This is an optimization exercise on Yosys and OpenROAD, whose aim is small area, not a production implementation.
Where RTL was checked, it was by simulation tests only, not by an equivalence proof against the original.
Not every run is shown, and edits may drop behaviour that the tests do not exercise.
The RTL of runs 2 to 4 was laid out without a check of its function.
Power figures rest on the tool's default switching activity, not on a simulated workload.

Run 1, finished layout with every layer on:
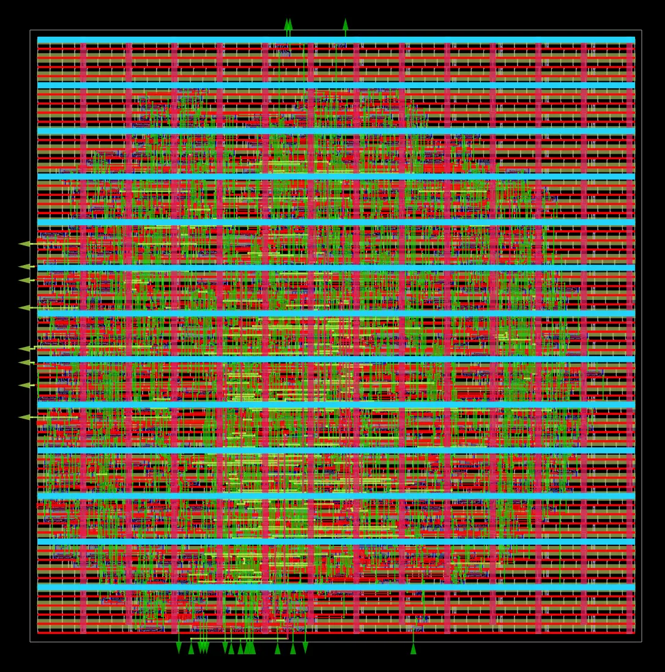
Run 1, drive-strength map:
(2 px per um)
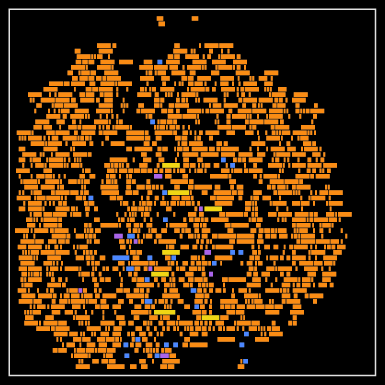
Run 1, register map, names as in the netlist:
(4 px per um) Other sequential cells in the stronger grey, the rest of the logic in the fainter grey.
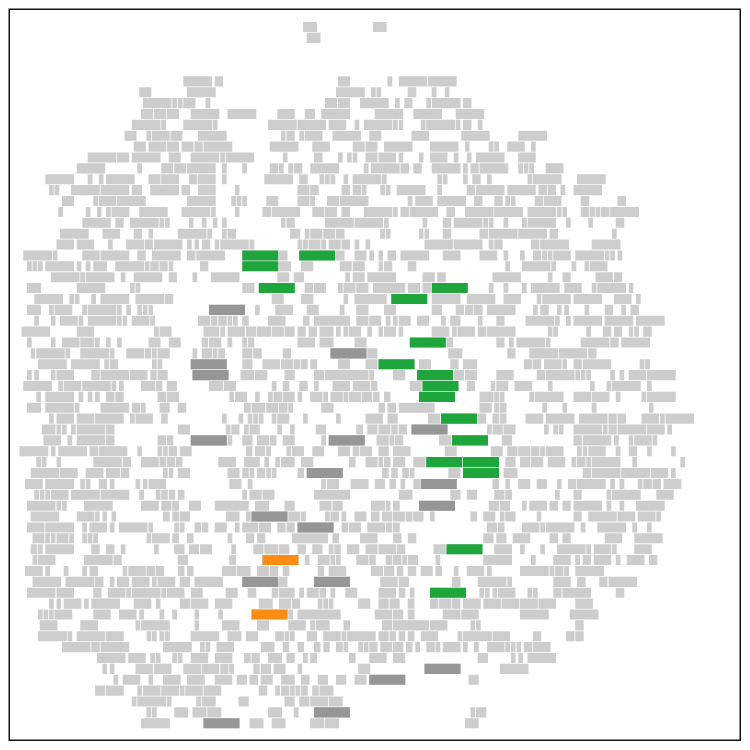
**flow/constraint.sdc**
```tcl
create_clock -name core_clock -period 8.0 [get_ports {clk}]
set_input_delay 1.6000 -clock core_clock [delete_from_list [all_inputs] [get_ports {clk}]]
set_output_delay 1.6000 -clock core_clock [all_outputs]
set_load 0.01 [all_outputs]
```
**flow/run.sh**
```bash
#!/bin/bash
# synth_recipe.tcl (not shown) runs the flow's synth.tcl, then flattens the netlist and writes it again
# the make line also repeats each setting of config.mk as NAME=value (left out here)
make -C /OpenROAD-flow-scripts/flow DESIGN_CONFIG=/design/flow/config.mk WORK_HOME=/design/flow/orfs CLKGATE_MAP_FILE= SYNTH_SCRIPT=/design/flow/synth_recipe.tcl finish
```
**flow/config.mk**
```make
export PLATFORM = sky130hd
export DESIGN_NAME = calc_logic
export DESIGN_NICKNAME = calc_logic
export VERILOG_FILES = /design/flow/design.v
export SDC_FILE = /design/flow/constraint.sdc
export NUM_CORES = 4
export LEC_CHECK = 0
export CAP_MARGIN = 20
export CORE_MARGIN = 2
export CORE_UTILIZATION = 40
export SLEW_MARGIN = 20
```
**flow/design.v**
```verilog
 `timescale 1ns / 1ps
module calc_logic(
   input clk,
   input rst,
   input [4:0] keycode,
   input newkey,
   output [15:0] Xdisplay,
   output LED_NEG_digit,
   output LED_OVW
   );
   localparam[4:0] KEY_CE = 5'b01100,
                   KEY_CA = 5'b00100,
                   KEY_MULTI = 5'b01001,
                   KEY_SUB = 5'b01010,
                   KEY_ADD = 5'b01011,
                   KEY_SQR = 5'b00001,
                   KEY_CH_SIGN = 5'b00010,
                   KEY_EQUALS = 5'b00011;
   reg signed [17:0] X, nextX, Y, nextY, ANS;
   reg [1:0] OP, nextOP;
   wire ADD = (OP == KEY_ADD [1:0]);
   wire SUB = (OP == KEY_SUB [1:0]);
   wire MULTI = (OP == KEY_MULTI [1:0]);        
   wire OP_T2 = (newkey && (keycode[4:2] == 3'b010) );
   wire CA = (newkey && (keycode == KEY_CA) );             
   wire CE = (newkey && (keycode == KEY_CE) );
   wire digit = (newkey && (keycode[4] == 1'b1) );
   wire EQUALS = (newkey && (keycode == KEY_EQUALS) );
   wire SQR = (newkey && (keycode == KEY_SQR) );
   wire CH_SIGN = (newkey && (keycode == KEY_CH_SIGN) );
   wire [6:0] CONTROL = {CE, CA, OP_T2, digit, EQUALS, SQR, CH_SIGN};  
   wire signed [17:0] ANS_ADD, ANS_MULTI, ANS_SUB, ANS_SQR, ANS_CH_SIGN;
   assign ANS_ADD = X+Y;
   assign ANS_SUB = Y-X;
   assign ANS_MULTI = X*Y;
   assign ANS_SQR = X*X;
   assign ANS_CH_SIGN = X*-1;  
   assign LED_OVW = X[16]; 
   assign Xdisplay = X[15:0];
   assign LED_NEG_digit = X[17];  
   always @ (ADD, MULTI, SUB, ANS_ADD, ANS_MULTI, ANS_SUB, X)
       case({ADD, SUB, MULTI})
           3'b100: ANS = ANS_ADD;
           3'b010: ANS = ANS_SUB;
           3'b001: ANS = ANS_MULTI;
           default: ANS = X;
       endcase   
   always @ (CONTROL, X, keycode, ANS, ANS_SQR, ANS_CH_SIGN)
       casez(CONTROL)
           7'b1000000: nextX = 18'b0;
           7'b?1?????: nextX = 18'b0;
           7'b0010000: nextX = 18'b0;
           7'b0001000: nextX = {X[12:0], keycode[3:0]};  
           7'b0000100: nextX = ANS;
           7'b0000010: nextX = ANS_SQR;
           7'b0000001: nextX = ANS_CH_SIGN;
           default: nextX = X;
       endcase
   always @ (posedge clk or posedge rst)
   begin
       if(rst) X <= 18'b0;
       else X <= nextX;
   end
   always @ (OP_T2, CA, Y, X)
       case({OP_T2, CA})
           2'b00: nextY = Y;
           2'b10: nextY = X;
           default: nextY = 18'b0;
       endcase
   always @ (posedge clk or posedge rst)
     begin
         if(rst) Y <= 18'b0;
         else Y <= nextY;
     end
   always @ (OP_T2, CA, keycode, OP)
       case({OP_T2, CA})
           2'b00: nextOP = OP;
           2'b10: nextOP = keycode[1:0];
           default: nextOP = 2'b0;
       endcase
   always @ (posedge clk or posedge rst)
     begin
         if(rst) OP <= 2'b0;
         else OP <= nextOP;
     end
   endmodule
```
==> impl_metrics.py, run 1 <==
metrics = {
    "floorplan": {
        "die_area_mm2": 0.0333,
        "start_util": 0.404,
        "rows": 65,
        "die_x_um": 182,
        "core-area_mm2": 0.0315,
    },
    "final_layout": {
        "nets": 1815,
        "drive_above_1_share": 0.0303,
        "diodes": 0,
    },
    "clock_tree": {
        "clockBufferDepth": 2,
        "path_clk_slew_ns": 0.07,
        "cts_buffers": 5,
        "cts_resized": 0,
        "cts_setup_buffers": 0,
        "htreeDepth": 2,
        "cts.sinks": 38,
        "worstSkewPairLatency_ns": 0.30,
        "hold_buffers": 0,
        "cts_tree": "yes",
        "cts-root-buf": "clkbuf_16",
    },
    "detailed_routing": {
        "via_per_inst": 5.28,
        "drt_wl_total_mm": 34.8,
        "drtIter0Drc": 744,
        "antenna_left": 0,
        "drc": 0,
        "firstDrtPassIters": 5,
        "vias": 9777,
        "post_drt_wl_per_cell_um": 18.8,
    },
    "synth": {
        "syn_inst": 1466,
        "yosys-top-cells-area": "fa_1 (31%), ha_1 (16%), inv_1 (8.7%)",
        "avgSynthCellArea_um2": 8.68,
        "yosysWarnings": 1,
        "yosys.cell_count.top_type": "inv_1",
        "syn_area_mm2": 0.0127,
        "synth_flop_cell": "dfrtp_1",
        "async_reset_ff_frac": 1.00,
        "yosysTopAreaCellShare": 0.314,
        "yosys-top-cells-count": "inv_1 (294), fa_1 (200), ha_1 (158)",
        "ys_seq_elements": 38,
        "synth_edf_count": 0,
        "ys_seq_area_frac": 0.0747,
        "yosysUniqueCellTypes": 63,
        "yosysTopAreaCell": "fa_1",
    },
    "setup_path": {
        "worstSetupPathType": "reg -> reg",
        "end_kind": "flip-flop",
        "cp.arrival_ns": 6.69,
        "r2r-start": "X[9]",
        "r2r_cells": 20,
        "reg2reg_slack_ns": 1.49,
        "r2r_end": "X[17]",
        "worstPathMaxFanout": 25,
        "critPathLaunchType": "flip-flop",
        "worstPathRequired_ns": 8.18,
    },
    "global_routing": {
        "antenna_found_initial": 0,
        "track_usage": 0.223,
        "grt-ovfl-total": 0,
        "grt_max_degree": 39,
        "grt_pass1_wl_mm": 58.0,
        "grt_pass1_vias": 10600,
    },
    "sta": {
        "tns_ns": 0,
        "fmax_mhz": 154,
        "rsz0062_at_grt": "no",
        "tightest_slew_ns": 1.06,
        "fin_skew_ns": 0.00929,
        "slew_viol_final": 0,
        "hold_violations": 0,
        "finalSetupViolCount": 0,
        "layout_min_cycle_time_ns": 6.51,
        "relSlewSlack": 0.296,
        "timing.final.crit_share": 0.813,
    },
    "placed_design": {
        "dp_hpwl_mm": 26.5,
        "place.gp.congestion": 0.896,
        "port_buffers": 25,
    },
    "pwr": {
        "p_leak_nw": 7.18,
        "power.density_mw_per_mm2": 93.9,
        "vdd_drop_max_mv": 0.0821,
        "power_mw": 1.28,
    },
    "job": {
        "drv_cap": 0,
    },
    "hold_path": {
        "whs_path_depth": 1,
        "worstHoldStart": "Y[17]",
        "hp-class": "reg -> reg",
        "min_to": "Y[17]",
    },
    "status": {
        "status": "finished clean",
    },
}
-- 'finished layout with every layer on' (at the start) --
I/O pin count: 26
die height: 182 um
Final Instance Count excl. Fillers: 1,852

-- 'drive-strength map' (at the start) --
purple -> _2 cells  # cells 9
orange -> _0 and _1 cells  # cells 1,406
yellow -> _6 and larger  # cells 7
blue -> _3 and _4 cells  # cells 28
Syn-to-layout area delta: 6.63%
final instance area: 0.0136 mm2
Repair and plain buffers: 48

-- 'register map, names as in the netlist' (at the start) --
orange -> OP  # sequential cells 2
green -> Y  # sequential cells 18, where centre

==> run 1: placed cells by master, fill, tap and decap left out, types with 4 or more instances in the layout <==
cell / count
dfrtp_1: 38
a222oi_1: 8
ha_1: 158
o21ai_0: 30
clkdlybuf4s50_1: 25
nor3_1: 20
mux2i_1: 6
a21oi_1: 31
buf_4: 23
xnor2_1: 79
nor2b_1: 9
fa_1: 200
inv_1: 294
or2_2: 4
a21o_1: 11
o22ai_1: 5
o211ai_1: 4
or3_1: 8
and2_1: 142
o21ai_1: 4
nand2_1: 130
a211oi_1: 13
o21bai_1: 5
clkbuf_16: 5
xor2_1: 26
a221o_1: 4
a22o_1: 25
nor2_1: 62
o21a_1: 15
nand3_1: 7
nand2b_1: 5
==> run 1: registers in the layout, indices dropped and copies added, names as in the netlist <==
signal,cells
Y,18
X,18
OP,2
==> run 1: stage by stage <==
step / util / std cells / hold slack [ns] / cell area (um2) / setup slack [ns]
detailed placement: 0.425 / 1844 / 0.573 / 13400 / 1.56
floorplan: - / 1466 / 0.507 / 12700 / 1.93
global route: 0.431 / 1852 / 0.612 / 13600 / 1.27
CTS: 0.431 / 1852 / 0.591 / 13600 / 1.52
global placement: 0.425 / 1844 / 0.566 / 13400 / 1.66
finish: 0.431 / 1852 / 0.588 / 13600 / 1.49
==> run 1: worst max-delay path by stage <==
stage	from	endpoint	slack, ns	cells past startpoint
after floorplan	X[9]	X[17]	1.93	21
after global placement	X[9]	X[17]	1.66	20
after detailed placement	X[9]	X[17]	1.56	20
after CTS	X[9]	X[17]	1.52	20
after global routing	X[9]	X[17]	1.27	20
final	X[9]	X[17]	1.49	20
==> run 1: layer usage <==
layer	vias up	global-route usage	wire, um
li1	4552	-	-
met1	4836	0.296	14900
met2	327	0.385	16900
met3	62	0.0216	1990
met4	0	0.0648	956
met5	-	0	0
==> run 1: critical path, stage by stage, from the launching register on <==
cell,delay [ns]
dfrtp_1,1.04
and2_1,0.26
fa_1,0.44
fa_1,0.47
ha_1,0.29
inv_1,0.05
fa_1,0.50
inv_1,0.06
fa_1,0.53
inv_1,0.05
fa_1,0.47
inv_1,0.04
ha_1,0.19
or3_1,0.41
o21bai_1,0.22
a311o_1,0.37
a21o_1,0.19
a21oi_1,0.22
xnor2_1,0.17
o22ai_1,0.12
a221o_1,0.29
==> run 1: final cells by class <==
| class | count | area (um2) |
|---|---|---|
| clock buffer | 5 | 125 |
| fill | 3094 | 17900 |
| timing repair buffer | 48 | 423 |
| inverter | 294 | 1100 |
| tap | 402 | 503 |
| sequential | 38 | 951 |
| multi-input combinational | 1062 | 10400 |
| clock inverter | 3 | 68.8 |
==> run 1: power breakdown <==
part / switching (mW) / internal, mW / total, mW / leakage (nW)
clock network: 0.0938 / 0.180 / 0.273 / 0.0940
registers: 0.0743 / 0.209 / 0.283 / 0.519
logic: 0.420 / 0.299 / 0.719 / 6.56
total: 0.588 / 0.687 / 1.28 / 7.18
==> run 1: cell families after synthesis <==
| kind of cell | count (synthesis) | synth area share |
|---|---|---|
| fa+ha+maj | 358 | 0.470 |
| flops | 38 | 0.0747 |
| xor+xnor | 107 | 0.0758 |
| compound gates | 184 | 0.102 |
| simple gates | 407 | 0.164 |
| buf+inv | 366 | 0.109 |
| mux | 6 | 0.00472 |
Run 1, cell outlines without signal wires:
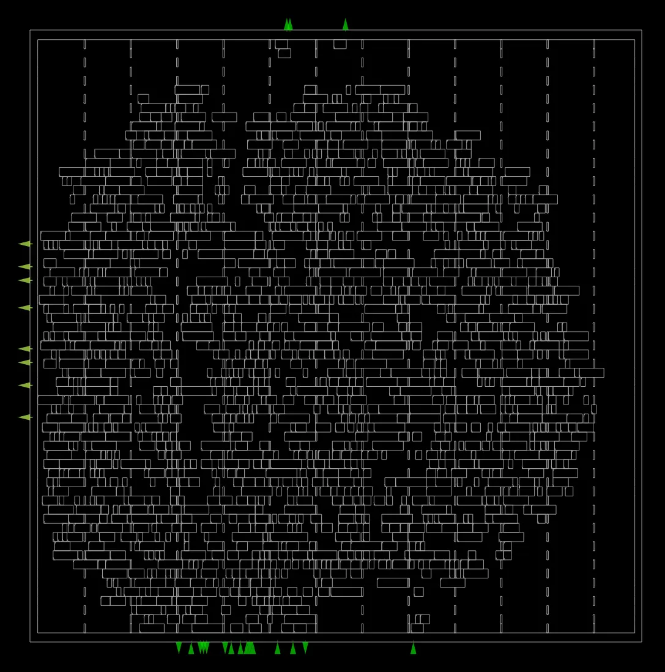

==> run 2: a larger rewrite; changed files in full <==
==> flow/design.v <==
module calc_logic(
   input clk,
   input rst,
   input [4:0] keycode,
   input newkey,
   output [15:0] Xdisplay,
   output LED_NEG_digit,
   output LED_OVW
   );
   reg [17:0] X, Y;
   reg [1:0] OP;
   assign Xdisplay = X[15:0];
   assign LED_OVW = X[16];
   assign LED_NEG_digit = X[17];
   wire digit  = newkey & keycode[4];
   wire optr   = newkey & (keycode[4:2] == 3'b010);
   wire clra   = newkey & (keycode == 5'b00100);
   wire clre   = newkey & (keycode == 5'b01100);
   wire equals = newkey & (keycode == 5'b00011);
   wire sqr    = newkey & (keycode == 5'b00001);
   wire chs    = newkey & (keycode == 5'b00010);
   wire eq_add = equals & (OP == 2'b11);
   wire eq_sub = equals & (OP == 2'b10);
   wire eq_mul = equals & (OP == 2'b01);
   wire zero   = optr | clra | clre;
   wire b_all  = eq_sub | chs;
   wire b_one  = ~(zero | digit | sqr | eq_mul);
   wire c_y    = eq_add | eq_sub;
   wire [17:0] B, C;
   genvar gi;
   generate for (gi = 0; gi < 18; gi = gi + 1) begin : g_bc
      if (gi == 0)
         assign B[gi] = b_one | (sqr & X[gi]) | (eq_mul & Y[gi]);
      else if (gi == 4)
         assign B[gi] = b_all | digit | (sqr & X[gi]) | (eq_mul & Y[gi]);
      else
         assign B[gi] = b_all | (sqr & X[gi]) | (eq_mul & Y[gi]);
      if (gi < 4)
         assign C[gi] = (c_y & Y[gi]) | (digit & keycode[gi]);
      else
         assign C[gi] = c_y & Y[gi];
   end endgenerate
   wire p1, p2, p3, p4, p5, p6, p7, p8, p9, p10, p11, p12, p13, p14, p15, p16, p17, p18, p19, p20, p21, p22, p23, p24, p25, p26, p27, p28, p29, p30, p31, p32, p33, p34, p35, p36, p37, p38, p39, p40, p41, p42, p43, p44, p45, p46, p47, p48, p49, p50, p51, p52, p53, p54, p55, p56, p57, p58, p59, p60, p61, p62, p63, p64, p65, p66, p67, p68, p69, p70, p71, p72, p73, p74, p75, p76, p77, p78, p79, p80, p81, p82, p83, p84, p85, p86, p87, p88, p89, p90, s91, c92, s93, c94, s95, c96, s97, c98, s99, s100, s101, c102, s103, c104, s105, c106, s107, c108, s109, c110, s111, c112, s113, c114, s115, c116, s117, c118, s119, c120, s121, c122, s123, c124, s125, c126, s127, c128, s129, c130, s131, c132, s133, c134, s135, c136, s137, c138, s139, c140, s141, c142, s143, s144, s145, s146, c147, s148, c149, s150, c151, s152, c153, s154, c155, s156, c157, s158, c159, s160, c161, s162, c163, s164, c165, s166, c167, s168, c169, s170, c171, s172, c173, s174, c175, s176, c177, s178, c179, s180, c181, s182, c183, s184, c185, s186, c187, s188, c189, s190, c191, s192, c193, s194, s195, s196, c197, s198, c199, s200, c201, s202, c203, s204, c205, s206, c207, s208, c209, s210, c211, s212, c213, s214, c215, s216, c217, s218, c219, s220, c221, s222, c223, s224, c225, s226, s227, c228, s229, c230, s231, c232, s233, c234, s235, c236, s237, c238, s239, c240, s241, c242, s243, c244, s245, c246, s247, c248, s249, c250, s251, c252, s253, c254, s255, c256, s257, c258, s259, c260, s261, s262, c263, s264, c265, s266, c267, s268, c269, s270, c271, s272, c273, s274, c275, s276, c277, s278, c279, s280, c281, s282, c283, s284, c285, s286, c287, s288, c289, s290, c291, s292, c293, s294, c295, s296;
   wire one0 = B[0] ^ 1'b0;
   wire two0 = (B[1] & ~B[0] & ~1'b0) | (~B[1] & B[0] & 1'b0);
   wire neg0 = B[1];
   assign p1 = ((one0 & X[0]) | (two0 & 1'b0)) ^ neg0;
   assign p2 = ((one0 & X[1]) | (two0 & X[0])) ^ neg0;
   assign p3 = ((one0 & X[2]) | (two0 & X[1])) ^ neg0;
   assign p4 = ((one0 & X[3]) | (two0 & X[2])) ^ neg0;
   assign p5 = ((one0 & X[4]) | (two0 & X[3])) ^ neg0;
   assign p6 = ((one0 & X[5]) | (two0 & X[4])) ^ neg0;
   assign p7 = ((one0 & X[6]) | (two0 & X[5])) ^ neg0;
   assign p8 = ((one0 & X[7]) | (two0 & X[6])) ^ neg0;
   assign p9 = ((one0 & X[8]) | (two0 & X[7])) ^ neg0;
   assign p10 = ((one0 & X[9]) | (two0 & X[8])) ^ neg0;
   assign p11 = ((one0 & X[10]) | (two0 & X[9])) ^ neg0;
   assign p12 = ((one0 & X[11]) | (two0 & X[10])) ^ neg0;
   assign p13 = ((one0 & X[12]) | (two0 & X[11])) ^ neg0;
   assign p14 = ((one0 & X[13]) | (two0 & X[12])) ^ neg0;
   assign p15 = ((one0 & X[14]) | (two0 & X[13])) ^ neg0;
   assign p16 = ((one0 & X[15]) | (two0 & X[14])) ^ neg0;
   assign p17 = ((one0 & X[16]) | (two0 & X[15])) ^ neg0;
   assign p18 = ((one0 & X[17]) | (two0 & X[16])) ^ neg0;
   wire one1 = B[2] ^ B[1];
   wire two1 = (B[3] & ~B[2] & ~B[1]) | (~B[3] & B[2] & B[1]);
   wire neg1 = B[3];
   assign p19 = ((one1 & X[0]) | (two1 & 1'b0)) ^ neg1;
   assign p20 = ((one1 & X[1]) | (two1 & X[0])) ^ neg1;
   assign p21 = ((one1 & X[2]) | (two1 & X[1])) ^ neg1;
   assign p22 = ((one1 & X[3]) | (two1 & X[2])) ^ neg1;
   assign p23 = ((one1 & X[4]) | (two1 & X[3])) ^ neg1;
   assign p24 = ((one1 & X[5]) | (two1 & X[4])) ^ neg1;
   assign p25 = ((one1 & X[6]) | (two1 & X[5])) ^ neg1;
   assign p26 = ((one1 & X[7]) | (two1 & X[6])) ^ neg1;
   assign p27 = ((one1 & X[8]) | (two1 & X[7])) ^ neg1;
   assign p28 = ((one1 & X[9]) | (two1 & X[8])) ^ neg1;
   assign p29 = ((one1 & X[10]) | (two1 & X[9])) ^ neg1;
   assign p30 = ((one1 & X[11]) | (two1 & X[10])) ^ neg1;
   assign p31 = ((one1 & X[12]) | (two1 & X[11])) ^ neg1;
   assign p32 = ((one1 & X[13]) | (two1 & X[12])) ^ neg1;
   assign p33 = ((one1 & X[14]) | (two1 & X[13])) ^ neg1;
   assign p34 = ((one1 & X[15]) | (two1 & X[14])) ^ neg1;
   wire one2 = B[4] ^ B[3];
   wire two2 = (B[5] & ~B[4] & ~B[3]) | (~B[5] & B[4] & B[3]);
   wire neg2 = B[5];
   assign p35 = ((one2 & X[0]) | (two2 & 1'b0)) ^ neg2;
   assign p36 = ((one2 & X[1]) | (two2 & X[0])) ^ neg2;
   assign p37 = ((one2 & X[2]) | (two2 & X[1])) ^ neg2;
   assign p38 = ((one2 & X[3]) | (two2 & X[2])) ^ neg2;
   assign p39 = ((one2 & X[4]) | (two2 & X[3])) ^ neg2;
   assign p40 = ((one2 & X[5]) | (two2 & X[4])) ^ neg2;
   assign p41 = ((one2 & X[6]) | (two2 & X[5])) ^ neg2;
   assign p42 = ((one2 & X[7]) | (two2 & X[6])) ^ neg2;
   assign p43 = ((one2 & X[8]) | (two2 & X[7])) ^ neg2;
   assign p44 = ((one2 & X[9]) | (two2 & X[8])) ^ neg2;
   assign p45 = ((one2 & X[10]) | (two2 & X[9])) ^ neg2;
   assign p46 = ((one2 & X[11]) | (two2 & X[10])) ^ neg2;
   assign p47 = ((one2 & X[12]) | (two2 & X[11])) ^ neg2;
   assign p48 = ((one2 & X[13]) | (two2 & X[12])) ^ neg2;
   wire one3 = B[6] ^ B[5];
   wire two3 = (B[7] & ~B[6] & ~B[5]) | (~B[7] & B[6] & B[5]);
   wire neg3 = B[7];
   assign p49 = ((one3 & X[0]) | (two3 & 1'b0)) ^ neg3;
   assign p50 = ((one3 & X[1]) | (two3 & X[0])) ^ neg3;
   assign p51 = ((one3 & X[2]) | (two3 & X[1])) ^ neg3;
   assign p52 = ((one3 & X[3]) | (two3 & X[2])) ^ neg3;
   assign p53 = ((one3 & X[4]) | (two3 & X[3])) ^ neg3;
   assign p54 = ((one3 & X[5]) | (two3 & X[4])) ^ neg3;
   assign p55 = ((one3 & X[6]) | (two3 & X[5])) ^ neg3;
   assign p56 = ((one3 & X[7]) | (two3 & X[6])) ^ neg3;
   assign p57 = ((one3 & X[8]) | (two3 & X[7])) ^ neg3;
   assign p58 = ((one3 & X[9]) | (two3 & X[8])) ^ neg3;
   assign p59 = ((one3 & X[10]) | (two3 & X[9])) ^ neg3;
   assign p60 = ((one3 & X[11]) | (two3 & X[10])) ^ neg3;
   wire one4 = B[8] ^ B[7];
   wire two4 = (B[9] & ~B[8] & ~B[7]) | (~B[9] & B[8] & B[7]);
   wire neg4 = B[9];
   assign p61 = ((one4 & X[0]) | (two4 & 1'b0)) ^ neg4;
   assign p62 = ((one4 & X[1]) | (two4 & X[0])) ^ neg4;
   assign p63 = ((one4 & X[2]) | (two4 & X[1])) ^ neg4;
   assign p64 = ((one4 & X[3]) | (two4 & X[2])) ^ neg4;
   assign p65 = ((one4 & X[4]) | (two4 & X[3])) ^ neg4;
   assign p66 = ((one4 & X[5]) | (two4 & X[4])) ^ neg4;
   assign p67 = ((one4 & X[6]) | (two4 & X[5])) ^ neg4;
   assign p68 = ((one4 & X[7]) | (two4 & X[6])) ^ neg4;
   assign p69 = ((one4 & X[8]) | (two4 & X[7])) ^ neg4;
   assign p70 = ((one4 & X[9]) | (two4 & X[8])) ^ neg4;
   wire one5 = B[10] ^ B[9];
   wire two5 = (B[11] & ~B[10] & ~B[9]) | (~B[11] & B[10] & B[9]);
   wire neg5 = B[11];
   assign p71 = ((one5 & X[0]) | (two5 & 1'b0)) ^ neg5;
   assign p72 = ((one5 & X[1]) | (two5 & X[0])) ^ neg5;
   assign p73 = ((one5 & X[2]) | (two5 & X[1])) ^ neg5;
   assign p74 = ((one5 & X[3]) | (two5 & X[2])) ^ neg5;
   assign p75 = ((one5 & X[4]) | (two5 & X[3])) ^ neg5;
   assign p76 = ((one5 & X[5]) | (two5 & X[4])) ^ neg5;
   assign p77 = ((one5 & X[6]) | (two5 & X[5])) ^ neg5;
   assign p78 = ((one5 & X[7]) | (two5 & X[6])) ^ neg5;
   wire one6 = B[12] ^ B[11];
   wire two6 = (B[13] & ~B[12] & ~B[11]) | (~B[13] & B[12] & B[11]);
   wire neg6 = B[13];
   assign p79 = ((one6 & X[0]) | (two6 & 1'b0)) ^ neg6;
   assign p80 = ((one6 & X[1]) | (two6 & X[0])) ^ neg6;
   assign p81 = ((one6 & X[2]) | (two6 & X[1])) ^ neg6;
   assign p82 = ((one6 & X[3]) | (two6 & X[2])) ^ neg6;
   assign p83 = ((one6 & X[4]) | (two6 & X[3])) ^ neg6;
   assign p84 = ((one6 & X[5]) | (two6 & X[4])) ^ neg6;
   wire one7 = B[14] ^ B[13];
   wire two7 = (B[15] & ~B[14] & ~B[13]) | (~B[15] & B[14] & B[13]);
   wire neg7 = B[15];
   assign p85 = ((one7 & X[0]) | (two7 & 1'b0)) ^ neg7;
   assign p86 = ((one7 & X[1]) | (two7 & X[0])) ^ neg7;
   assign p87 = ((one7 & X[2]) | (two7 & X[1])) ^ neg7;
   assign p88 = ((one7 & X[3]) | (two7 & X[2])) ^ neg7;
   wire one8 = B[16] ^ B[15];
   wire two8 = (B[17] & ~B[16] & ~B[15]) | (~B[17] & B[16] & B[15]);
   wire neg8 = B[17];
   assign p89 = ((one8 & X[0]) | (two8 & 1'b0)) ^ neg8;
   assign p90 = ((one8 & X[1]) | (two8 & X[0])) ^ neg8;
   assign s91 = p15 ^ p31;
   assign c92 = p15 & p31;
   assign s93 = p16 ^ p32;
   assign c94 = p16 & p32;
   assign s95 = p17 ^ p33 ^ p47;
   assign c96 = (p17 & p33) | (p17 & p47) | (p33 & p47);
   assign s97 = p59 ^ p69;
   assign c98 = p59 & p69;
   assign s99 = p18 ^ p34 ^ p48;
   assign s100 = p60 ^ p70;
   assign s101 = p9 ^ p25;
   assign c102 = p9 & p25;
   assign s103 = p10 ^ p26;
   assign c104 = p10 & p26;
   assign s105 = p11 ^ p27 ^ p41;
   assign c106 = (p11 & p27) | (p11 & p41) | (p27 & p41);
   assign s107 = p53 ^ p63;
   assign c108 = p53 & p63;
   assign s109 = p12 ^ p28 ^ p42;
   assign c110 = (p12 & p28) | (p12 & p42) | (p28 & p42);
   assign s111 = p54 ^ p64;
   assign c112 = p54 & p64;
   assign s113 = p13 ^ p29 ^ p43;
   assign c114 = (p13 & p29) | (p13 & p43) | (p29 & p43);
   assign s115 = p55 ^ p65 ^ p73;
   assign c116 = (p55 & p65) | (p55 & p73) | (p65 & p73);
   assign s117 = p79 ^ neg6;
   assign c118 = p79 & neg6;
   assign s119 = p14 ^ p30 ^ p44;
   assign c120 = (p14 & p30) | (p14 & p44) | (p30 & p44);
   assign s121 = p56 ^ p66 ^ p74;
   assign c122 = (p56 & p66) | (p56 & p74) | (p66 & p74);
   assign s123 = p80 ^ C[13];
   assign c124 = p80 & C[13];
   assign s125 = p45 ^ p57 ^ p67;
   assign c126 = (p45 & p57) | (p45 & p67) | (p57 & p67);
   assign s127 = p75 ^ p81 ^ p85;
   assign c128 = (p75 & p81) | (p75 & p85) | (p81 & p85);
   assign s129 = neg7 ^ C[14] ^ s91;
   assign c130 = (neg7 & C[14]) | (neg7 & s91) | (C[14] & s91);
   assign s131 = p46 ^ p58 ^ p68;
   assign c132 = (p46 & p58) | (p46 & p68) | (p58 & p68);
   assign s133 = p76 ^ p82 ^ p86;
   assign c134 = (p76 & p82) | (p76 & p86) | (p82 & p86);
   assign s135 = C[15] ^ s93 ^ c92;
   assign c136 = (C[15] & s93) | (C[15] & c92) | (s93 & c92);
   assign s137 = p77 ^ p83 ^ p87;
   assign c138 = (p77 & p83) | (p77 & p87) | (p83 & p87);
   assign s139 = p89 ^ neg8 ^ C[16];
   assign c140 = (p89 & neg8) | (p89 & C[16]) | (neg8 & C[16]);
   assign s141 = s95 ^ s97 ^ c94;
   assign c142 = (s95 & s97) | (s95 & c94) | (s97 & c94);
   assign s143 = p78 ^ p84 ^ p88;
   assign s144 = p90 ^ C[17] ^ s99;
   assign s145 = s100 ^ c96 ^ c98;
   assign s146 = p5 ^ p21;
   assign c147 = p5 & p21;
   assign s148 = p6 ^ p22;
   assign c149 = p6 & p22;
   assign s150 = p7 ^ p23 ^ p37;
   assign c151 = (p7 & p23) | (p7 & p37) | (p23 & p37);
   assign s152 = p49 ^ neg3;
   assign c153 = p49 & neg3;
   assign s154 = p8 ^ p24 ^ p38;
   assign c155 = (p8 & p24) | (p8 & p38) | (p24 & p38);
   assign s156 = p50 ^ C[7];
   assign c157 = p50 & C[7];
   assign s158 = p39 ^ p51 ^ p61;
   assign c159 = (p39 & p51) | (p39 & p61) | (p51 & p61);
   assign s160 = neg4 ^ C[8] ^ s101;
   assign c161 = (neg4 & C[8]) | (neg4 & s101) | (C[8] & s101);
   assign s162 = p40 ^ p52 ^ p62;
   assign c163 = (p40 & p52) | (p40 & p62) | (p52 & p62);
   assign s164 = C[9] ^ s103 ^ c102;
   assign c165 = (C[9] & s103) | (C[9] & c102) | (s103 & c102);
   assign s166 = p71 ^ neg5 ^ C[10];
   assign c167 = (p71 & neg5) | (p71 & C[10]) | (neg5 & C[10]);
   assign s168 = s105 ^ s107 ^ c104;
   assign c169 = (s105 & s107) | (s105 & c104) | (s107 & c104);
   assign s170 = p72 ^ C[11] ^ s109;
   assign c171 = (p72 & C[11]) | (p72 & s109) | (C[11] & s109);
   assign s172 = s111 ^ c106 ^ c108;
   assign c173 = (s111 & c106) | (s111 & c108) | (c106 & c108);
   assign s174 = C[12] ^ s113 ^ s115;
   assign c175 = (C[12] & s113) | (C[12] & s115) | (s113 & s115);
   assign s176 = s117 ^ c110 ^ c112;
   assign c177 = (s117 & c110) | (s117 & c112) | (c110 & c112);
   assign s178 = s119 ^ s121 ^ s123;
   assign c179 = (s119 & s121) | (s119 & s123) | (s121 & s123);
   assign s180 = c114 ^ c116 ^ c118;
   assign c181 = (c114 & c116) | (c114 & c118) | (c116 & c118);
   assign s182 = s125 ^ s127 ^ s129;
   assign c183 = (s125 & s127) | (s125 & s129) | (s127 & s129);
   assign s184 = c120 ^ c122 ^ c124;
   assign c185 = (c120 & c122) | (c120 & c124) | (c122 & c124);
   assign s186 = s131 ^ s133 ^ s135;
   assign c187 = (s131 & s133) | (s131 & s135) | (s133 & s135);
   assign s188 = c126 ^ c128 ^ c130;
   assign c189 = (c126 & c128) | (c126 & c130) | (c128 & c130);
   assign s190 = s137 ^ s139 ^ s141;
   assign c191 = (s137 & s139) | (s137 & s141) | (s139 & s141);
   assign s192 = c132 ^ c134 ^ c136;
   assign c193 = (c132 & c134) | (c132 & c136) | (c134 & c136);
   assign s194 = s143 ^ s144 ^ s145;
   assign s195 = c138 ^ c140 ^ c142;
   assign s196 = p3 ^ p19;
   assign c197 = p3 & p19;
   assign s198 = p4 ^ p20;
   assign c199 = p4 & p20;
   assign s200 = p35 ^ neg2 ^ C[4];
   assign c201 = (p35 & neg2) | (p35 & C[4]) | (neg2 & C[4]);
   assign s202 = p36 ^ C[5] ^ s148;
   assign c203 = (p36 & C[5]) | (p36 & s148) | (C[5] & s148);
   assign s204 = C[6] ^ s150 ^ s152;
   assign c205 = (C[6] & s150) | (C[6] & s152) | (s150 & s152);
   assign s206 = s154 ^ s156 ^ c151;
   assign c207 = (s154 & s156) | (s154 & c151) | (s156 & c151);
   assign s208 = s158 ^ s160 ^ c155;
   assign c209 = (s158 & s160) | (s158 & c155) | (s160 & c155);
   assign s210 = s162 ^ s164 ^ c159;
   assign c211 = (s162 & s164) | (s162 & c159) | (s164 & c159);
   assign s212 = s166 ^ s168 ^ c163;
   assign c213 = (s166 & s168) | (s166 & c163) | (s168 & c163);
   assign s214 = s170 ^ s172 ^ c167;
   assign c215 = (s170 & s172) | (s170 & c167) | (s172 & c167);
   assign s216 = s174 ^ s176 ^ c171;
   assign c217 = (s174 & s176) | (s174 & c171) | (s176 & c171);
   assign s218 = s178 ^ s180 ^ c175;
   assign c219 = (s178 & s180) | (s178 & c175) | (s180 & c175);
   assign s220 = s182 ^ s184 ^ c179;
   assign c221 = (s182 & s184) | (s182 & c179) | (s184 & c179);
   assign s222 = s186 ^ s188 ^ c183;
   assign c223 = (s186 & s188) | (s186 & c183) | (s188 & c183);
   assign s224 = s190 ^ s192 ^ c187;
   assign c225 = (s190 & s192) | (s190 & c187) | (s192 & c187);
   assign s226 = s194 ^ s195 ^ c191;
   assign s227 = p1 ^ neg0;
   assign c228 = p1 & neg0;
   assign s229 = p2 ^ C[1];
   assign c230 = p2 & C[1];
   assign s231 = neg1 ^ C[2] ^ s196;
   assign c232 = (neg1 & C[2]) | (neg1 & s196) | (C[2] & s196);
   assign s233 = C[3] ^ s198 ^ c197;
   assign c234 = (C[3] & s198) | (C[3] & c197) | (s198 & c197);
   assign s235 = s146 ^ s200 ^ c199;
   assign c236 = (s146 & s200) | (s146 & c199) | (s200 & c199);
   assign s237 = c147 ^ s202 ^ c201;
   assign c238 = (c147 & s202) | (c147 & c201) | (s202 & c201);
   assign s239 = c149 ^ s204 ^ c203;
   assign c240 = (c149 & s204) | (c149 & c203) | (s204 & c203);
   assign s241 = c153 ^ s206 ^ c205;
   assign c242 = (c153 & s206) | (c153 & c205) | (s206 & c205);
   assign s243 = c157 ^ s208 ^ c207;
   assign c244 = (c157 & s208) | (c157 & c207) | (s208 & c207);
   assign s245 = c161 ^ s210 ^ c209;
   assign c246 = (c161 & s210) | (c161 & c209) | (s210 & c209);
   assign s247 = c165 ^ s212 ^ c211;
   assign c248 = (c165 & s212) | (c165 & c211) | (s212 & c211);
   assign s249 = c169 ^ s214 ^ c213;
   assign c250 = (c169 & s214) | (c169 & c213) | (s214 & c213);
   assign s251 = c173 ^ s216 ^ c215;
   assign c252 = (c173 & s216) | (c173 & c215) | (s216 & c215);
   assign s253 = c177 ^ s218 ^ c217;
   assign c254 = (c177 & s218) | (c177 & c217) | (s218 & c217);
   assign s255 = c181 ^ s220 ^ c219;
   assign c256 = (c181 & s220) | (c181 & c219) | (s220 & c219);
   assign s257 = c185 ^ s222 ^ c221;
   assign c258 = (c185 & s222) | (c185 & c221) | (s222 & c221);
   assign s259 = c189 ^ s224 ^ c223;
   assign c260 = (c189 & s224) | (c189 & c223) | (s224 & c223);
   assign s261 = c193 ^ s226 ^ c225;
   assign s262 = C[0] ^ s227;
   assign c263 = C[0] & s227;
   assign s264 = s229 ^ c228 ^ c263;
   assign c265 = (s229 & c228) | (s229 & c263) | (c228 & c263);
   assign s266 = s231 ^ c230 ^ c265;
   assign c267 = (s231 & c230) | (s231 & c265) | (c230 & c265);
   assign s268 = s233 ^ c232 ^ c267;
   assign c269 = (s233 & c232) | (s233 & c267) | (c232 & c267);
   assign s270 = s235 ^ c234 ^ c269;
   assign c271 = (s235 & c234) | (s235 & c269) | (c234 & c269);
   assign s272 = s237 ^ c236 ^ c271;
   assign c273 = (s237 & c236) | (s237 & c271) | (c236 & c271);
   assign s274 = s239 ^ c238 ^ c273;
   assign c275 = (s239 & c238) | (s239 & c273) | (c238 & c273);
   assign s276 = s241 ^ c240 ^ c275;
   assign c277 = (s241 & c240) | (s241 & c275) | (c240 & c275);
   assign s278 = s243 ^ c242 ^ c277;
   assign c279 = (s243 & c242) | (s243 & c277) | (c242 & c277);
   assign s280 = s245 ^ c244 ^ c279;
   assign c281 = (s245 & c244) | (s245 & c279) | (c244 & c279);
   assign s282 = s247 ^ c246 ^ c281;
   assign c283 = (s247 & c246) | (s247 & c281) | (c246 & c281);
   assign s284 = s249 ^ c248 ^ c283;
   assign c285 = (s249 & c248) | (s249 & c283) | (c248 & c283);
   assign s286 = s251 ^ c250 ^ c285;
   assign c287 = (s251 & c250) | (s251 & c285) | (c250 & c285);
   assign s288 = s253 ^ c252 ^ c287;
   assign c289 = (s253 & c252) | (s253 & c287) | (c252 & c287);
   assign s290 = s255 ^ c254 ^ c289;
   assign c291 = (s255 & c254) | (s255 & c289) | (c254 & c289);
   assign s292 = s257 ^ c256 ^ c291;
   assign c293 = (s257 & c256) | (s257 & c291) | (c256 & c291);
   assign s294 = s259 ^ c258 ^ c293;
   assign c295 = (s259 & c258) | (s259 & c293) | (c258 & c293);
   assign s296 = s261 ^ c260 ^ c295;
   wire [17:0] R = {s296, s294, s292, s290, s288, s286, s284, s282, s280, s278, s276, s274, s272, s270, s268, s266, s264, s262};
   wire [17:0] nextX = {R[17] & ~digit, R[16:0]};
   always @(posedge clk or posedge rst)
      if (rst) begin
         X <= 18'b0;
         OP <= 2'b0;
      end else begin
         X <= nextX;
         if (optr | clra) OP <= clra ? 2'b00 : keycode[1:0];
      end
   always @(posedge clk)
      if (optr) Y <= X;
endmodule
Run 2, cell outlines without signal wires:
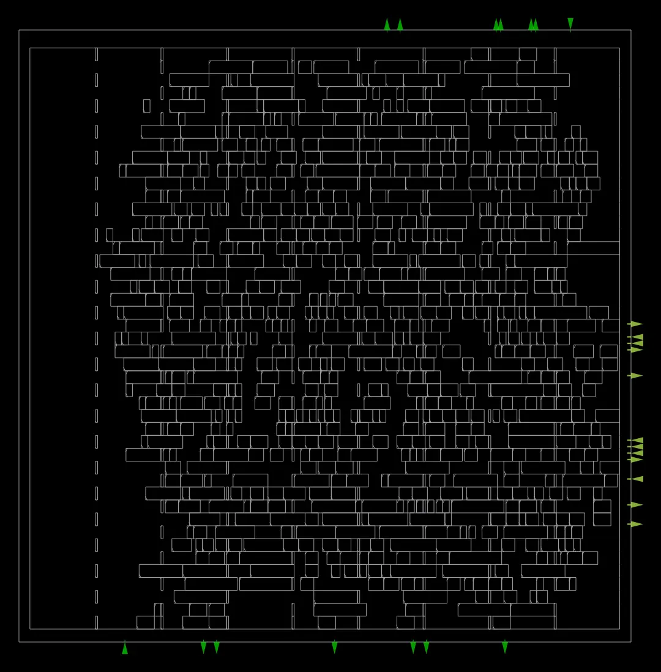
fillcell total: 1,416
final core occ: 0.504
Final Instance Count excl. Fillers: 942
seq_cells: 38

Run 2, port wiring:
(3 px per um)
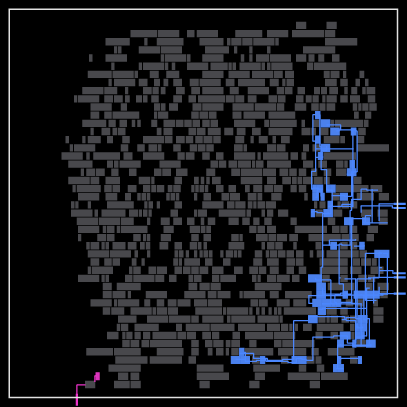
blue -> keycode  # direction input, edge right, end cells 55, buffers 15, wire 804 um
magenta -> rst  # direction input, edge bottom, end cells 1, buffers 1, wire 9.00 um
IO Port Bufs: 25

==> run 2 against run 1 <==
Net effect:
- synthesized cell count decreased by 55%
- highest routed layer unchanged
- now fails the layout checks on setup timing
- final area decreased by 44%
- combinational power increased by 61%
- critical path type is now in -> reg
- setup slack got worse by 3.6 ns
- critical endpoint is now X[17]
- sequential power increased by 22%
- clock skew decreased by 0.0023 ns
- critical path depth increased by 17
- register-to-register slack got worse by 2.5 ns
==> impl_metrics.py, run 2 <==
metrics = {
    "final_layout": {
        "syn2layout_area_growth_pct": 22.7,
        "multi_input_area_mm2": 0.00482,
        "drive_above_1_share": 0.236,
        "diodes": 0,
        "largest_registers": "X: 18 flops, Y: 18 flops, OP: 2 flops",
        "nets": 856,
        "final_cell_mix": "buf_4 (109), inv_1 (66), fa_1 (63), a22oi_1 (52), nand2_1 (49)",
        "seqCellArea_mm2": 0.00104,
        "final_common_cell": "buf_4",
    },
    "setup_path": {
        "cpMaxStageDelayCell": "or4b_4",
        "r2r_end": "X[17]",
        "end_kind": "flip-flop",
        "worstSetupPathType": "in -> reg",
        "critPathLaunchType": "primary input",
        "reg2reg_slack_ns": -1.05,
        "max_stage_delay_ns": 0.56,
        "crit_path_frequent_cell": "fa_2",
        "worstPathMaxFanout": 15,
        "worstPathRequired_ns": 8.23,
    },
    "detailed_routing": {
        "post_drt_wl_per_cell_um": 21.1,
        "vias": 5469,
        "via_per_inst": 5.81,
        "drtIter0Drc": 537,
        "drc": 0,
        "drt_wl_total_mm": 19.8,
        "antenna_left": 0,
        "firstDrtPassIters": 6,
    },
    "hold_path": {
        "worstHoldStart": "X[17]",
        "min_to": "Y[17]",
        "whs_path_depth": 0,
        "hp-class": "reg -> reg",
    },
    "synth": {
        "avgSynthCellArea_um2": 9.40,
        "yosysTopAreaCell": "fa_1",
        "yosysWarnings": 1,
        "yosysUniqueCellTypes": 61,
        "yosys-top-cells-area": "fa_1 (25%), edfxtp_1 (8.7%), dfrtp_1 (8.0%)",
        "synth_edf_count": 18,
        "async_reset_ff_frac": 0.526,
        "synth_flop_cell": "dfrtp_1",
        "ys_seq_area_frac": 0.167,
        "yosys.cell_count.top_type": "fa_1",
        "yosys-top-cells-count": "fa_1 (77), inv_1 (72), a22oi_1 (52)",
        "syn_inst": 664,
        "syn_area_mm2": 0.00624,
    },
    "floorplan": {
        "ios": 26,
        "die_y_um": 129,
        "start_util": 0.410,
        "core-area_mm2": 0.0152,
        "die_x_um": 129,
        "die_area_mm2": 0.0166,
        "rows": 45,
    },
    "status": {
        "status": "complete, but fails checks",
        "violations": "setup timing",
    },
    "global_routing": {
        "grt_pass1_vias": 5766,
        "grt-ovfl-total": 0,
        "track_usage": 0.251,
        "grt_pass1_wl_mm": 31.7,
        "grt_max_degree": 25,
    },
    "sta": {
        "tightest_slew_ns": 0.498,
        "timing.final.crit_share": 1.26,
        "timing.hold.ws_ns": 0.622,
        "relSlewSlack": 0.659,
        "rsz0062_at_grt": "yes",
        "finalSetupViolCount": 4,
        "slew_viol_final": 0,
        "hold_violations": 0,
        "fmax_mhz": 98.8,
        "setup_ws_ns": -2.12,
        "layout_min_cycle_time_ns": 10.12,
    },
    "pwr": {
        "vdd_drop_max_mv": 0.0977,
        "p_leak_nw": 3.18,
        "power.density_mw_per_mm2": 225,
    },
    "clock_tree": {
        "path_clk_slew_ns": 0.06,
        "cts_buffers": 5,
        "cts_tree": "yes",
        "worstSkewPairLatency_ns": 0.30,
        "clockBufferDepth": 2,
    },
    "placed_design": {
        "place.gp.congestion": 0.890,
        "dp_hpwl_mm": 15.1,
        "placed_area_mm2": 0.00739,
    },
    "job": {
        "drv_cap": 0,
    },
}
[run 2: layer usage]
metal	vias to the layer above	GRT usage	wire length, um
li1	2483	-	-
met1	2726	0.333	8290
met2	218	0.413	9560
met3	42	0.0437	1370
met4	0	0.0959	619
met5	-	0	0
[run 2: worst max path at each step]
stage / startpoint / to / slack (ns) / cells after the start
2_1_floorplan: keycode[2] / X[17] / -2.35 / 40
3_3_place_gp: keycode[4] / X[17] / -2.85 / 37
3_5_place_dp: keycode[4] / X[17] / -2.95 / 37
4_1_cts: keycode[2] / X[17] / -2.17 / 37
5_1_grt: keycode[2] / X[17] / -2.46 / 37
6_report: keycode[3] / X[17] / -2.12 / 37
[run 2: worst max-delay path, delay by kind of cell]
kind	cells	cell delay [ns]
AND/OR/NAND/NOR	4	0.96
XOR/XNOR	9	1.64
buffers and inverters	7	0.73
AO/OA/AOI/OAI	3	0.45
adder cells (fa/ha/maj)	14	4.95
[run 2: stage by stage]
step	worst slack, ns	TNS [ns]	std cells	power [mW]
2_1_floorplan	-2.35	-5.92	664	1.07
3_3_place_gp	-2.85	-8.66	925	1.48
3_5_place_dp	-2.95	-8.90	925	1.50
4_1_cts	-2.17	-3.91	941	1.73
5_1_grt	-2.46	-5.21	942	1.87
6_report	-2.12	-3.77	942	1.73
[run 2: logic make-up (layout without fill, tap and decap cells)]
| kind of cell | after synthesis | in the layout | share of synthesized area |
|---|---|---|---|
| buffers and inverters | 131 | 221 | 0.0820 |
| flip-flops | 38 | 38 | 0.167 |
| AND/OR/NAND/NOR | 132 | 132 | 0.111 |
| AO/OA/AOI/OAI | 170 | 170 | 0.205 |
| XOR/XNOR | 69 | 69 | 0.104 |
| adder cells (fa/ha/maj) | 95 | 95 | 0.283 |
| multiplexers | 29 | 29 | 0.0485 |
[run 2: final cells by class]
type,count,area share
Inverter,72,0.0353
Clock inverter,2,0.00163
Sequential cell,38,0.136
Tap cell,188,0.0307
Timing Repair Buffer,141,0.149
Clock buffer,6,0.0181
Multi-Input combinational cell,495,0.629
[run 2: timing repair]
action / CTS / global route
pin swaps: 34 / 0
buffers inserted: 9 / 0
resized for setup: 37 / 2
hold buffers: 0 / 0
endpoints found under the setup margin: 6 / 5
[run 2: report_power, final]
group / total (mW) / internal [mW] / leakage (nW) / switching (mW)
logic: 1.16 / 0.503 / 2.69 / 0.661
registers: 0.344 / 0.272 / 0.413 / 0.0718
clock network: 0.217 / 0.124 / 0.0729 / 0.0936
total: 1.73 / 0.899 / 3.18 / 0.826
Run 2, register map, names as in the netlist:
(6 px per um) Other sequential cells in the stronger grey, the rest of the logic in the fainter grey.
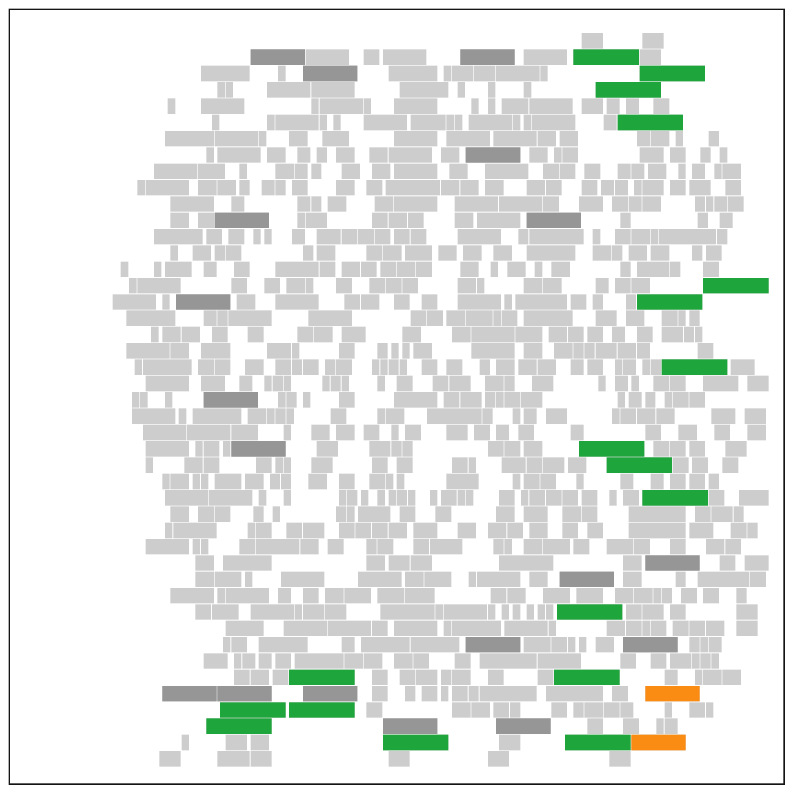

==> run 3: a larger rewrite; changed files in full <==
==> flow/design.v <==
module calc_logic(
   input clk,
   input rst,
   input [4:0] keycode,
   input newkey,
   output [15:0] Xdisplay,
   output LED_NEG_digit,
   output LED_OVW
   );
   reg [17:0] X, Y;
   reg [1:0] OP;
   assign Xdisplay = X[15:0];
   assign LED_OVW = X[16];
   assign LED_NEG_digit = X[17];
   wire digit  = newkey & keycode[4];
   wire optr   = newkey & (keycode[4:2] == 3'b010);
   wire clra   = newkey & (keycode == 5'b00100);
   wire equals = newkey & (keycode == 5'b00011);
   wire sqr    = newkey & (keycode == 5'b00001);
   wire chs    = newkey & (keycode == 5'b00010);
   wire eq_add = equals & (OP == 2'b11);
   wire eq_sub = equals & (OP == 2'b10);
   wire eq_mul = equals & (OP == 2'b01);
   wire hold   = ~newkey | (keycode == 5'b00000) | (keycode == 5'b00101) |
                 (keycode == 5'b00110) | (keycode == 5'b00111) |
                 (keycode == 5'b01101) | (keycode == 5'b01110) |
                 (keycode == 5'b01111) | (equals & (OP == 2'b00));
   wire ysel   = eq_add | eq_sub;
   wire c_one  = hold | eq_add | eq_sub | chs;    
   wire c_neg  = eq_sub | chs;                    
   wire [8:0] one, two, neg;
   wire one2_top;
   wire [3:0] C = ({4{ysel}} & Y[3:0]) | ({4{digit}} & keycode[3:0]);
   wire [17:0] B = ({18{sqr}} & X) | ({18{eq_mul}} & Y);
   wire [8:0] e_one, e_two, e_neg;
   calc_benc u_enc (.b(B), .one(e_one), .two(e_two), .neg(e_neg));
   assign one = e_one | {6'b0, digit, 1'b0, c_one};
   assign two = e_two;
   assign neg = e_neg | {8'b0, c_neg};
   assign one2_top = e_one[2];
   wire p1, pn2, p3, pn4, p5, pn6, p7, pn8, p9, pn10, p11, pn12, p13, pn14, p15, pn16, p17, pn18, p19, pn20, p21, pn22, p23, pn24, p25, pn26, p27, pn28, p29, pn30, p31, pn32, p33, pn34, p35, pn36, p37, pn38, p39, pn40, p41, p42, p43, p44, p45, p46, p47, p48, p49, p50, p51, p52, p53, p54, p55, pn56, p57, pn58, p59, pn60, p61, pn62, p63, pn64, p65, pn66, p67, pn68, p69, pn70, p71, pn72, p73, pn74, p75, pn76, p77, pn78, p79, pn80, p81, pn82, p83, pn84, p85, pn86, p87, pn88, p89, pn90, p91, pn92, p93, pn94, p95, pn96, p97, pn98, p99, pn100, p101, pn102, p103, pn104, p105, pn106, p107, pn108, p109, pn110, p111, pn112, p113, pn114, p115, pn116, p117, pn118, p119, pn120, p121, pn122, p123, pn124, p125, pn126, p127, pn128, p129, pn130, p131, pn132, p133, pn134, p135, pn136, p137, pn138, p139, pn140, p141, pn142, p143, pn144, p145, pn146, p147, pn148, p149, pn150, p151, pn152, p153, pn154, p155, pn156, p157, pn158, p159, pn160, p161, pn162, p163, pn164, p165, pn166, s167, c168, x169, s170, c171, s172, c173, s174, c175, s176, c177, s178, c179, s180, c181, s182, c183, s184, c185, s186, c187, s188, c189, s190, c191, s192, c193, s194, c195, s196, c197, s198, c199, x200, x201, x202, s203, c204, s205, c206, s207, c208, s209, c210, s211, c212, s213, c214, s215, c216, s217, c218, s219, c220, s221, c222, s223, c224, s225, c226, s227, c228, s229, c230, s231, c232, s233, c234, s235, c236, s237, c238, s239, c240, s241, c242, x243, x244, s245, c246, s247, c248, s249, c250, s251, c252, s253, c254, s255, c256, s257, c258, s259, c260, s261, c262, s263, c264, s265, c266, s267, c268, s269, c270, s271, c272, s273, c274, x275, s276, c277, s278, c279, s280, c281, s282, c283, s284, c285, s286, c287, s288, c289, s290, c291, s292, c293, s294, c295, s296, c297, s298, c299, s300, c301, s302, c303, s304, c305, s306, c307, s308, c309, x310, s311, c312, s313, c314, s315, c316, s317, c318, s319, c320, s321, c322, s323, c324, s325, c326, s327, c328, s329, c330, s331, c332, s333, c334, s335, c336, s337, c338, s339, c340, s341, c342, s343, c344, x345, g346, g347, q348, g349, q350, g351, q352, g353, q354, g355, q356, g357, q358, g359, q360, g361, q362, g363, g364, g365, q366, g367, q368, g369, q370, g371, q372, g373, q374, g375, q376, g377, g378, g379, g380, g381, q382, g383, q384, g385, q386, g387, q388, g389, g390, g391, g392, g393, g394, g395, g396, g397, g398, x399, x400, x401, x402, x403, x404, x405, x406, x407, x408, x409, x410, x411, x412, x413, x414, x415;
   calc_ao22n u_bs0_0 (.a1(one[0]), .b1(X[0]), .a2(two[0]), .b2(1'b0), .y(pn2));
   assign p1 = ~(pn2 ^ neg[0]);
   calc_ao22n u_bs1_0 (.a1(one[0]), .b1(X[1]), .a2(two[0]), .b2(X[0]), .y(pn4));
   assign p3 = ~(pn4 ^ neg[0]);
   calc_ao22n u_bs2_0 (.a1(one[0]), .b1(X[2]), .a2(two[0]), .b2(X[1]), .y(pn6));
   assign p5 = ~(pn6 ^ neg[0]);
   calc_ao22n u_bs3_0 (.a1(one[0]), .b1(X[3]), .a2(two[0]), .b2(X[2]), .y(pn8));
   assign p7 = ~(pn8 ^ neg[0]);
   calc_ao22n u_bs4_0 (.a1(one[0]), .b1(X[4]), .a2(two[0]), .b2(X[3]), .y(pn10));
   assign p9 = ~(pn10 ^ neg[0]);
   calc_ao22n u_bs5_0 (.a1(one[0]), .b1(X[5]), .a2(two[0]), .b2(X[4]), .y(pn12));
   assign p11 = ~(pn12 ^ neg[0]);
   calc_ao22n u_bs6_0 (.a1(one[0]), .b1(X[6]), .a2(two[0]), .b2(X[5]), .y(pn14));
   assign p13 = ~(pn14 ^ neg[0]);
   calc_ao22n u_bs7_0 (.a1(one[0]), .b1(X[7]), .a2(two[0]), .b2(X[6]), .y(pn16));
   assign p15 = ~(pn16 ^ neg[0]);
   calc_ao22n u_bs8_0 (.a1(one[0]), .b1(X[8]), .a2(two[0]), .b2(X[7]), .y(pn18));
   assign p17 = ~(pn18 ^ neg[0]);
   calc_ao22n u_bs9_0 (.a1(one[0]), .b1(X[9]), .a2(two[0]), .b2(X[8]), .y(pn20));
   assign p19 = ~(pn20 ^ neg[0]);
   calc_ao22n u_bs10_0 (.a1(one[0]), .b1(X[10]), .a2(two[0]), .b2(X[9]), .y(pn22));
   assign p21 = ~(pn22 ^ neg[0]);
   calc_ao22n u_bs11_0 (.a1(one[0]), .b1(X[11]), .a2(two[0]), .b2(X[10]), .y(pn24));
   assign p23 = ~(pn24 ^ neg[0]);
   calc_ao22n u_bs12_0 (.a1(one[0]), .b1(X[12]), .a2(two[0]), .b2(X[11]), .y(pn26));
   assign p25 = ~(pn26 ^ neg[0]);
   calc_ao22n u_bs13_0 (.a1(one[0]), .b1(X[13]), .a2(two[0]), .b2(X[12]), .y(pn28));
   assign p27 = ~(pn28 ^ neg[0]);
   calc_ao22n u_bs14_0 (.a1(one[0]), .b1(X[14]), .a2(two[0]), .b2(X[13]), .y(pn30));
   assign p29 = ~(pn30 ^ neg[0]);
   calc_ao22n u_bs15_0 (.a1(one[0]), .b1(X[15]), .a2(two[0]), .b2(X[14]), .y(pn32));
   assign p31 = ~(pn32 ^ neg[0]);
   calc_ao22n u_bs16_0 (.a1(one[0]), .b1(X[16]), .a2(two[0]), .b2(X[15]), .y(pn34));
   assign p33 = ~(pn34 ^ neg[0]);
   calc_ao22n u_bs17_0 (.a1(one[0]), .b1(X[17]), .a2(two[0]), .b2(X[16]), .y(pn36));
   assign p35 = ~(pn36 ^ neg[0]);
   calc_ao22n u_bs2_1 (.a1(one[1]), .b1(X[0]), .a2(two[1]), .b2(1'b0), .y(pn38));
   assign p37 = ~(pn38 ^ neg[1]);
   calc_ao22n u_bs3_1 (.a1(one[1]), .b1(X[1]), .a2(two[1]), .b2(X[0]), .y(pn40));
   assign p39 = ~(pn40 ^ neg[1]);
   calc_bsel3 u_bs4_1 (.one(one[1]), .two(two[1]), .neg(neg[1]), .ys(ysel), .x1(X[2]), .x2(X[1]), .y(Y[4]), .p(p41));
   calc_bsel3 u_bs5_1 (.one(one[1]), .two(two[1]), .neg(neg[1]), .ys(ysel), .x1(X[3]), .x2(X[2]), .y(Y[5]), .p(p42));
   calc_bsel3 u_bs6_1 (.one(one[1]), .two(two[1]), .neg(neg[1]), .ys(ysel), .x1(X[4]), .x2(X[3]), .y(Y[6]), .p(p43));
   calc_bsel3 u_bs7_1 (.one(one[1]), .two(two[1]), .neg(neg[1]), .ys(ysel), .x1(X[5]), .x2(X[4]), .y(Y[7]), .p(p44));
   calc_bsel3 u_bs8_1 (.one(one[1]), .two(two[1]), .neg(neg[1]), .ys(ysel), .x1(X[6]), .x2(X[5]), .y(Y[8]), .p(p45));
   calc_bsel3 u_bs9_1 (.one(one[1]), .two(two[1]), .neg(neg[1]), .ys(ysel), .x1(X[7]), .x2(X[6]), .y(Y[9]), .p(p46));
   calc_bsel3 u_bs10_1 (.one(one[1]), .two(two[1]), .neg(neg[1]), .ys(ysel), .x1(X[8]), .x2(X[7]), .y(Y[10]), .p(p47));
   calc_bsel3 u_bs11_1 (.one(one[1]), .two(two[1]), .neg(neg[1]), .ys(ysel), .x1(X[9]), .x2(X[8]), .y(Y[11]), .p(p48));
   calc_bsel3 u_bs12_1 (.one(one[1]), .two(two[1]), .neg(neg[1]), .ys(ysel), .x1(X[10]), .x2(X[9]), .y(Y[12]), .p(p49));
   calc_bsel3 u_bs13_1 (.one(one[1]), .two(two[1]), .neg(neg[1]), .ys(ysel), .x1(X[11]), .x2(X[10]), .y(Y[13]), .p(p50));
   calc_bsel3 u_bs14_1 (.one(one[1]), .two(two[1]), .neg(neg[1]), .ys(ysel), .x1(X[12]), .x2(X[11]), .y(Y[14]), .p(p51));
   calc_bsel3 u_bs15_1 (.one(one[1]), .two(two[1]), .neg(neg[1]), .ys(ysel), .x1(X[13]), .x2(X[12]), .y(Y[15]), .p(p52));
   calc_bsel3 u_bs16_1 (.one(one[1]), .two(two[1]), .neg(neg[1]), .ys(ysel), .x1(X[14]), .x2(X[13]), .y(Y[16]), .p(p53));
   calc_bsel3 u_bs17_1 (.one(one[1]), .two(two[1]), .neg(neg[1]), .ys(ysel), .x1(X[15]), .x2(X[14]), .y(Y[17]), .p(p54));
   calc_ao22n u_bs4_2 (.a1(one[2]), .b1(X[0]), .a2(two[2]), .b2(1'b0), .y(pn56));
   assign p55 = ~(pn56 ^ neg[2]);
   calc_ao22n u_bs5_2 (.a1(one[2]), .b1(X[1]), .a2(two[2]), .b2(X[0]), .y(pn58));
   assign p57 = ~(pn58 ^ neg[2]);
   calc_ao22n u_bs6_2 (.a1(one[2]), .b1(X[2]), .a2(two[2]), .b2(X[1]), .y(pn60));
   assign p59 = ~(pn60 ^ neg[2]);
   calc_ao22n u_bs7_2 (.a1(one[2]), .b1(X[3]), .a2(two[2]), .b2(X[2]), .y(pn62));
   assign p61 = ~(pn62 ^ neg[2]);
   calc_ao22n u_bs8_2 (.a1(one[2]), .b1(X[4]), .a2(two[2]), .b2(X[3]), .y(pn64));
   assign p63 = ~(pn64 ^ neg[2]);
   calc_ao22n u_bs9_2 (.a1(one[2]), .b1(X[5]), .a2(two[2]), .b2(X[4]), .y(pn66));
   assign p65 = ~(pn66 ^ neg[2]);
   calc_ao22n u_bs10_2 (.a1(one[2]), .b1(X[6]), .a2(two[2]), .b2(X[5]), .y(pn68));
   assign p67 = ~(pn68 ^ neg[2]);
   calc_ao22n u_bs11_2 (.a1(one[2]), .b1(X[7]), .a2(two[2]), .b2(X[6]), .y(pn70));
   assign p69 = ~(pn70 ^ neg[2]);
   calc_ao22n u_bs12_2 (.a1(one[2]), .b1(X[8]), .a2(two[2]), .b2(X[7]), .y(pn72));
   assign p71 = ~(pn72 ^ neg[2]);
   calc_ao22n u_bs13_2 (.a1(one[2]), .b1(X[9]), .a2(two[2]), .b2(X[8]), .y(pn74));
   assign p73 = ~(pn74 ^ neg[2]);
   calc_ao22n u_bs14_2 (.a1(one[2]), .b1(X[10]), .a2(two[2]), .b2(X[9]), .y(pn76));
   assign p75 = ~(pn76 ^ neg[2]);
   calc_ao22n u_bs15_2 (.a1(one[2]), .b1(X[11]), .a2(two[2]), .b2(X[10]), .y(pn78));
   assign p77 = ~(pn78 ^ neg[2]);
   calc_ao22n u_bs16_2 (.a1(one[2]), .b1(X[12]), .a2(two[2]), .b2(X[11]), .y(pn80));
   assign p79 = ~(pn80 ^ neg[2]);
   calc_ao22n u_bs17_2 (.a1(one2_top), .b1(X[13]), .a2(two[2]), .b2(X[12]), .y(pn82));
   assign p81 = ~(pn82 ^ neg[2]);
   calc_ao22n u_bs6_3 (.a1(one[3]), .b1(X[0]), .a2(two[3]), .b2(1'b0), .y(pn84));
   assign p83 = ~(pn84 ^ neg[3]);
   calc_ao22n u_bs7_3 (.a1(one[3]), .b1(X[1]), .a2(two[3]), .b2(X[0]), .y(pn86));
   assign p85 = ~(pn86 ^ neg[3]);
   calc_ao22n u_bs8_3 (.a1(one[3]), .b1(X[2]), .a2(two[3]), .b2(X[1]), .y(pn88));
   assign p87 = ~(pn88 ^ neg[3]);
   calc_ao22n u_bs9_3 (.a1(one[3]), .b1(X[3]), .a2(two[3]), .b2(X[2]), .y(pn90));
   assign p89 = ~(pn90 ^ neg[3]);
   calc_ao22n u_bs10_3 (.a1(one[3]), .b1(X[4]), .a2(two[3]), .b2(X[3]), .y(pn92));
   assign p91 = ~(pn92 ^ neg[3]);
   calc_ao22n u_bs11_3 (.a1(one[3]), .b1(X[5]), .a2(two[3]), .b2(X[4]), .y(pn94));
   assign p93 = ~(pn94 ^ neg[3]);
   calc_ao22n u_bs12_3 (.a1(one[3]), .b1(X[6]), .a2(two[3]), .b2(X[5]), .y(pn96));
   assign p95 = ~(pn96 ^ neg[3]);
   calc_ao22n u_bs13_3 (.a1(one[3]), .b1(X[7]), .a2(two[3]), .b2(X[6]), .y(pn98));
   assign p97 = ~(pn98 ^ neg[3]);
   calc_ao22n u_bs14_3 (.a1(one[3]), .b1(X[8]), .a2(two[3]), .b2(X[7]), .y(pn100));
   assign p99 = ~(pn100 ^ neg[3]);
   calc_ao22n u_bs15_3 (.a1(one[3]), .b1(X[9]), .a2(two[3]), .b2(X[8]), .y(pn102));
   assign p101 = ~(pn102 ^ neg[3]);
   calc_ao22n u_bs16_3 (.a1(one[3]), .b1(X[10]), .a2(two[3]), .b2(X[9]), .y(pn104));
   assign p103 = ~(pn104 ^ neg[3]);
   calc_ao22n u_bs17_3 (.a1(one[3]), .b1(X[11]), .a2(two[3]), .b2(X[10]), .y(pn106));
   assign p105 = ~(pn106 ^ neg[3]);
   calc_ao22n u_bs8_4 (.a1(one[4]), .b1(X[0]), .a2(two[4]), .b2(1'b0), .y(pn108));
   assign p107 = ~(pn108 ^ neg[4]);
   calc_ao22n u_bs9_4 (.a1(one[4]), .b1(X[1]), .a2(two[4]), .b2(X[0]), .y(pn110));
   assign p109 = ~(pn110 ^ neg[4]);
   calc_ao22n u_bs10_4 (.a1(one[4]), .b1(X[2]), .a2(two[4]), .b2(X[1]), .y(pn112));
   assign p111 = ~(pn112 ^ neg[4]);
   calc_ao22n u_bs11_4 (.a1(one[4]), .b1(X[3]), .a2(two[4]), .b2(X[2]), .y(pn114));
   assign p113 = ~(pn114 ^ neg[4]);
   calc_ao22n u_bs12_4 (.a1(one[4]), .b1(X[4]), .a2(two[4]), .b2(X[3]), .y(pn116));
   assign p115 = ~(pn116 ^ neg[4]);
   calc_ao22n u_bs13_4 (.a1(one[4]), .b1(X[5]), .a2(two[4]), .b2(X[4]), .y(pn118));
   assign p117 = ~(pn118 ^ neg[4]);
   calc_ao22n u_bs14_4 (.a1(one[4]), .b1(X[6]), .a2(two[4]), .b2(X[5]), .y(pn120));
   assign p119 = ~(pn120 ^ neg[4]);
   calc_ao22n u_bs15_4 (.a1(one[4]), .b1(X[7]), .a2(two[4]), .b2(X[6]), .y(pn122));
   assign p121 = ~(pn122 ^ neg[4]);
   calc_ao22n u_bs16_4 (.a1(one[4]), .b1(X[8]), .a2(two[4]), .b2(X[7]), .y(pn124));
   assign p123 = ~(pn124 ^ neg[4]);
   calc_ao22n u_bs17_4 (.a1(one[4]), .b1(X[9]), .a2(two[4]), .b2(X[8]), .y(pn126));
   assign p125 = ~(pn126 ^ neg[4]);
   calc_ao22n u_bs10_5 (.a1(one[5]), .b1(X[0]), .a2(two[5]), .b2(1'b0), .y(pn128));
   assign p127 = ~(pn128 ^ neg[5]);
   calc_ao22n u_bs11_5 (.a1(one[5]), .b1(X[1]), .a2(two[5]), .b2(X[0]), .y(pn130));
   assign p129 = ~(pn130 ^ neg[5]);
   calc_ao22n u_bs12_5 (.a1(one[5]), .b1(X[2]), .a2(two[5]), .b2(X[1]), .y(pn132));
   assign p131 = ~(pn132 ^ neg[5]);
   calc_ao22n u_bs13_5 (.a1(one[5]), .b1(X[3]), .a2(two[5]), .b2(X[2]), .y(pn134));
   assign p133 = ~(pn134 ^ neg[5]);
   calc_ao22n u_bs14_5 (.a1(one[5]), .b1(X[4]), .a2(two[5]), .b2(X[3]), .y(pn136));
   assign p135 = ~(pn136 ^ neg[5]);
   calc_ao22n u_bs15_5 (.a1(one[5]), .b1(X[5]), .a2(two[5]), .b2(X[4]), .y(pn138));
   assign p137 = ~(pn138 ^ neg[5]);
   calc_ao22n u_bs16_5 (.a1(one[5]), .b1(X[6]), .a2(two[5]), .b2(X[5]), .y(pn140));
   assign p139 = ~(pn140 ^ neg[5]);
   calc_ao22n u_bs17_5 (.a1(one[5]), .b1(X[7]), .a2(two[5]), .b2(X[6]), .y(pn142));
   assign p141 = ~(pn142 ^ neg[5]);
   calc_ao22n u_bs12_6 (.a1(one[6]), .b1(X[0]), .a2(two[6]), .b2(1'b0), .y(pn144));
   assign p143 = ~(pn144 ^ neg[6]);
   calc_ao22n u_bs13_6 (.a1(one[6]), .b1(X[1]), .a2(two[6]), .b2(X[0]), .y(pn146));
   assign p145 = ~(pn146 ^ neg[6]);
   calc_ao22n u_bs14_6 (.a1(one[6]), .b1(X[2]), .a2(two[6]), .b2(X[1]), .y(pn148));
   assign p147 = ~(pn148 ^ neg[6]);
   calc_ao22n u_bs15_6 (.a1(one[6]), .b1(X[3]), .a2(two[6]), .b2(X[2]), .y(pn150));
   assign p149 = ~(pn150 ^ neg[6]);
   calc_ao22n u_bs16_6 (.a1(one[6]), .b1(X[4]), .a2(two[6]), .b2(X[3]), .y(pn152));
   assign p151 = ~(pn152 ^ neg[6]);
   calc_ao22n u_bs17_6 (.a1(one[6]), .b1(X[5]), .a2(two[6]), .b2(X[4]), .y(pn154));
   assign p153 = ~(pn154 ^ neg[6]);
   calc_ao22n u_bs14_7 (.a1(one[7]), .b1(X[0]), .a2(two[7]), .b2(1'b0), .y(pn156));
   assign p155 = ~(pn156 ^ neg[7]);
   calc_ao22n u_bs15_7 (.a1(one[7]), .b1(X[1]), .a2(two[7]), .b2(X[0]), .y(pn158));
   assign p157 = ~(pn158 ^ neg[7]);
   calc_ao22n u_bs16_7 (.a1(one[7]), .b1(X[2]), .a2(two[7]), .b2(X[1]), .y(pn160));
   assign p159 = ~(pn160 ^ neg[7]);
   calc_ao22n u_bs17_7 (.a1(one[7]), .b1(X[3]), .a2(two[7]), .b2(X[2]), .y(pn162));
   assign p161 = ~(pn162 ^ neg[7]);
   calc_ao22n u_bs16_8 (.a1(one[8]), .b1(X[0]), .a2(two[8]), .b2(1'b0), .y(pn164));
   assign p163 = ~(pn164 ^ neg[8]);
   calc_ao22n u_bs17_8 (.a1(one[8]), .b1(X[1]), .a2(two[8]), .b2(X[0]), .y(pn166));
   assign p165 = ~(pn166 ^ neg[8]);
   calc_ha u_ha1 (.a(neg[8]), .b(p33), .s(s167), .co(c168));
   assign x169 = p35 ^ p54;
   calc_ha u_ha2 (.a(neg[5]), .b(p21), .s(s170), .co(c171));
   calc_ha u_ha3 (.a(p23), .b(p48), .s(s172), .co(c173));
   calc_fa u_fa4 (.a(neg[6]), .b(p25), .c(p49), .s(s174), .co(c175));
   calc_ha u_ha5 (.a(p71), .b(p95), .s(s176), .co(c177));
   calc_fa u_fa6 (.a(p27), .b(p50), .c(p73), .s(s178), .co(c179));
   calc_ha u_ha7 (.a(p97), .b(p117), .s(s180), .co(c181));
   calc_fa u_fa8 (.a(neg[7]), .b(p29), .c(p51), .s(s182), .co(c183));
   calc_fa u_fa9 (.a(p75), .b(p99), .c(p119), .s(s184), .co(c185));
   calc_ha u_ha10 (.a(p135), .b(p147), .s(s186), .co(c187));
   calc_fa u_fa11 (.a(p31), .b(p52), .c(p77), .s(s188), .co(c189));
   calc_fa u_fa12 (.a(p101), .b(p121), .c(p137), .s(s190), .co(c191));
   calc_ha u_ha13 (.a(p149), .b(p157), .s(s192), .co(c193));
   calc_fa u_fa14 (.a(p53), .b(p79), .c(p103), .s(s194), .co(c195));
   calc_fa u_fa15 (.a(p123), .b(p139), .c(p151), .s(s196), .co(c197));
   calc_fa u_fa16 (.a(p159), .b(p163), .c(s167), .s(s198), .co(c199));
   assign x200 = p81 ^ p105 ^ p125;
   assign x201 = p141 ^ p153 ^ p161;
   assign x202 = p165 ^ c168 ^ x169;
   calc_ha u_ha17 (.a(neg[3]), .b(p13), .s(s203), .co(c204));
   calc_ha u_ha18 (.a(p15), .b(p44), .s(s205), .co(c206));
   calc_fa u_fa19 (.a(neg[4]), .b(p17), .c(p45), .s(s207), .co(c208));
   calc_ha u_ha20 (.a(p63), .b(p87), .s(s209), .co(c210));
   calc_fa u_fa21 (.a(p19), .b(p46), .c(p65), .s(s211), .co(c212));
   calc_ha u_ha22 (.a(p89), .b(p109), .s(s213), .co(c214));
   calc_fa u_fa23 (.a(p47), .b(p67), .c(p91), .s(s215), .co(c216));
   calc_fa u_fa24 (.a(p111), .b(p127), .c(s170), .s(s217), .co(c218));
   calc_fa u_fa25 (.a(p69), .b(p93), .c(p113), .s(s219), .co(c220));
   calc_fa u_fa26 (.a(p129), .b(c171), .c(s172), .s(s221), .co(c222));
   calc_fa u_fa27 (.a(p115), .b(p131), .c(p143), .s(s223), .co(c224));
   calc_fa u_fa28 (.a(c173), .b(s176), .c(s174), .s(s225), .co(c226));
   calc_fa u_fa29 (.a(p133), .b(p145), .c(c177), .s(s227), .co(c228));
   calc_fa u_fa30 (.a(s180), .b(c175), .c(s178), .s(s229), .co(c230));
   calc_fa u_fa31 (.a(p155), .b(c181), .c(s186), .s(s231), .co(c232));
   calc_fa u_fa32 (.a(c179), .b(s182), .c(s184), .s(s233), .co(c234));
   calc_fa u_fa33 (.a(c187), .b(s192), .c(c183), .s(s235), .co(c236));
   calc_fa u_fa34 (.a(c185), .b(s188), .c(s190), .s(s237), .co(c238));
   calc_fa u_fa35 (.a(c193), .b(c189), .c(c191), .s(s239), .co(c240));
   calc_fa u_fa36 (.a(s194), .b(s196), .c(s198), .s(s241), .co(c242));
   assign x243 = c195 ^ c197 ^ x200;
   assign x244 = x201 ^ c199 ^ x202;
   calc_ha u_ha37 (.a(C[2]), .b(neg[1]), .s(s245), .co(c246));
   calc_ha u_ha38 (.a(C[3]), .b(p7), .s(s247), .co(c248));
   calc_fa u_fa39 (.a(neg[2]), .b(p9), .c(p41), .s(s249), .co(c250));
   calc_ha u_ha40 (.a(p11), .b(p42), .s(s251), .co(c252));
   calc_fa u_fa41 (.a(p43), .b(p59), .c(p83), .s(s253), .co(c254));
   calc_fa u_fa42 (.a(p61), .b(p85), .c(c204), .s(s255), .co(c256));
   calc_fa u_fa43 (.a(p107), .b(c206), .c(s209), .s(s257), .co(c258));
   calc_fa u_fa44 (.a(c210), .b(s213), .c(c208), .s(s259), .co(c260));
   calc_fa u_fa45 (.a(c214), .b(c212), .c(s215), .s(s261), .co(c262));
   calc_fa u_fa46 (.a(c216), .b(s219), .c(c218), .s(s263), .co(c264));
   calc_fa u_fa47 (.a(c220), .b(s223), .c(c222), .s(s265), .co(c266));
   calc_fa u_fa48 (.a(c224), .b(s227), .c(c226), .s(s267), .co(c268));
   calc_fa u_fa49 (.a(c228), .b(s231), .c(c230), .s(s269), .co(c270));
   calc_fa u_fa50 (.a(c232), .b(s235), .c(c234), .s(s271), .co(c272));
   calc_fa u_fa51 (.a(c236), .b(s239), .c(c238), .s(s273), .co(c274));
   assign x275 = c240 ^ x243 ^ c242;
   calc_ha u_ha52 (.a(C[0]), .b(neg[0]), .s(s276), .co(c277));
   calc_ha u_ha53 (.a(C[1]), .b(p3), .s(s278), .co(c279));
   calc_fa u_fa54 (.a(p5), .b(p37), .c(s245), .s(s280), .co(c281));
   calc_fa u_fa55 (.a(c246), .b(p39), .c(s247), .s(s282), .co(c283));
   calc_fa u_fa56 (.a(p55), .b(c248), .c(s249), .s(s284), .co(c285));
   calc_fa u_fa57 (.a(p57), .b(s251), .c(c250), .s(s286), .co(c287));
   calc_fa u_fa58 (.a(c252), .b(s203), .c(s253), .s(s288), .co(c289));
   calc_fa u_fa59 (.a(s205), .b(c254), .c(s255), .s(s290), .co(c291));
   calc_fa u_fa60 (.a(s207), .b(c256), .c(s257), .s(s292), .co(c293));
   calc_fa u_fa61 (.a(s211), .b(c258), .c(s259), .s(s294), .co(c295));
   calc_fa u_fa62 (.a(s217), .b(c260), .c(s261), .s(s296), .co(c297));
   calc_fa u_fa63 (.a(s221), .b(c262), .c(s263), .s(s298), .co(c299));
   calc_fa u_fa64 (.a(s225), .b(c264), .c(s265), .s(s300), .co(c301));
   calc_fa u_fa65 (.a(s229), .b(c266), .c(s267), .s(s302), .co(c303));
   calc_fa u_fa66 (.a(s233), .b(c268), .c(s269), .s(s304), .co(c305));
   calc_fa u_fa67 (.a(s237), .b(c270), .c(s271), .s(s306), .co(c307));
   calc_fa u_fa68 (.a(s241), .b(c272), .c(s273), .s(s308), .co(c309));
   assign x310 = x244 ^ c274 ^ x275;
   calc_ha u_ha69 (.a(p1), .b(s276), .s(s311), .co(c312));
   calc_ha u_ha70 (.a(c277), .b(s278), .s(s313), .co(c314));
   calc_ha u_ha71 (.a(c279), .b(s280), .s(s315), .co(c316));
   calc_ha u_ha72 (.a(c281), .b(s282), .s(s317), .co(c318));
   calc_ha u_ha73 (.a(c283), .b(s284), .s(s319), .co(c320));
   calc_ha u_ha74 (.a(s286), .b(c285), .s(s321), .co(c322));
   calc_ha u_ha75 (.a(c287), .b(s288), .s(s323), .co(c324));
   calc_ha u_ha76 (.a(c289), .b(s290), .s(s325), .co(c326));
   calc_ha u_ha77 (.a(c291), .b(s292), .s(s327), .co(c328));
   calc_ha u_ha78 (.a(c293), .b(s294), .s(s329), .co(c330));
   calc_ha u_ha79 (.a(c295), .b(s296), .s(s331), .co(c332));
   calc_ha u_ha80 (.a(c297), .b(s298), .s(s333), .co(c334));
   calc_ha u_ha81 (.a(c299), .b(s300), .s(s335), .co(c336));
   calc_ha u_ha82 (.a(c301), .b(s302), .s(s337), .co(c338));
   calc_ha u_ha83 (.a(c303), .b(s304), .s(s339), .co(c340));
   calc_ha u_ha84 (.a(c305), .b(s306), .s(s341), .co(c342));
   calc_ha u_ha85 (.a(c307), .b(s308), .s(s343), .co(c344));
   assign x345 = c309 ^ x310;
   assign g346 = c312 | (s311 & 1'b0);
   assign g347 = c316 | (s315 & c314);
   assign q348 = s315 & s313;
   assign g349 = c320 | (s319 & c318);
   assign q350 = s319 & s317;
   assign g351 = c324 | (s323 & c322);
   assign q352 = s323 & s321;
   assign g353 = c328 | (s327 & c326);
   assign q354 = s327 & s325;
   assign g355 = c332 | (s331 & c330);
   assign q356 = s331 & s329;
   assign g357 = c336 | (s335 & c334);
   assign q358 = s335 & s333;
   assign g359 = c340 | (s339 & c338);
   assign q360 = s339 & s337;
   assign g361 = c344 | (s343 & c342);
   assign q362 = s343 & s341;
   assign g363 = c314 | (s313 & g346);
   assign g364 = g347 | (q348 & g346);
   assign g365 = c322 | (s321 & g349);
   assign q366 = s321 & q350;
   assign g367 = g351 | (q352 & g349);
   assign q368 = q352 & q350;
   assign g369 = c330 | (s329 & g353);
   assign q370 = s329 & q354;
   assign g371 = g355 | (q356 & g353);
   assign q372 = q356 & q354;
   assign g373 = c338 | (s337 & g357);
   assign q374 = s337 & q358;
   assign g375 = g359 | (q360 & g357);
   assign q376 = q360 & q358;
   assign g377 = c318 | (s317 & g364);
   assign g378 = g349 | (q350 & g364);
   assign g379 = g365 | (q366 & g364);
   assign g380 = g367 | (q368 & g364);
   assign g381 = c334 | (s333 & g371);
   assign q382 = s333 & q372;
   assign g383 = g357 | (q358 & g371);
   assign q384 = q358 & q372;
   assign g385 = g373 | (q374 & g371);
   assign q386 = q374 & q372;
   assign g387 = g375 | (q376 & g371);
   assign q388 = q376 & q372;
   assign g389 = c326 | (s325 & g380);
   assign g390 = g353 | (q354 & g380);
   assign g391 = g369 | (q370 & g380);
   assign g392 = g371 | (q372 & g380);
   assign g393 = g381 | (q382 & g380);
   assign g394 = g383 | (q384 & g380);
   assign g395 = g385 | (q386 & g380);
   assign g396 = g387 | (q388 & g380);
   assign g397 = c342 | (s341 & g396);
   assign g398 = g361 | (q362 & g396);
   assign x399 = s313 ^ g346;
   assign x400 = s315 ^ g363;
   assign x401 = s317 ^ g364;
   assign x402 = s319 ^ g377;
   assign x403 = s321 ^ g378;
   assign x404 = s323 ^ g379;
   assign x405 = s325 ^ g380;
   assign x406 = s327 ^ g389;
   assign x407 = s329 ^ g390;
   assign x408 = s331 ^ g391;
   assign x409 = s333 ^ g392;
   assign x410 = s335 ^ g393;
   assign x411 = s337 ^ g394;
   assign x412 = s339 ^ g395;
   assign x413 = s341 ^ g396;
   assign x414 = s343 ^ g397;
   assign x415 = x345 ^ g398;
   wire [17:0] nextX = {x415, x414, x413, x412, x411, x410, x409, x408, x407, x406, x405, x404, x403, x402, x401, x400, x399, s311};
   always @(posedge clk or posedge rst)
      if (rst) begin
         X <= 18'b0;
         OP <= 2'b0;
      end else begin
         X <= nextX;
         if (optr | clra) OP <= clra ? 2'b00 : keycode[1:0];
      end
   always @(posedge clk)
      if (optr) Y <= X;
endmodule
module calc_benc(input [17:0] b, output [8:0] one, output [8:0] two, output [8:0] neg);
   wire [18:0] bb = {b, 1'b0};
   genvar j;
   generate for (j = 0; j < 9; j = j + 1) begin : g_enc
      assign one[j] = bb[2*j+1] ^ bb[2*j];
      assign two[j] = (bb[2*j+2] & ~bb[2*j+1] & ~bb[2*j]) | (~bb[2*j+2] & bb[2*j+1] & bb[2*j]);
      assign neg[j] = bb[2*j+2];
   end endgenerate
endmodule
module calc_fa(input a, input b, input c, output s, output co);
   assign s = a ^ b ^ c;
   assign co = (a & b) | (a & c) | (b & c);
endmodule
module calc_ha(input a, input b, output s, output co);
   assign s = a ^ b;
   assign co = a & b;
endmodule
module calc_bsel(input one, input two, input neg, input x1, input x2, output p);
   assign p = ((one & x1) | (two & x2)) ^ neg;
endmodule
module calc_ao22n(input a1, input b1, input a2, input b2, output y);
   assign y = ~((a1 & b1) | (a2 & b2));
endmodule
module calc_bsel3(input one, input two, input neg, input ys, input x1, input x2, input y, output p);
   assign p = ((one & x1) | (two & x2) | (ys & y)) ^ neg;
endmodule
==> flow/config.mk <==
export PLATFORM = sky130hd
export DESIGN_NAME = calc_logic
export DESIGN_NICKNAME = calc_logic
export VERILOG_FILES = /design/flow/design.v
export SDC_FILE = /design/flow/constraint.sdc
export NUM_CORES = 4
export LEC_CHECK = 0
export CAP_MARGIN = 20
export CORE_MARGIN = 2
export CORE_UTILIZATION = 40
export SLEW_MARGIN = 20
export SYNTH_HIERARCHICAL = 1
export SYNTH_MINIMUM_KEEP_SIZE = 0
Run 3, register map, names as in the netlist:
(6 px per um) Other sequential cells in the stronger grey, the rest of the logic in the fainter grey.
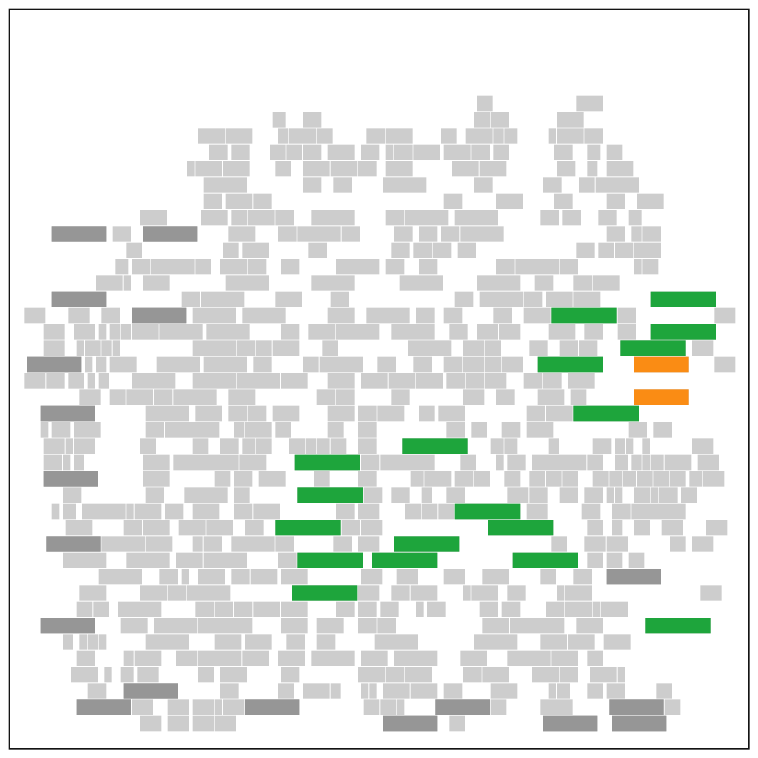
green -> Y  # sequential cells 18
orange -> OP  # sequential cells 2

==> run 3 against run 2 <==
Net effect:
- now clean on timing, DRC and antenna
- fmax grew 36%
- highest routed layer unchanged
- final area fell by 13%
- non-clock buffer count shrank 61
- combinational power shrank 41%
- register-to-register slack better by 3.5 ns
- clock power is 8% higher
- clock-buffer cell count decreased by 1
- flip-flop and latch count stayed put
- hold slack worse by 0.094 ns
- power down 24%
==> impl_metrics.py, run 3 <==
metrics = {
    "sta": {
        "timing.final.crit_share": 0.931,
        "slew_viol_final": 0,
        "tns_ns": 0,
        "rsz0062_at_grt": "no",
        "layout_min_cycle_time_ns": 7.45,
        "hold_violations": 0,
        "fmax_mhz": 134,
        "fin_skew_ns": 0.00437,
        "relSlewSlack": 0.410,
        "tightest_slew_ns": 0.885,
        "finalSetupViolCount": 0,
    },
    "clock_tree": {
        "path_clk_slew_ns": 0.06,
        "cts_tree": "yes",
        "cts_setup_buffers": 0,
        "worstSkewPairLatency_ns": 0.29,
        "cts-root-buf": "clkbuf_16",
        "htreeDepth": 2,
        "cts.sinks": 38,
        "cts_buffers": 5,
        "clockBufferDepth": 2,
        "hold_buffers": 0,
    },
    "synth": {
        "yosysTopAreaCell": "fa_1",
        "synth_fa_ha_area_frac": 0.265,
        "async_reset_ff_frac": 0.526,
        "yosys-top-cells-count": "xnor2_1 (95), a22oi_2 (76), fa_1 (52)",
        "yosys-top-cells-area": "fa_1 (18%), a22oi_2 (17%), xnor2_1 (15%)",
        "syn_inst": 488,
        "synthMuxAreaShare": 0.00177,
        "synth-xor-area-share": 0.192,
        "yosysWarnings": 7,
        "synth_flop_cell": "dfrtp_1",
        "ys_seq_area_frac": 0.184,
        "ys_seq_elements": 38,
        "yosys.area_share.simple": 0.0515,
        "yosysUniqueCellTypes": 50,
        "syn_area_mm2": 0.00567,
    },
    "detailed_routing": {
        "antenna_left": 0,
        "post_drt_wl_per_cell_um": 20.9,
        "vias": 4294,
        "firstDrtPassIters": 5,
        "drc": 0,
        "drtIter0Drc": 277,
    },
    "placed_design": {
        "place.gp.congestion": 0.911,
        "dp_hpwl_mm": 11.9,
    },
    "hold_path": {
        "hp-class": "reg -> reg",
    },
    "final_layout": {
        "final_common_cell": "xnor2_1",
        "instances_no_fill": 741,
        "largest_registers": "X: 18 flops, Y: 18 flops, OP: 2 flops",
        "drive_above_1_share": 0.266,
        "final_cell_mix": "xnor2_1 (95), a22oi_2 (76), buf_4 (55), fa_1 (52), ha_1 (37)",
        "nets": 657,
    },
    "floorplan": {
        "die_area_mm2": 0.0151,
        "die_y_um": 123,
        "die_x_um": 123,
        "core-area_mm2": 0.0139,
        "start_util": 0.408,
        "rows": 43,
    },
    "setup_path": {
        "cpMaxStageDelayCell": "fa_1",
        "max_stage_delay_ns": 0.51,
        "worstPathMaxFanout": 11,
        "crit_family": "adder cells",
        "crit_path_frequent_cell": "fa_1",
        "worstPathRequired_ns": 8.21,
        "critPathLaunchType": "primary input",
        "worstSetupPathType": "in -> reg",
        "end_kind": "flip-flop",
        "cp_num_buf_inv": 2,
        "cp.arrival_ns": 7.66,
        "crit_path_cell_trace": "clkdlybuf4s50_1 > nand2b_1 > nor4b_1 > nand2_1 > nor2_2 > buf_4 > a22o_1 > xor2_1 > a222oi_1 > xnor2_1 > fa_1 > fa_1 > fa_1 > fa_1 > ha_1 > a21oi_1 > o21ai_0 > or4_1 > o22a_2 > ha_1 > nor2_1 > xnor2_1",
    },
    "job": {
        "drv_cap": 0,
    },
    "status": {
        "status": "finished clean",
    },
    "pwr": {
        "power.density_mw_per_mm2": 196,
        "vdd_drop_max_mv": 0.151,
        "p_leak_nw": 2.65,
    },
    "global_routing": {
        "grt-ovfl-total": 0,
        "grt_pass1_vias": 4621,
        "track_usage": 0.223,
        "antenna_found_initial": 0,
    },
}
Run 3, port wiring:
(3 px per um)
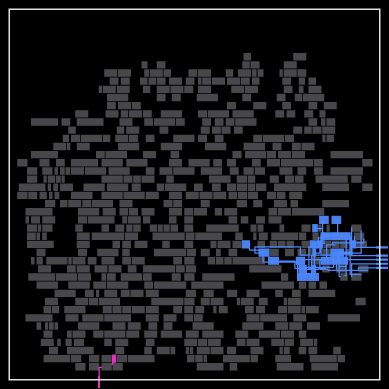
blue -> keycode  # direction input, edge right, end cells 22, buffers 9, wire 373 um
magenta -> rst  # direction input, edge bottom, end cells 1, buffers 1, wire 7.20 um

==> run 3: per-module statistics from Yosys, one instance, submodules excluded <==
| module | cell area (um2) | times used | cells inside | flip-flops and latches |
|---|---|---|---|---|
| calc_ao22n | 12.5 | 76 | 1 | 0 |
| calc_benc | 299 | 1 | 43 | 0 |
| calc_bsel3 | 18.8 | 14 | 2 | 0 |
| calc_fa | 20.0 | 52 | 1 | 0 |
| calc_ha | 12.5 | 33 | 1 | 0 |
| calc_logic | 2700 | 1 | 256 | 38 |
==> run 3: kinds of logic (layout without fill, tap and decap cells) <==
logic type / Yosys count / after routing
AO/OA/AOI/OAI: 154 / 154
XOR/XNOR: 124 / 124
flip-flops: 38 / 38
multiplexers: 1 / 1
adder cells (fa/ha/maj): 89 / 89
other: 1 / 9
AND/OR/NAND/NOR: 52 / 52
buffers and inverters: 29 / 94
==> run 3: layer usage <==
layer	routed length, um	track usage
met3	807	0.0314
met1	7410	0.322
met5	0	0
met2	7120	0.360
met4	140	0.0398
==> run 3: worst paths after layout <==
path / startpoint / endpoint / slack [ns] / cells past startpoint
max: keycode[4] / X[16] / 0.55 / 22
min: OP[1] / OP[1] / 0.53 / 1
max reg2reg: OP[1] / X[16] / 2.43 / 21
min reg2reg: OP[1] / OP[1] / 0.53 / 1
max in group asynchronous: rst / OP[1] / 5.66 / 2
min in group asynchronous: rst / X[8] / 1.80 / 2
==> run 3: worst register-to-register path, stage by stage (launching register included) <==
cell and delay [ns]:
dfrtp_1 0.35, inv_1 0.07, nand2_1 0.09, nor2_2 0.06, buf_4 0.15, a22o_1 0.26, nor3b_1 0.26, o21ai_2 0.22
a22oi_2 0.25, xor2_1 0.30, fa_1 0.51, fa_1 0.40, fa_1 0.40, fa_1 0.48, ha_1 0.34, a21oi_1 0.14
o21ai_0 0.11, or4_1 0.42, o22a_2 0.23, ha_1 0.17, nor2_1 0.13, xnor2_1 0.14
==> run 3: final cells by class <==
type	count	area (um2)
well taps	180	225
flip-flops and latches	38	1040
multi-input cells	429	4530
clock buffers	5	125
inverters	6	22.5
fillers	1264	7230
clock inverters	3	40.0
repair buffers	80	663
==> run 3: through the flow <==
step | hold WS (ns) | total power [mW] | setup slack (ns) | utilization | area [um2]
final | 0.527 | 1.30 | 0.548 | 0.479 | 6650
after global routing | 0.548 | 1.38 | 0.154 | 0.479 | 6650
after CTS | 0.535 | 1.31 | 0.597 | 0.479 | 6650
after detailed placement | 0.517 | 1.06 | 0.337 | 0.467 | 6480
after global placement | 0.494 | 1.05 | 0.361 | 0.467 | 6480
after floorplan | 0.466 | 0.773 | 0.109 | - | 5700
==> run 3: report_power, final <==
group | internal, mW | total [mW] | switching, mW
sequential | 0.259 | 0.379 | 0.120
combinational | 0.307 | 0.690 | 0.382
clock | 0.146 | 0.235 | 0.0890
total | 0.713 | 1.30 | 0.592
Run 3, drive-strength map:
(3 px per um)
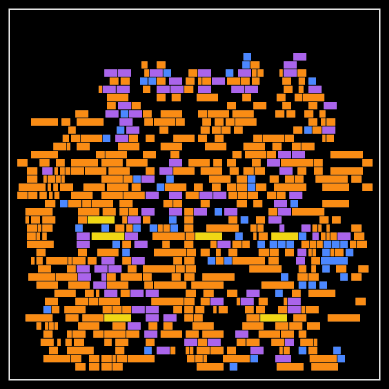

## Run 4: large edit since run 3, in outline
flow/design.v: 409 -> 403 lines; modules unchanged: 6
  calc_logic: edited, 383 -> 374 lines
  calc_o22ai: new, 3 lines
==> module calc_o22ai as of run 4 <==
module calc_o22ai(input a1, input a2, input b1, input b2, output y);
   assign y = ~((a1 | a2) & (b1 | b2));
endmodule
Run 4, drive-strength map:
(3 px per um)
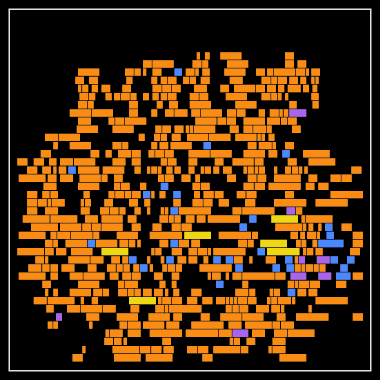
orange -> _0 and _1 cells  # cells 522
yellow -> _6 and larger  # cells 6
purple -> _2 cells  # cells 8
blue -> _3 and _4 cells  # cells 31

==> run 4 against run 3 <==
Net effect:
- sequential share of layout area up 1.3 points
- sequential power down about 10%
- critical path depth unchanged
- setup slack worse by 0.12 ns
- synthesized cell count up 7.0%
- clock power about the same
- still clean on timing, DRC and antenna
- first-iteration DRC count up 64%
- clock-buffer cell count unchanged
- fmax down 1.6%
==> impl_metrics.py, run 4 <==
metrics = {
    "synth": {
        "avgSynthCellArea_um2": 10.3,
        "synth_edf_count": 18,
        "yosys-top-cells-area": "fa_1 (19%), edfxtp_1 (10%), xnor2_1 (9.9%)",
        "yosysUniqueCellTypes": 48,
        "yosysTopAreaCellShare": 0.193,
        "ys_seq_area_frac": 0.193,
        "yosys-top-cells-count": "o22ai_1 (77), xnor2_1 (61), xor2_1 (61)",
        "yosys.cell_count.top_type": "o22ai_1",
        "yosysTopAreaCell": "fa_1",
        "ys_seq_elements": 38,
        "syn_area_mm2": 0.00538,
    },
    "pwr": {
        "pwr-share-clk": 0.200,
        "power_frac_comb": 0.507,
        "switching_power_uw": 498,
        "sw_frac_of_total": 0.429,
        "p_leak_nw": 2.98,
        "seqPwrFrac": 0.293,
        "power_mw": 1.16,
        "internal-power_uw": 663,
        "power.density_mw_per_mm2": 190,
    },
    "sta": {
        "rsz0062_at_grt": "no",
        "tns_ns": 0,
        "tightest_slew_ns": 0.861,
        "timing.hold.ws_ns": 0.518,
        "relSlewSlack": 0.425,
        "finalSetupViolCount": 0,
        "timing.final.crit_share": 0.946,
        "fin_skew_ns": 0.00605,
        "setup_ws_ns": 0.429,
        "hold_violations": 0,
        "slew_viol_final": 0,
    },
    "placed_design": {
        "pre_cts_slack_ns": 0.273,
        "dp_hpwl_mm": 11.3,
        "place.gp.congestion": 0.899,
    },
    "job": {
        "drv_cap": 0,
    },
    "hold_path": {
        "hp-class": "reg -> reg",
    },
    "clock_tree": {
        "cts_tree": "yes",
        "cts_setup_buffers": 0,
        "clockBufferDepth": 2,
        "path_clk_slew_ns": 0.06,
        "cts-root-buf": "clkbuf_16",
        "cts.sinks": 38,
        "cts_buffers": 5,
        "hold_buffers": 0,
        "worstSkewPairLatency_ns": 0.29,
        "htreeDepth": 2,
    },
    "setup_path": {
        "worstPathMaxFanout": 21,
        "crit_start": "keycode[1]",
        "r2r-start": "OP[1]",
        "end_kind": "flip-flop",
        "cp.arrival_ns": 7.76,
        "worstPathRequired_ns": 8.19,
        "critPathLaunchType": "primary input",
    },
    "global_routing": {
        "grt_pass1_vias": 4396,
        "grt_max_degree": 22,
        "grt_pass1_wl_mm": 24.3,
        "track_usage": 0.218,
        "antenna_found_initial": 0,
        "grt-ovfl-total": 0,
    },
    "detailed_routing": {
        "post_drt_wl_per_cell_um": 20.1,
        "vias": 4350,
        "firstDrtPassIters": 5,
        "drc": 0,
        "drtIter0Drc": 454,
    },
    "final_layout": {
        "drive_above_1_share": 0.0794,
        "largest_registers": "X: 18 flops, Y: 18 flops, OP: 2 flops",
        "diodes": 0,
        "final_common_cell": "o22ai_1",
        "syn2layout_area_growth_pct": 13.8,
        "nets": 667,
        "fillers": 1241,
    },
    "floorplan": {
        "core-area_mm2": 0.0132,
        "rows": 42,
        "start_util": 0.408,
    },
    "status": {
        "status": "finished clean",
    },
}
Run 4, finished layout with every layer on:
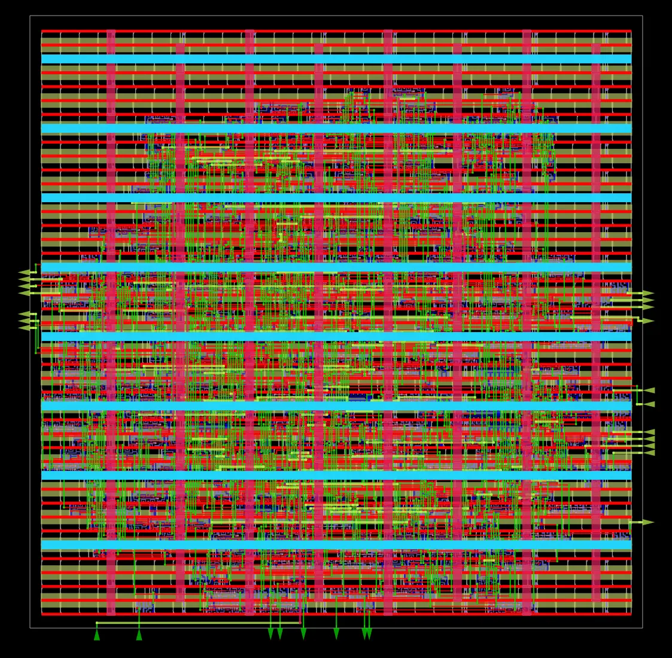
final core occ: 0.464
die area: 0.0144 mm2
die height: 120 um
Final Instance Count excl. Fillers: 743
DIE WIDTH: 120 um

run 4: metal layers:
layer	share of wire	global-route usage	routed length (um)	vias to the layer above
li1	-	-	-	1986
met1	0.47	0.317	7010	2186
met2	0.46	0.339	6810	160
met3	0.065	0.0413	979	18
met4	0.010	0.0419	153	0
met5	0	0	0	-
run 4: cell families after synthesis:
kind of cell	after synthesis	synth area share
AO/OA/AOI/OAI	151	0.199
XOR/XNOR	123	0.202
adder cells (fa/ha/maj)	93	0.289
buffers and inverters	62	0.0546
flip-flops	38	0.193
other	1	0.000697
AND/OR/NAND/NOR	54	0.0625
run 4: worst paths after layout:
path                              end  slack (ns)  cells past startpoint
worst max-delay path            X[14]        0.43                     22
worst min register to register  Y[16]        0.52                      0
worst min-delay path            Y[16]        0.52                      0
max in group asynchronous       X[15]        5.67                      2
worst max register to register  X[14]        2.29                     21
min in group asynchronous        X[6]        1.79                      2
run 4: critical path: stages:
cell and delay (ns):
clkdlybuf4s50_1 0.61, nor4b_4 0.33, nand2_1 0.13, nor2_2 0.22
a22o_1 0.22, buf_4 0.34, o22ai_1 0.15, buf_4 0.20
a222oi_1 0.36, xnor2_1 0.17, fa_1 0.59, fa_1 0.45
fa_1 0.45, ha_1 0.33, and4_1 0.22, a221o_1 0.30
or2_1 0.26, a21o_1 0.18, a21o_1 0.17, ha_1 0.17
nor2_1 0.13, xnor2_1 0.15
run 4: area by class of cell:
class / count / area (um2) / share of cell area
multi-input combinational: 430 / 4090 / 0.668
sequential: 38 / 1040 / 0.170
timing repair buffer: 52 / 453 / 0.0740
tap: 176 / 220 / 0.0360
inverter: 39 / 146 / 0.0239
clock buffer: 5 / 125 / 0.0204
clock inverter: 3 / 45.0 / 0.00736
run 4: stage by stage:
stage / instances / area, um2
2_1_floorplan: 530 / 5410
3_3_place_gp: 735 / 5950
3_5_place_dp: 735 / 5950
4_1_cts: 743 / 6120
5_1_grt: 743 / 6120
6_report: 743 / 6120
run 4: power groups by stage:
stage / clock network [mW] / registers [mW] / logic, mW
after floorplan: 0 / 0.324 / 0.363
after CTS: 0.236 / 0.338 / 0.589
final: 0.232 / 0.340 / 0.589
after global placement: 0 / 0.341 / 0.577
after detailed placement: 0 / 0.342 / 0.581
after global routing: 0.244 / 0.347 / 0.648
run 4: modules after synthesis, one instance, submodules excluded:
module / times used / flip-flops and latches / cell area [um2] / cells
calc_fa: 52 / 0 / 20.0 / 1
calc_o22ai: 76 / 0 / 6.26 / 1
calc_logic: 1 / 38 / 2890 / 290
calc_bsel3: 14 / 0 / 18.8 / 2
calc_benc: 1 / 0 / 299 / 43
calc_ha: 33 / 0 / 12.5 / 1
Run 4, port wiring:
(3 px per um)
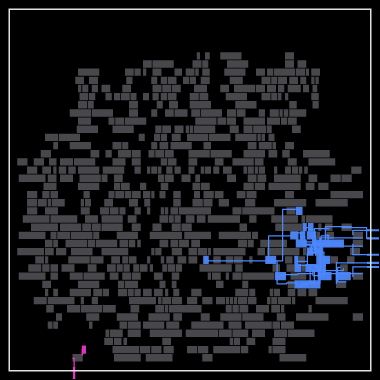

--- run 5 (diff from run 4) ---
--- a/flow/design.v
+++ b/flow/design.v
@@ -42,6 +42,6 @@
    wire [8:0] onen = ~one, twon = ~two;
    wire one2_topn = ~one2_top;
-   wire p1, sl2, p3, sl4, p5, sl6, p7, sl8, p9, sl10, p11, sl12, p13, sl14, p15, sl16, p17, sl18, p19, sl20, p21, sl22, p23, sl24, p25, sl26, p27, sl28, p29, sl30, p31, sl32, p33, sl34, p35, sl36, p37, sl38, p39, sl40, p41, p42, p43, p44, p45, p46, p47, p48, p49, p50, p51, p52, p53, p54, p55, sl56, p57, sl58, p59, sl60, p61, sl62, p63, sl64, p65, sl66, p67, sl68, p69, sl70, p71, sl72, p73, sl74, p75, sl76, p77, sl78, p79, sl80, p81, sl82, p83, sl84, p85, sl86, p87, sl88, p89, sl90, p91, sl92, p93, sl94, p95, sl96, p97, sl98, p99, sl100, p101, sl102, p103, sl104, p105, sl106, p107, sl108, p109, sl110, p111, sl112, p113, sl114, p115, sl116, p117, sl118, p119, sl120, p121, sl122, p123, sl124, p125, sl126, p127, sl128, p129, sl130, p131, sl132, p133, sl134, p135, sl136, p137, sl138, p139, sl140, p141, sl142, p143, sl144, p145, sl146, p147, sl148, p149, sl150, p151, sl152, p153, sl154, p155, sl156, p157, sl158, p159, sl160, p161, sl162, p163, sl164, p165, sl166, s167, c168, x169, s170, c171, s172, c173, s174, c175, s176, c177, s178, c179, s180, c181, s182, c183, s184, c185, s186, c187, s188, c189, s190, c191, s192, c193, s194, c195, s196, c197, s198, c199, x200, x201, x202, s203, c204, s205, c206, s207, c208, s209, c210, s211, c212, s213, c214, s215, c216, s217, c218, s219, c220, s221, c222, s223, c224, s225, c226, s227, c228, s229, c230, s231, c232, s233, c234, s235, c236, s237, c238, s239, c240, s241, c242, x243, x244, s245, c246, s247, c248, s249, c250, s251, c252, s253, c254, s255, c256, s257, c258, s259, c260, s261, c262, s263, c264, s265, c266, s267, c268, s269, c270, s271, c272, s273, c274, x275, s276, c277, s278, c279, s280, c281, s282, c283, s284, c285, s286, c287, s288, c289, s290, c291, s292, c293, s294, c295, s296, c297, s298, c299, s300, c301, s302, c303, s304, c305, s306, c307, s308, c309, x310, s311, c312, s313, c314, s315, c316, s317, c318, s319, c320, s321, c322, s323, c324, s325, c326, s327, c328, s329, c330, s331, c332, s333, c334, s335, c336, s337, c338, s339, c340, s341, c342, s343, c344, x345, g346, g347, q348, g349, q350, g351, q352, g353, q354, g355, q356, g357, q358, g359, q360, g361, q362, g363, g364, q365, g366, q367, g368, q369, g370, g371, q372, g373, g374, g375, g376, g377, g378, g379, g380, g381, g382, g383, g384, g385, g386, x387, x388, x389, x390, x391, x392, x393, x394, x395, x396, x397, x398, x399, x400, x401, x402, x403;
-   calc_o22ai u_bs0_0 (.a1(onen[0]), .a2(nX[0]), .b1(twon[0]), .b2(1'b1), .y(sl2));
+   wire p1, sl2, p3, sl4, p5, sl6, p7, sl8, p9, sl10, p11, sl12, p13, sl14, p15, sl16, p17, sl18, p19, sl20, p21, sl22, p23, sl24, p25, sl26, p27, sl28, p29, sl30, p31, sl32, p33, sl34, p35, sl36, p37, sl38, p39, sl40, p41, p42, p43, p44, p45, p46, p47, p48, p49, p50, p51, p52, p53, p54, p55, sl56, p57, sl58, p59, sl60, p61, sl62, p63, sl64, p65, sl66, p67, sl68, p69, sl70, p71, sl72, p73, sl74, p75, sl76, p77, sl78, p79, sl80, p81, sl82, p83, sl84, p85, sl86, p87, sl88, p89, sl90, p91, sl92, p93, sl94, p95, sl96, p97, sl98, p99, sl100, p101, sl102, p103, sl104, p105, sl106, p107, sl108, p109, sl110, p111, sl112, p113, sl114, p115, sl116, p117, sl118, p119, sl120, p121, sl122, p123, sl124, p125, sl126, p127, sl128, p129, sl130, p131, sl132, p133, sl134, p135, sl136, p137, sl138, p139, sl140, p141, sl142, p143, sl144, p145, sl146, p147, sl148, p149, sl150, p151, sl152, p153, sl154, p155, sl156, p157, sl158, p159, sl160, p161, sl162, p163, sl164, p165, sl166, s167, c168, x169, s170, c171, s172, c173, s174, c175, s176, c177, s178, c179, s180, c181, s182, c183, s184, c185, s186, c187, s188, c189, s190, c191, s192, c193, s194, c195, s196, c197, s198, c199, x200, x201, x202, s203, c204, s205, c206, s207, c208, s209, c210, s211, c212, s213, c214, s215, c216, s217, c218, s219, c220, s221, c222, s223, c224, s225, c226, s227, c228, s229, c230, s231, c232, s233, c234, s235, c236, s237, c238, s239, c240, s241, c242, x243, x244, s245, c246, s247, c248, s249, c250, s251, c252, s253, c254, s255, c256, s257, c258, s259, c260, s261, c262, s263, c264, s265, c266, s267, c268, s269, c270, s271, c272, s273, c274, x275, s276, c277, s278, c279, s280, c281, s282, c283, s284, c285, s286, c287, s288, c289, s290, c291, s292, c293, s294, c295, s296, c297, s298, c299, s300, c301, s302, c303, s304, c305, s306, c307, s308, c309, x310, s311, c312, s313, c314, s315, c316, s317, c318, s319, c320, s321, c322, s323, c324, s325, c326, s327, c328, s329, c330, s331, c332, s333, c334, s335, c336, s337, c338, s339, c340, s341, c342, s343, c344, x345, g346, g347, q348, g349, q350, g351, q352, g353, q354, g355, q356, g357, g358, q359, g360, q361, g362, g363, g364, g365, g366, g367, g368, g369, g370, x371, x372, x373, x374, x375, x376, x377, x378, x379, x380, x381, x382;
+   calc_nor2 u_bs0_0 (.a(onen[0]), .b(nX[0]), .y(sl2));
    assign p1 = sl2 ^ neg[0];
    calc_o22ai u_bs1_0 (.a1(onen[0]), .a2(nX[1]), .b1(twon[0]), .b2(nX[0]), .y(sl4));
@@ -79,5 +79,5 @@
    calc_o22ai u_bs17_0 (.a1(onen[0]), .a2(nX[17]), .b1(twon[0]), .b2(nX[16]), .y(sl36));
    assign p35 = sl36 ^ neg[0];
-   calc_o22ai u_bs2_1 (.a1(onen[1]), .a2(nX[0]), .b1(twon[1]), .b2(1'b1), .y(sl38));
+   calc_nor2 u_bs2_1 (.a(onen[1]), .b(nX[0]), .y(sl38));
    assign p37 = sl38 ^ neg[1];
    calc_o22ai u_bs3_1 (.a1(onen[1]), .a2(nX[1]), .b1(twon[1]), .b2(nX[0]), .y(sl40));
@@ -97,5 +97,5 @@
    calc_bsel3 u_bs16_1 (.one(one[1]), .two(two[1]), .neg(neg[1]), .ys(ysel), .x1(X[14]), .x2(X[13]), .y(Y[16]), .p(p53));
    calc_bsel3 u_bs17_1 (.one(one[1]), .two(two[1]), .neg(neg[1]), .ys(ysel), .x1(X[15]), .x2(X[14]), .y(Y[17]), .p(p54));
-   calc_o22ai u_bs4_2 (.a1(onen[2]), .a2(nX[0]), .b1(twon[2]), .b2(1'b1), .y(sl56));
+   calc_nor2 u_bs4_2 (.a(onen[2]), .b(nX[0]), .y(sl56));
    assign p55 = sl56 ^ neg[2];
    calc_o22ai u_bs5_2 (.a1(onen[2]), .a2(nX[1]), .b1(twon[2]), .b2(nX[0]), .y(sl58));
@@ -125,5 +125,5 @@
    calc_o22ai u_bs17_2 (.a1(one2_topn), .a2(nX[13]), .b1(twon[2]), .b2(nX[12]), .y(sl82));
    assign p81 = sl82 ^ neg[2];
-   calc_o22ai u_bs6_3 (.a1(onen[3]), .a2(nX[0]), .b1(twon[3]), .b2(1'b1), .y(sl84));
+   calc_nor2 u_bs6_3 (.a(onen[3]), .b(nX[0]), .y(sl84));
    assign p83 = sl84 ^ neg[3];
    calc_o22ai u_bs7_3 (.a1(onen[3]), .a2(nX[1]), .b1(twon[3]), .b2(nX[0]), .y(sl86));
@@ -149,5 +149,5 @@
    calc_o22ai u_bs17_3 (.a1(onen[3]), .a2(nX[11]), .b1(twon[3]), .b2(nX[10]), .y(sl106));
    assign p105 = sl106 ^ neg[3];
-   calc_o22ai u_bs8_4 (.a1(onen[4]), .a2(nX[0]), .b1(twon[4]), .b2(1'b1), .y(sl108));
+   calc_nor2 u_bs8_4 (.a(onen[4]), .b(nX[0]), .y(sl108));
    assign p107 = sl108 ^ neg[4];
    calc_o22ai u_bs9_4 (.a1(onen[4]), .a2(nX[1]), .b1(twon[4]), .b2(nX[0]), .y(sl110));
@@ -169,5 +169,5 @@
    calc_o22ai u_bs17_4 (.a1(onen[4]), .a2(nX[9]), .b1(twon[4]), .b2(nX[8]), .y(sl126));
    assign p125 = sl126 ^ neg[4];
-   calc_o22ai u_bs10_5 (.a1(onen[5]), .a2(nX[0]), .b1(twon[5]), .b2(1'b1), .y(sl128));
+   calc_nor2 u_bs10_5 (.a(onen[5]), .b(nX[0]), .y(sl128));
    assign p127 = sl128 ^ neg[5];
    calc_o22ai u_bs11_5 (.a1(onen[5]), .a2(nX[1]), .b1(twon[5]), .b2(nX[0]), .y(sl130));
@@ -185,5 +185,5 @@
    calc_o22ai u_bs17_5 (.a1(onen[5]), .a2(nX[7]), .b1(twon[5]), .b2(nX[6]), .y(sl142));
    assign p141 = sl142 ^ neg[5];
-   calc_o22ai u_bs12_6 (.a1(onen[6]), .a2(nX[0]), .b1(twon[6]), .b2(1'b1), .y(sl144));
+   calc_nor2 u_bs12_6 (.a(onen[6]), .b(nX[0]), .y(sl144));
    assign p143 = sl144 ^ neg[6];
    calc_o22ai u_bs13_6 (.a1(onen[6]), .a2(nX[1]), .b1(twon[6]), .b2(nX[0]), .y(sl146));
@@ -197,5 +197,5 @@
    calc_o22ai u_bs17_6 (.a1(onen[6]), .a2(nX[5]), .b1(twon[6]), .b2(nX[4]), .y(sl154));
    assign p153 = sl154 ^ neg[6];
-   calc_o22ai u_bs14_7 (.a1(onen[7]), .a2(nX[0]), .b1(twon[7]), .b2(1'b1), .y(sl156));
+   calc_nor2 u_bs14_7 (.a(onen[7]), .b(nX[0]), .y(sl156));
    assign p155 = sl156 ^ neg[7];
    calc_o22ai u_bs15_7 (.a1(onen[7]), .a2(nX[1]), .b1(twon[7]), .b2(nX[0]), .y(sl158));
@@ -205,5 +205,5 @@
    calc_o22ai u_bs17_7 (.a1(onen[7]), .a2(nX[3]), .b1(twon[7]), .b2(nX[2]), .y(sl162));
    assign p161 = sl162 ^ neg[7];
-   calc_o22ai u_bs16_8 (.a1(onen[8]), .a2(nX[0]), .b1(twon[8]), .b2(1'b1), .y(sl164));
+   calc_nor2 u_bs16_8 (.a(onen[8]), .b(nX[0]), .y(sl164));
    assign p163 = sl164 ^ neg[8];
    calc_o22ai u_bs17_8 (.a1(onen[8]), .a2(nX[1]), .b1(twon[8]), .b2(nX[0]), .y(sl166));
@@ -286,9 +286,9 @@
    assign x310 = x244 ^ c274 ^ x275;
    calc_ha u_ha69 (.a(p1), .b(s276), .s(s311), .co(c312));
-   calc_ha u_ha70 (.a(c277), .b(s278), .s(s313), .co(c314));
-   calc_ha u_ha71 (.a(c279), .b(s280), .s(s315), .co(c316));
-   calc_ha u_ha72 (.a(c281), .b(s282), .s(s317), .co(c318));
-   calc_ha u_ha73 (.a(c283), .b(s284), .s(s319), .co(c320));
-   calc_ha u_ha74 (.a(s286), .b(c285), .s(s321), .co(c322));
+   calc_fa u_fa70 (.a(c277), .b(s278), .c(c312), .s(s313), .co(c314));
+   calc_fa u_fa71 (.a(c279), .b(s280), .c(c314), .s(s315), .co(c316));
+   calc_fa u_fa72 (.a(c281), .b(s282), .c(c316), .s(s317), .co(c318));
+   calc_fa u_fa73 (.a(c283), .b(s284), .c(c318), .s(s319), .co(c320));
+   calc_fa u_fa74 (.a(s286), .b(c285), .c(c320), .s(s321), .co(c322));
    calc_ha u_ha75 (.a(c287), .b(s288), .s(s323), .co(c324));
    calc_ha u_ha76 (.a(c289), .b(s290), .s(s325), .co(c326));
@@ -303,63 +303,42 @@
    calc_ha u_ha85 (.a(c307), .b(s308), .s(s343), .co(c344));
    assign x345 = c309 ^ x310;
-   assign g346 = c312 | (s311 & 1'b0);
-   assign g347 = c316 | (s315 & c314);
-   assign q348 = s315 & s313;
-   assign g349 = c320 | (s319 & c318);
-   assign q350 = s319 & s317;
-   assign g351 = c324 | (s323 & c322);
-   assign q352 = s323 & s321;
-   assign g353 = c328 | (s327 & c326);
-   assign q354 = s327 & s325;
-   assign g355 = c332 | (s331 & c330);
-   assign q356 = s331 & s329;
-   assign g357 = c336 | (s335 & c334);
-   assign q358 = s335 & s333;
-   assign g359 = c340 | (s339 & c338);
-   assign q360 = s339 & s337;
-   assign g361 = c344 | (s343 & c342);
-   assign q362 = s343 & s341;
-   assign g363 = g347 | (q348 & g346);
-   assign g364 = g351 | (q352 & g349);
-   assign q365 = q352 & q350;
-   assign g366 = g355 | (q356 & g353);
-   assign q367 = q356 & q354;
-   assign g368 = g359 | (q360 & g357);
-   assign q369 = q360 & q358;
-   assign g370 = g364 | (q365 & g363);
-   assign g371 = g368 | (q369 & g366);
-   assign q372 = q369 & q367;
-   assign g373 = g371 | (q372 & g370);
-   assign g374 = g366 | (q367 & g370);
-   assign g375 = g349 | (q350 & g363);
-   assign g376 = g353 | (q354 & g370);
-   assign g377 = g357 | (q358 & g374);
-   assign g378 = g361 | (q362 & g373);
-   assign g379 = c314 | (s313 & g346);
-   assign g380 = c318 | (s317 & g363);
-   assign g381 = c322 | (s321 & g375);
-   assign g382 = c326 | (s325 & g370);
-   assign g383 = c330 | (s329 & g376);
-   assign g384 = c334 | (s333 & g374);
-   assign g385 = c338 | (s337 & g377);
-   assign g386 = c342 | (s341 & g373);
-   assign x387 = s313 ^ g346;
-   assign x388 = s315 ^ g379;
-   assign x389 = s317 ^ g363;
-   assign x390 = s319 ^ g380;
-   assign x391 = s321 ^ g375;
-   assign x392 = s323 ^ g381;
-   assign x393 = s325 ^ g370;
-   assign x394 = s327 ^ g382;
-   assign x395 = s329 ^ g376;
-   assign x396 = s331 ^ g383;
-   assign x397 = s333 ^ g374;
-   assign x398 = s335 ^ g384;
-   assign x399 = s337 ^ g377;
-   assign x400 = s339 ^ g385;
-   assign x401 = s341 ^ g373;
-   assign x402 = s343 ^ g386;
-   assign x403 = x345 ^ g378;
-   wire [17:0] nextX = {x403, x402, x401, x400, x399, x398, x397, x396, x395, x394, x393, x392, x391, x390, x389, x388, x387, s311};
+   assign g346 = c324 | (s323 & c322);
+   assign g347 = c328 | (s327 & c326);
+   assign q348 = s327 & s325;
+   assign g349 = c332 | (s331 & c330);
+   assign q350 = s331 & s329;
+   assign g351 = c336 | (s335 & c334);
+   assign q352 = s335 & s333;
+   assign g353 = c340 | (s339 & c338);
+   assign q354 = s339 & s337;
+   assign g355 = c344 | (s343 & c342);
+   assign q356 = s343 & s341;
+   assign g357 = g347 | (q348 & g346);
+   assign g358 = g351 | (q352 & g349);
+   assign q359 = q352 & q350;
+   assign g360 = g355 | (q356 & g353);
+   assign q361 = q356 & q354;
+   assign g362 = g358 | (q359 & g357);
+   assign g363 = g360 | (q361 & g362);
+   assign g364 = g349 | (q350 & g357);
+   assign g365 = g353 | (q354 & g362);
+   assign g366 = c326 | (s325 & g346);
+   assign g367 = c330 | (s329 & g357);
+   assign g368 = c334 | (s333 & g364);
+   assign g369 = c338 | (s337 & g362);
+   assign g370 = c342 | (s341 & g365);
+   assign x371 = s323 ^ c322;
+   assign x372 = s325 ^ g346;
+   assign x373 = s327 ^ g366;
+   assign x374 = s329 ^ g357;
+   assign x375 = s331 ^ g367;
+   assign x376 = s333 ^ g364;
+   assign x377 = s335 ^ g368;
+   assign x378 = s337 ^ g362;
+   assign x379 = s339 ^ g369;
+   assign x380 = s341 ^ g365;
+   assign x381 = s343 ^ g370;
+   assign x382 = x345 ^ g363;
+   wire [17:0] nextX = {x382, x381, x380, x379, x378, x377, x376, x375, x374, x373, x372, x371, s321, s319, s317, s315, s313, s311};
    always @(posedge clk or posedge rst)
       if (rst) begin
@@ -393,4 +372,7 @@
    assign p = ((one & x1) | (two & x2)) ^ neg;
 endmodule
+module calc_nor2(input a, input b, output y);
+   assign y = ~(a | b);
+endmodule
 module calc_o22ai(input a1, input a2, input b1, input b2, output y);
    assign y = ~((a1 | a2) & (b1 | b2));
--- a/flow/config.mk
+++ b/flow/config.mk
@@ -9,4 +9,5 @@
 export CORE_MARGIN = 2
 export CORE_UTILIZATION = 40
+export CTS_BUF_LIST = sky130_fd_sc_hd__clkbuf_4
 export SLEW_MARGIN = 20
 export SYNTH_HIERARCHICAL = 1
Run 5, port wiring:
(3 px per um)
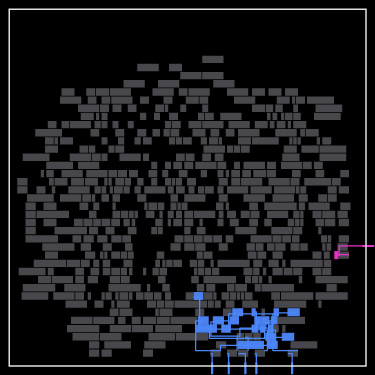
blue -> keycode  # direction input, edge bottom, end cells 22, buffers 7, wire 282 um
magenta -> rst  # direction input, edge right, end cells 1, buffers 1, wire 16.3 um

Run 5, wiring by layer:
(4 px per um) Two of the layers only.
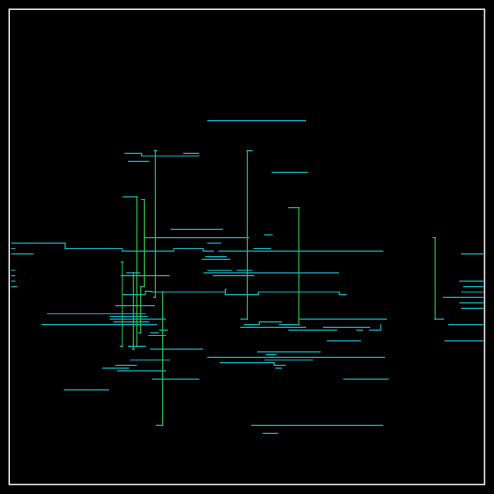
cyan -> metal 3  # wire length 832 um
green -> metal 4  # wire length 274 um

==> run 5 against run 4 <==
Net effect:
- critical endpoint is now X[16]
- global-route usage decreased by 1.4 points
- setup slack improved by 0.18 ns
- still clean on timing, DRC and antenna
- non-clock buffer count decreased by 2
- critical path depth increased by 4
- clock-buffer cell count increased by 2
- sequential share of layout area increased by 0.83 points
- cell count decreased by 4.7%
==> impl_metrics.py, run 5 <==
metrics = {
    "clock_tree": {
        "htreeDepth": 2,
        "cts.sinks": 38,
        "cts_resized": 0,
        "worstSkewPairLatency_ns": 0.37,
        "cts-root-buf": "clkbuf_4",
        "hold_buffers": 0,
        "cts_buffers": 5,
    },
    "synth": {
        "synth_top_family_by_area": "adder cells",
        "synth_compound_area_frac": 0.178,
        "yosys-top-cells-count": "o22ai_1 (68), xor2_1 (60), xnor2_1 (59)",
        "synth_edf_count": 18,
        "ys_seq_elements": 38,
        "async_reset_ff_frac": 0.526,
        "synthMuxAreaShare": 0.00430,
        "avgSynthCellArea_um2": 10.6,
        "yosysTopAreaCell": "fa_1",
    },
    "pwr": {
        "power_frac_comb": 0.547,
        "pwr-share-clk": 0.134,
        "vdd_drop_max_mv": 0.108,
        "sw_frac_of_total": 0.449,
        "switching_power_uw": 481,
        "internal-power_uw": 590,
        "power.density_mw_per_mm2": 183,
    },
    "final_layout": {
        "drive_above_1_share": 0.0829,
        "final_common_cell": "o22ai_1",
        "postLayoutCellArea_mm2": 0.00584,
        "final_cell_mix": "o22ai_1 (68), xor2_1 (60), xnor2_1 (59), fa_1 (57), inv_1 (40)",
        "fin_util": 0.459,
        "instances_no_fill": 708,
    },
    "sta": {
        "rsz0062_at_grt": "no",
        "layout_min_cycle_time_ns": 7.40,
        "fmax_mhz": 135,
        "tightest_slew_ns": 0.993,
        "slew_viol_final": 0,
        "timing.final.crit_share": 0.924,
        "finalSetupViolCount": 0,
        "fin_skew_ns": 0.00897,
    },
    "global_routing": {
        "grt_pass1_wl_mm": 22.7,
        "grt_use_met3": 0.0275,
        "grt-ovfl-total": 0,
        "track_usage": 0.204,
        "antenna_found_initial": 1,
        "busiest_layer": "met2",
        "grtUsageMet1": 0.302,
    },
    "setup_path": {
        "reg2reg_slack_ns": 2.27,
        "cpMaxStageDelayCell": "clkdlybuf4s50_1",
        "worstSetupPathType": "in -> reg",
        "worstPathMaxFanout": 8,
        "crit_path_frequent_cell": "fa_1",
        "cp.arrival_ns": 7.69,
    },
    "detailed_routing": {
        "vias": 4046,
        "drtIter0Drc": 443,
        "antenna_left": 0,
        "drc": 0,
        "via_per_inst": 5.71,
    },
    "placed_design": {
        "port_buffers": 25,
    },
    "floorplan": {
        "die_x_um": 118,
        "rows": 41,
    },
    "status": {
        "status": "finished clean",
    },
    "hold_path": {
        "hp-class": "reg -> reg",
    },
}
run 5: cell types whose count changed after synthesis, sizes merged, moves of 5 or more:
cell	before	now
o22ai	77	68
fa	52	57
nor2	13	19
ha	41	34
a21o	10	1
run 5: power groups by stage:
stage | Sequential (mW) | Combinational (mW) | Clock [mW]
after floorplan | 0.328 | 0.359 | 0
after global placement | 0.347 | 0.575 | 0
after detailed placement | 0.345 | 0.577 | 0
after CTS | 0.342 | 0.586 | 0.147
after global routing | 0.349 | 0.645 | 0.155
final | 0.342 | 0.585 | 0.143
run 5: cells by family after synthesis:
logic type	count (synthesis)
buffers and inverters	63
AOI/OAI and AO/OA	130
DFF	38
and+or+nand+nor	52
adders and majority gates	91
xor gates and xnor gates	120
muxes	2
run 5: path summary, 6_finish.rpt:
check	startpoint	to	cells after the start
max	keycode[3]	X[16]	26
min	OP[1]	OP[1]	1
max in group asynchronous	rst	X[7]	2
min in group asynchronous	rst	OP[1]	2
max reg2reg	OP[1]	X[16]	24
min reg2reg	OP[1]	OP[1]	1
run 5: stage by stage:
step | power [mW] | worst slack, ns
6_report | 1.07 | 0.605
5_1_grt | 1.15 | 0.130
4_1_cts | 1.07 | 0.466
3_5_place_dp | 0.922 | 0.0827
3_3_place_gp | 0.921 | 0.227
2_1_floorplan | 0.687 | 0.537
run 5: area by class of cell:
class	instances	area, um2	area share
Clock buffer	7	52.6	0.00900
Sequential cell	38	1040	0.178
Multi-Input combinational cell	395	3900	0.668
Antenna cell	5	12.5	0.00214
Clock inverter	1	30.0	0.00514
Timing Repair Buffer	50	438	0.0750
Inverter	40	150	0.0257
Tap cell	172	215	0.0369
run 5: per-module statistics from Yosys, one instance, submodules excluded:
module	flops+latches	times used	area, um2
calc_ha	0	28	12.5
calc_logic	38	1	2730
calc_bsel3	0	14	18.8
calc_benc	0	1	299
calc_fa	0	57	20.0
calc_nor2	0	9	3.75
calc_o22ai	0	67	6.26
run 5: routing by layer:
metal	vias to the layer above	part of all wire
li1	1857	-
met1	2018	0.47
met2	151	0.45
met3	20	0.060
met4	0	0.020
met5	-	0
run 5: critical path, delay by kind of cell:
| kind | cells | cell delay [ns] |
|---|---|---|
| adder cells (fa/ha/maj) | 7 | 2.41 |
| XOR/XNOR | 3 | 0.62 |
| buffers and inverters | 3 | 0.83 |
| AO/OA/AOI/OAI | 5 | 0.85 |
| AND/OR/NAND/NOR | 8 | 1.35 |

==> screenshots <==
Finished layout with every layer on.
(a)
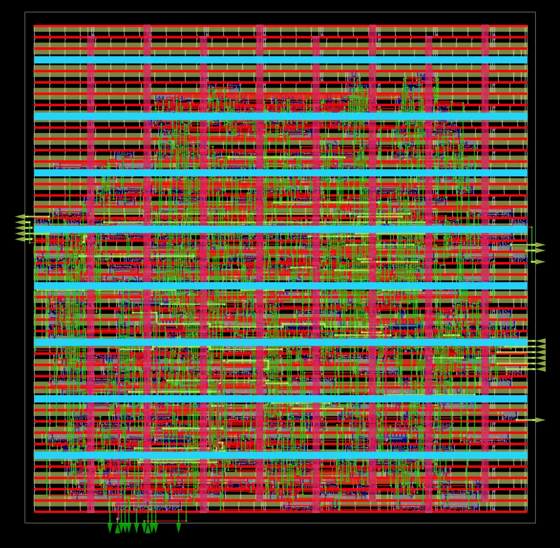
(b)
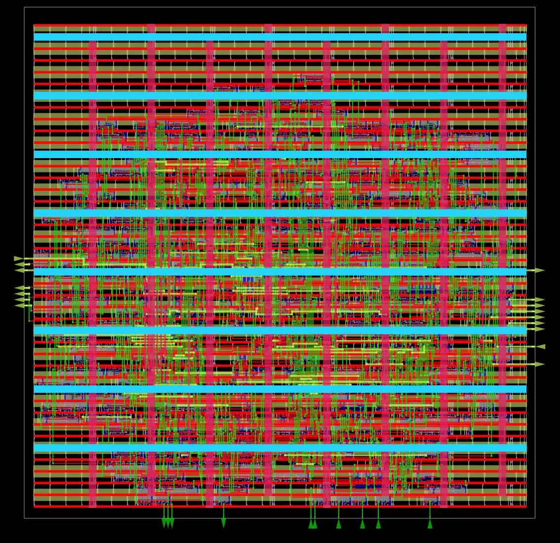
(c)
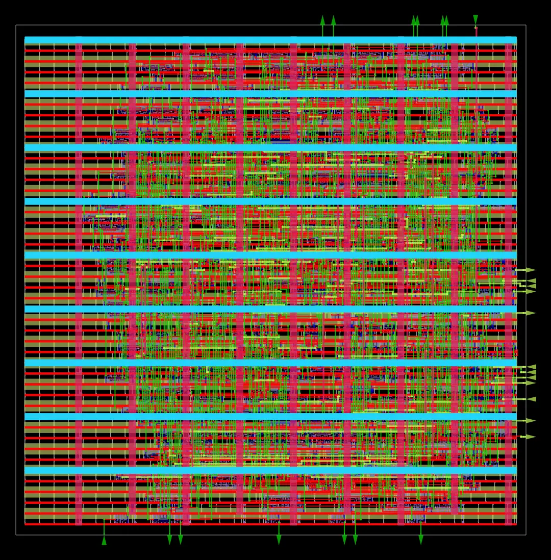
Run 5 is (b).
Run 2 is (c).
Run 3 is (a).

## separate check: timing with driven ports
How much do the figures lean on ideal ports? The routed layouts below were timed once more, with nothing changed but the port constraints. Step 1 assumes that a clkbuf_16 drives the clock port and a buf_2 every other input. Step 2 adds t to the input delays and takes it off the output delays; t is the mean of the earliest and latest rising clock arrival at the registers after step 1. Input paths then give back, and output paths get back, about the clock's delay inside the block. Slacks: ideal / step 1 / step 2; pairs: ideal / step 1.
run	t (ns)	setup slack, ns	worst setup path after step 2	worst register clock-pin slew, ns
run 1	0.334	1.494 / 1.494 / 1.494	register to register	0.07 / 0.07
run 2	0.340	-2.119 / -2.104 / -2.443	input to register	0.07 / 0.07
run 3	0.329	0.548 / 0.561 / 0.232	input to register	0.06 / 0.06
run 4	0.319	0.429 / 0.440 / 0.122	input to register	0.06 / 0.06
run 5	0.395	0.605 / 0.617 / 0.222	input to register	0.13 / 0.13
The setup slack of run 5, which loses most, moves by +0.012 ns with the drivers and by -0.383 ns with both steps.
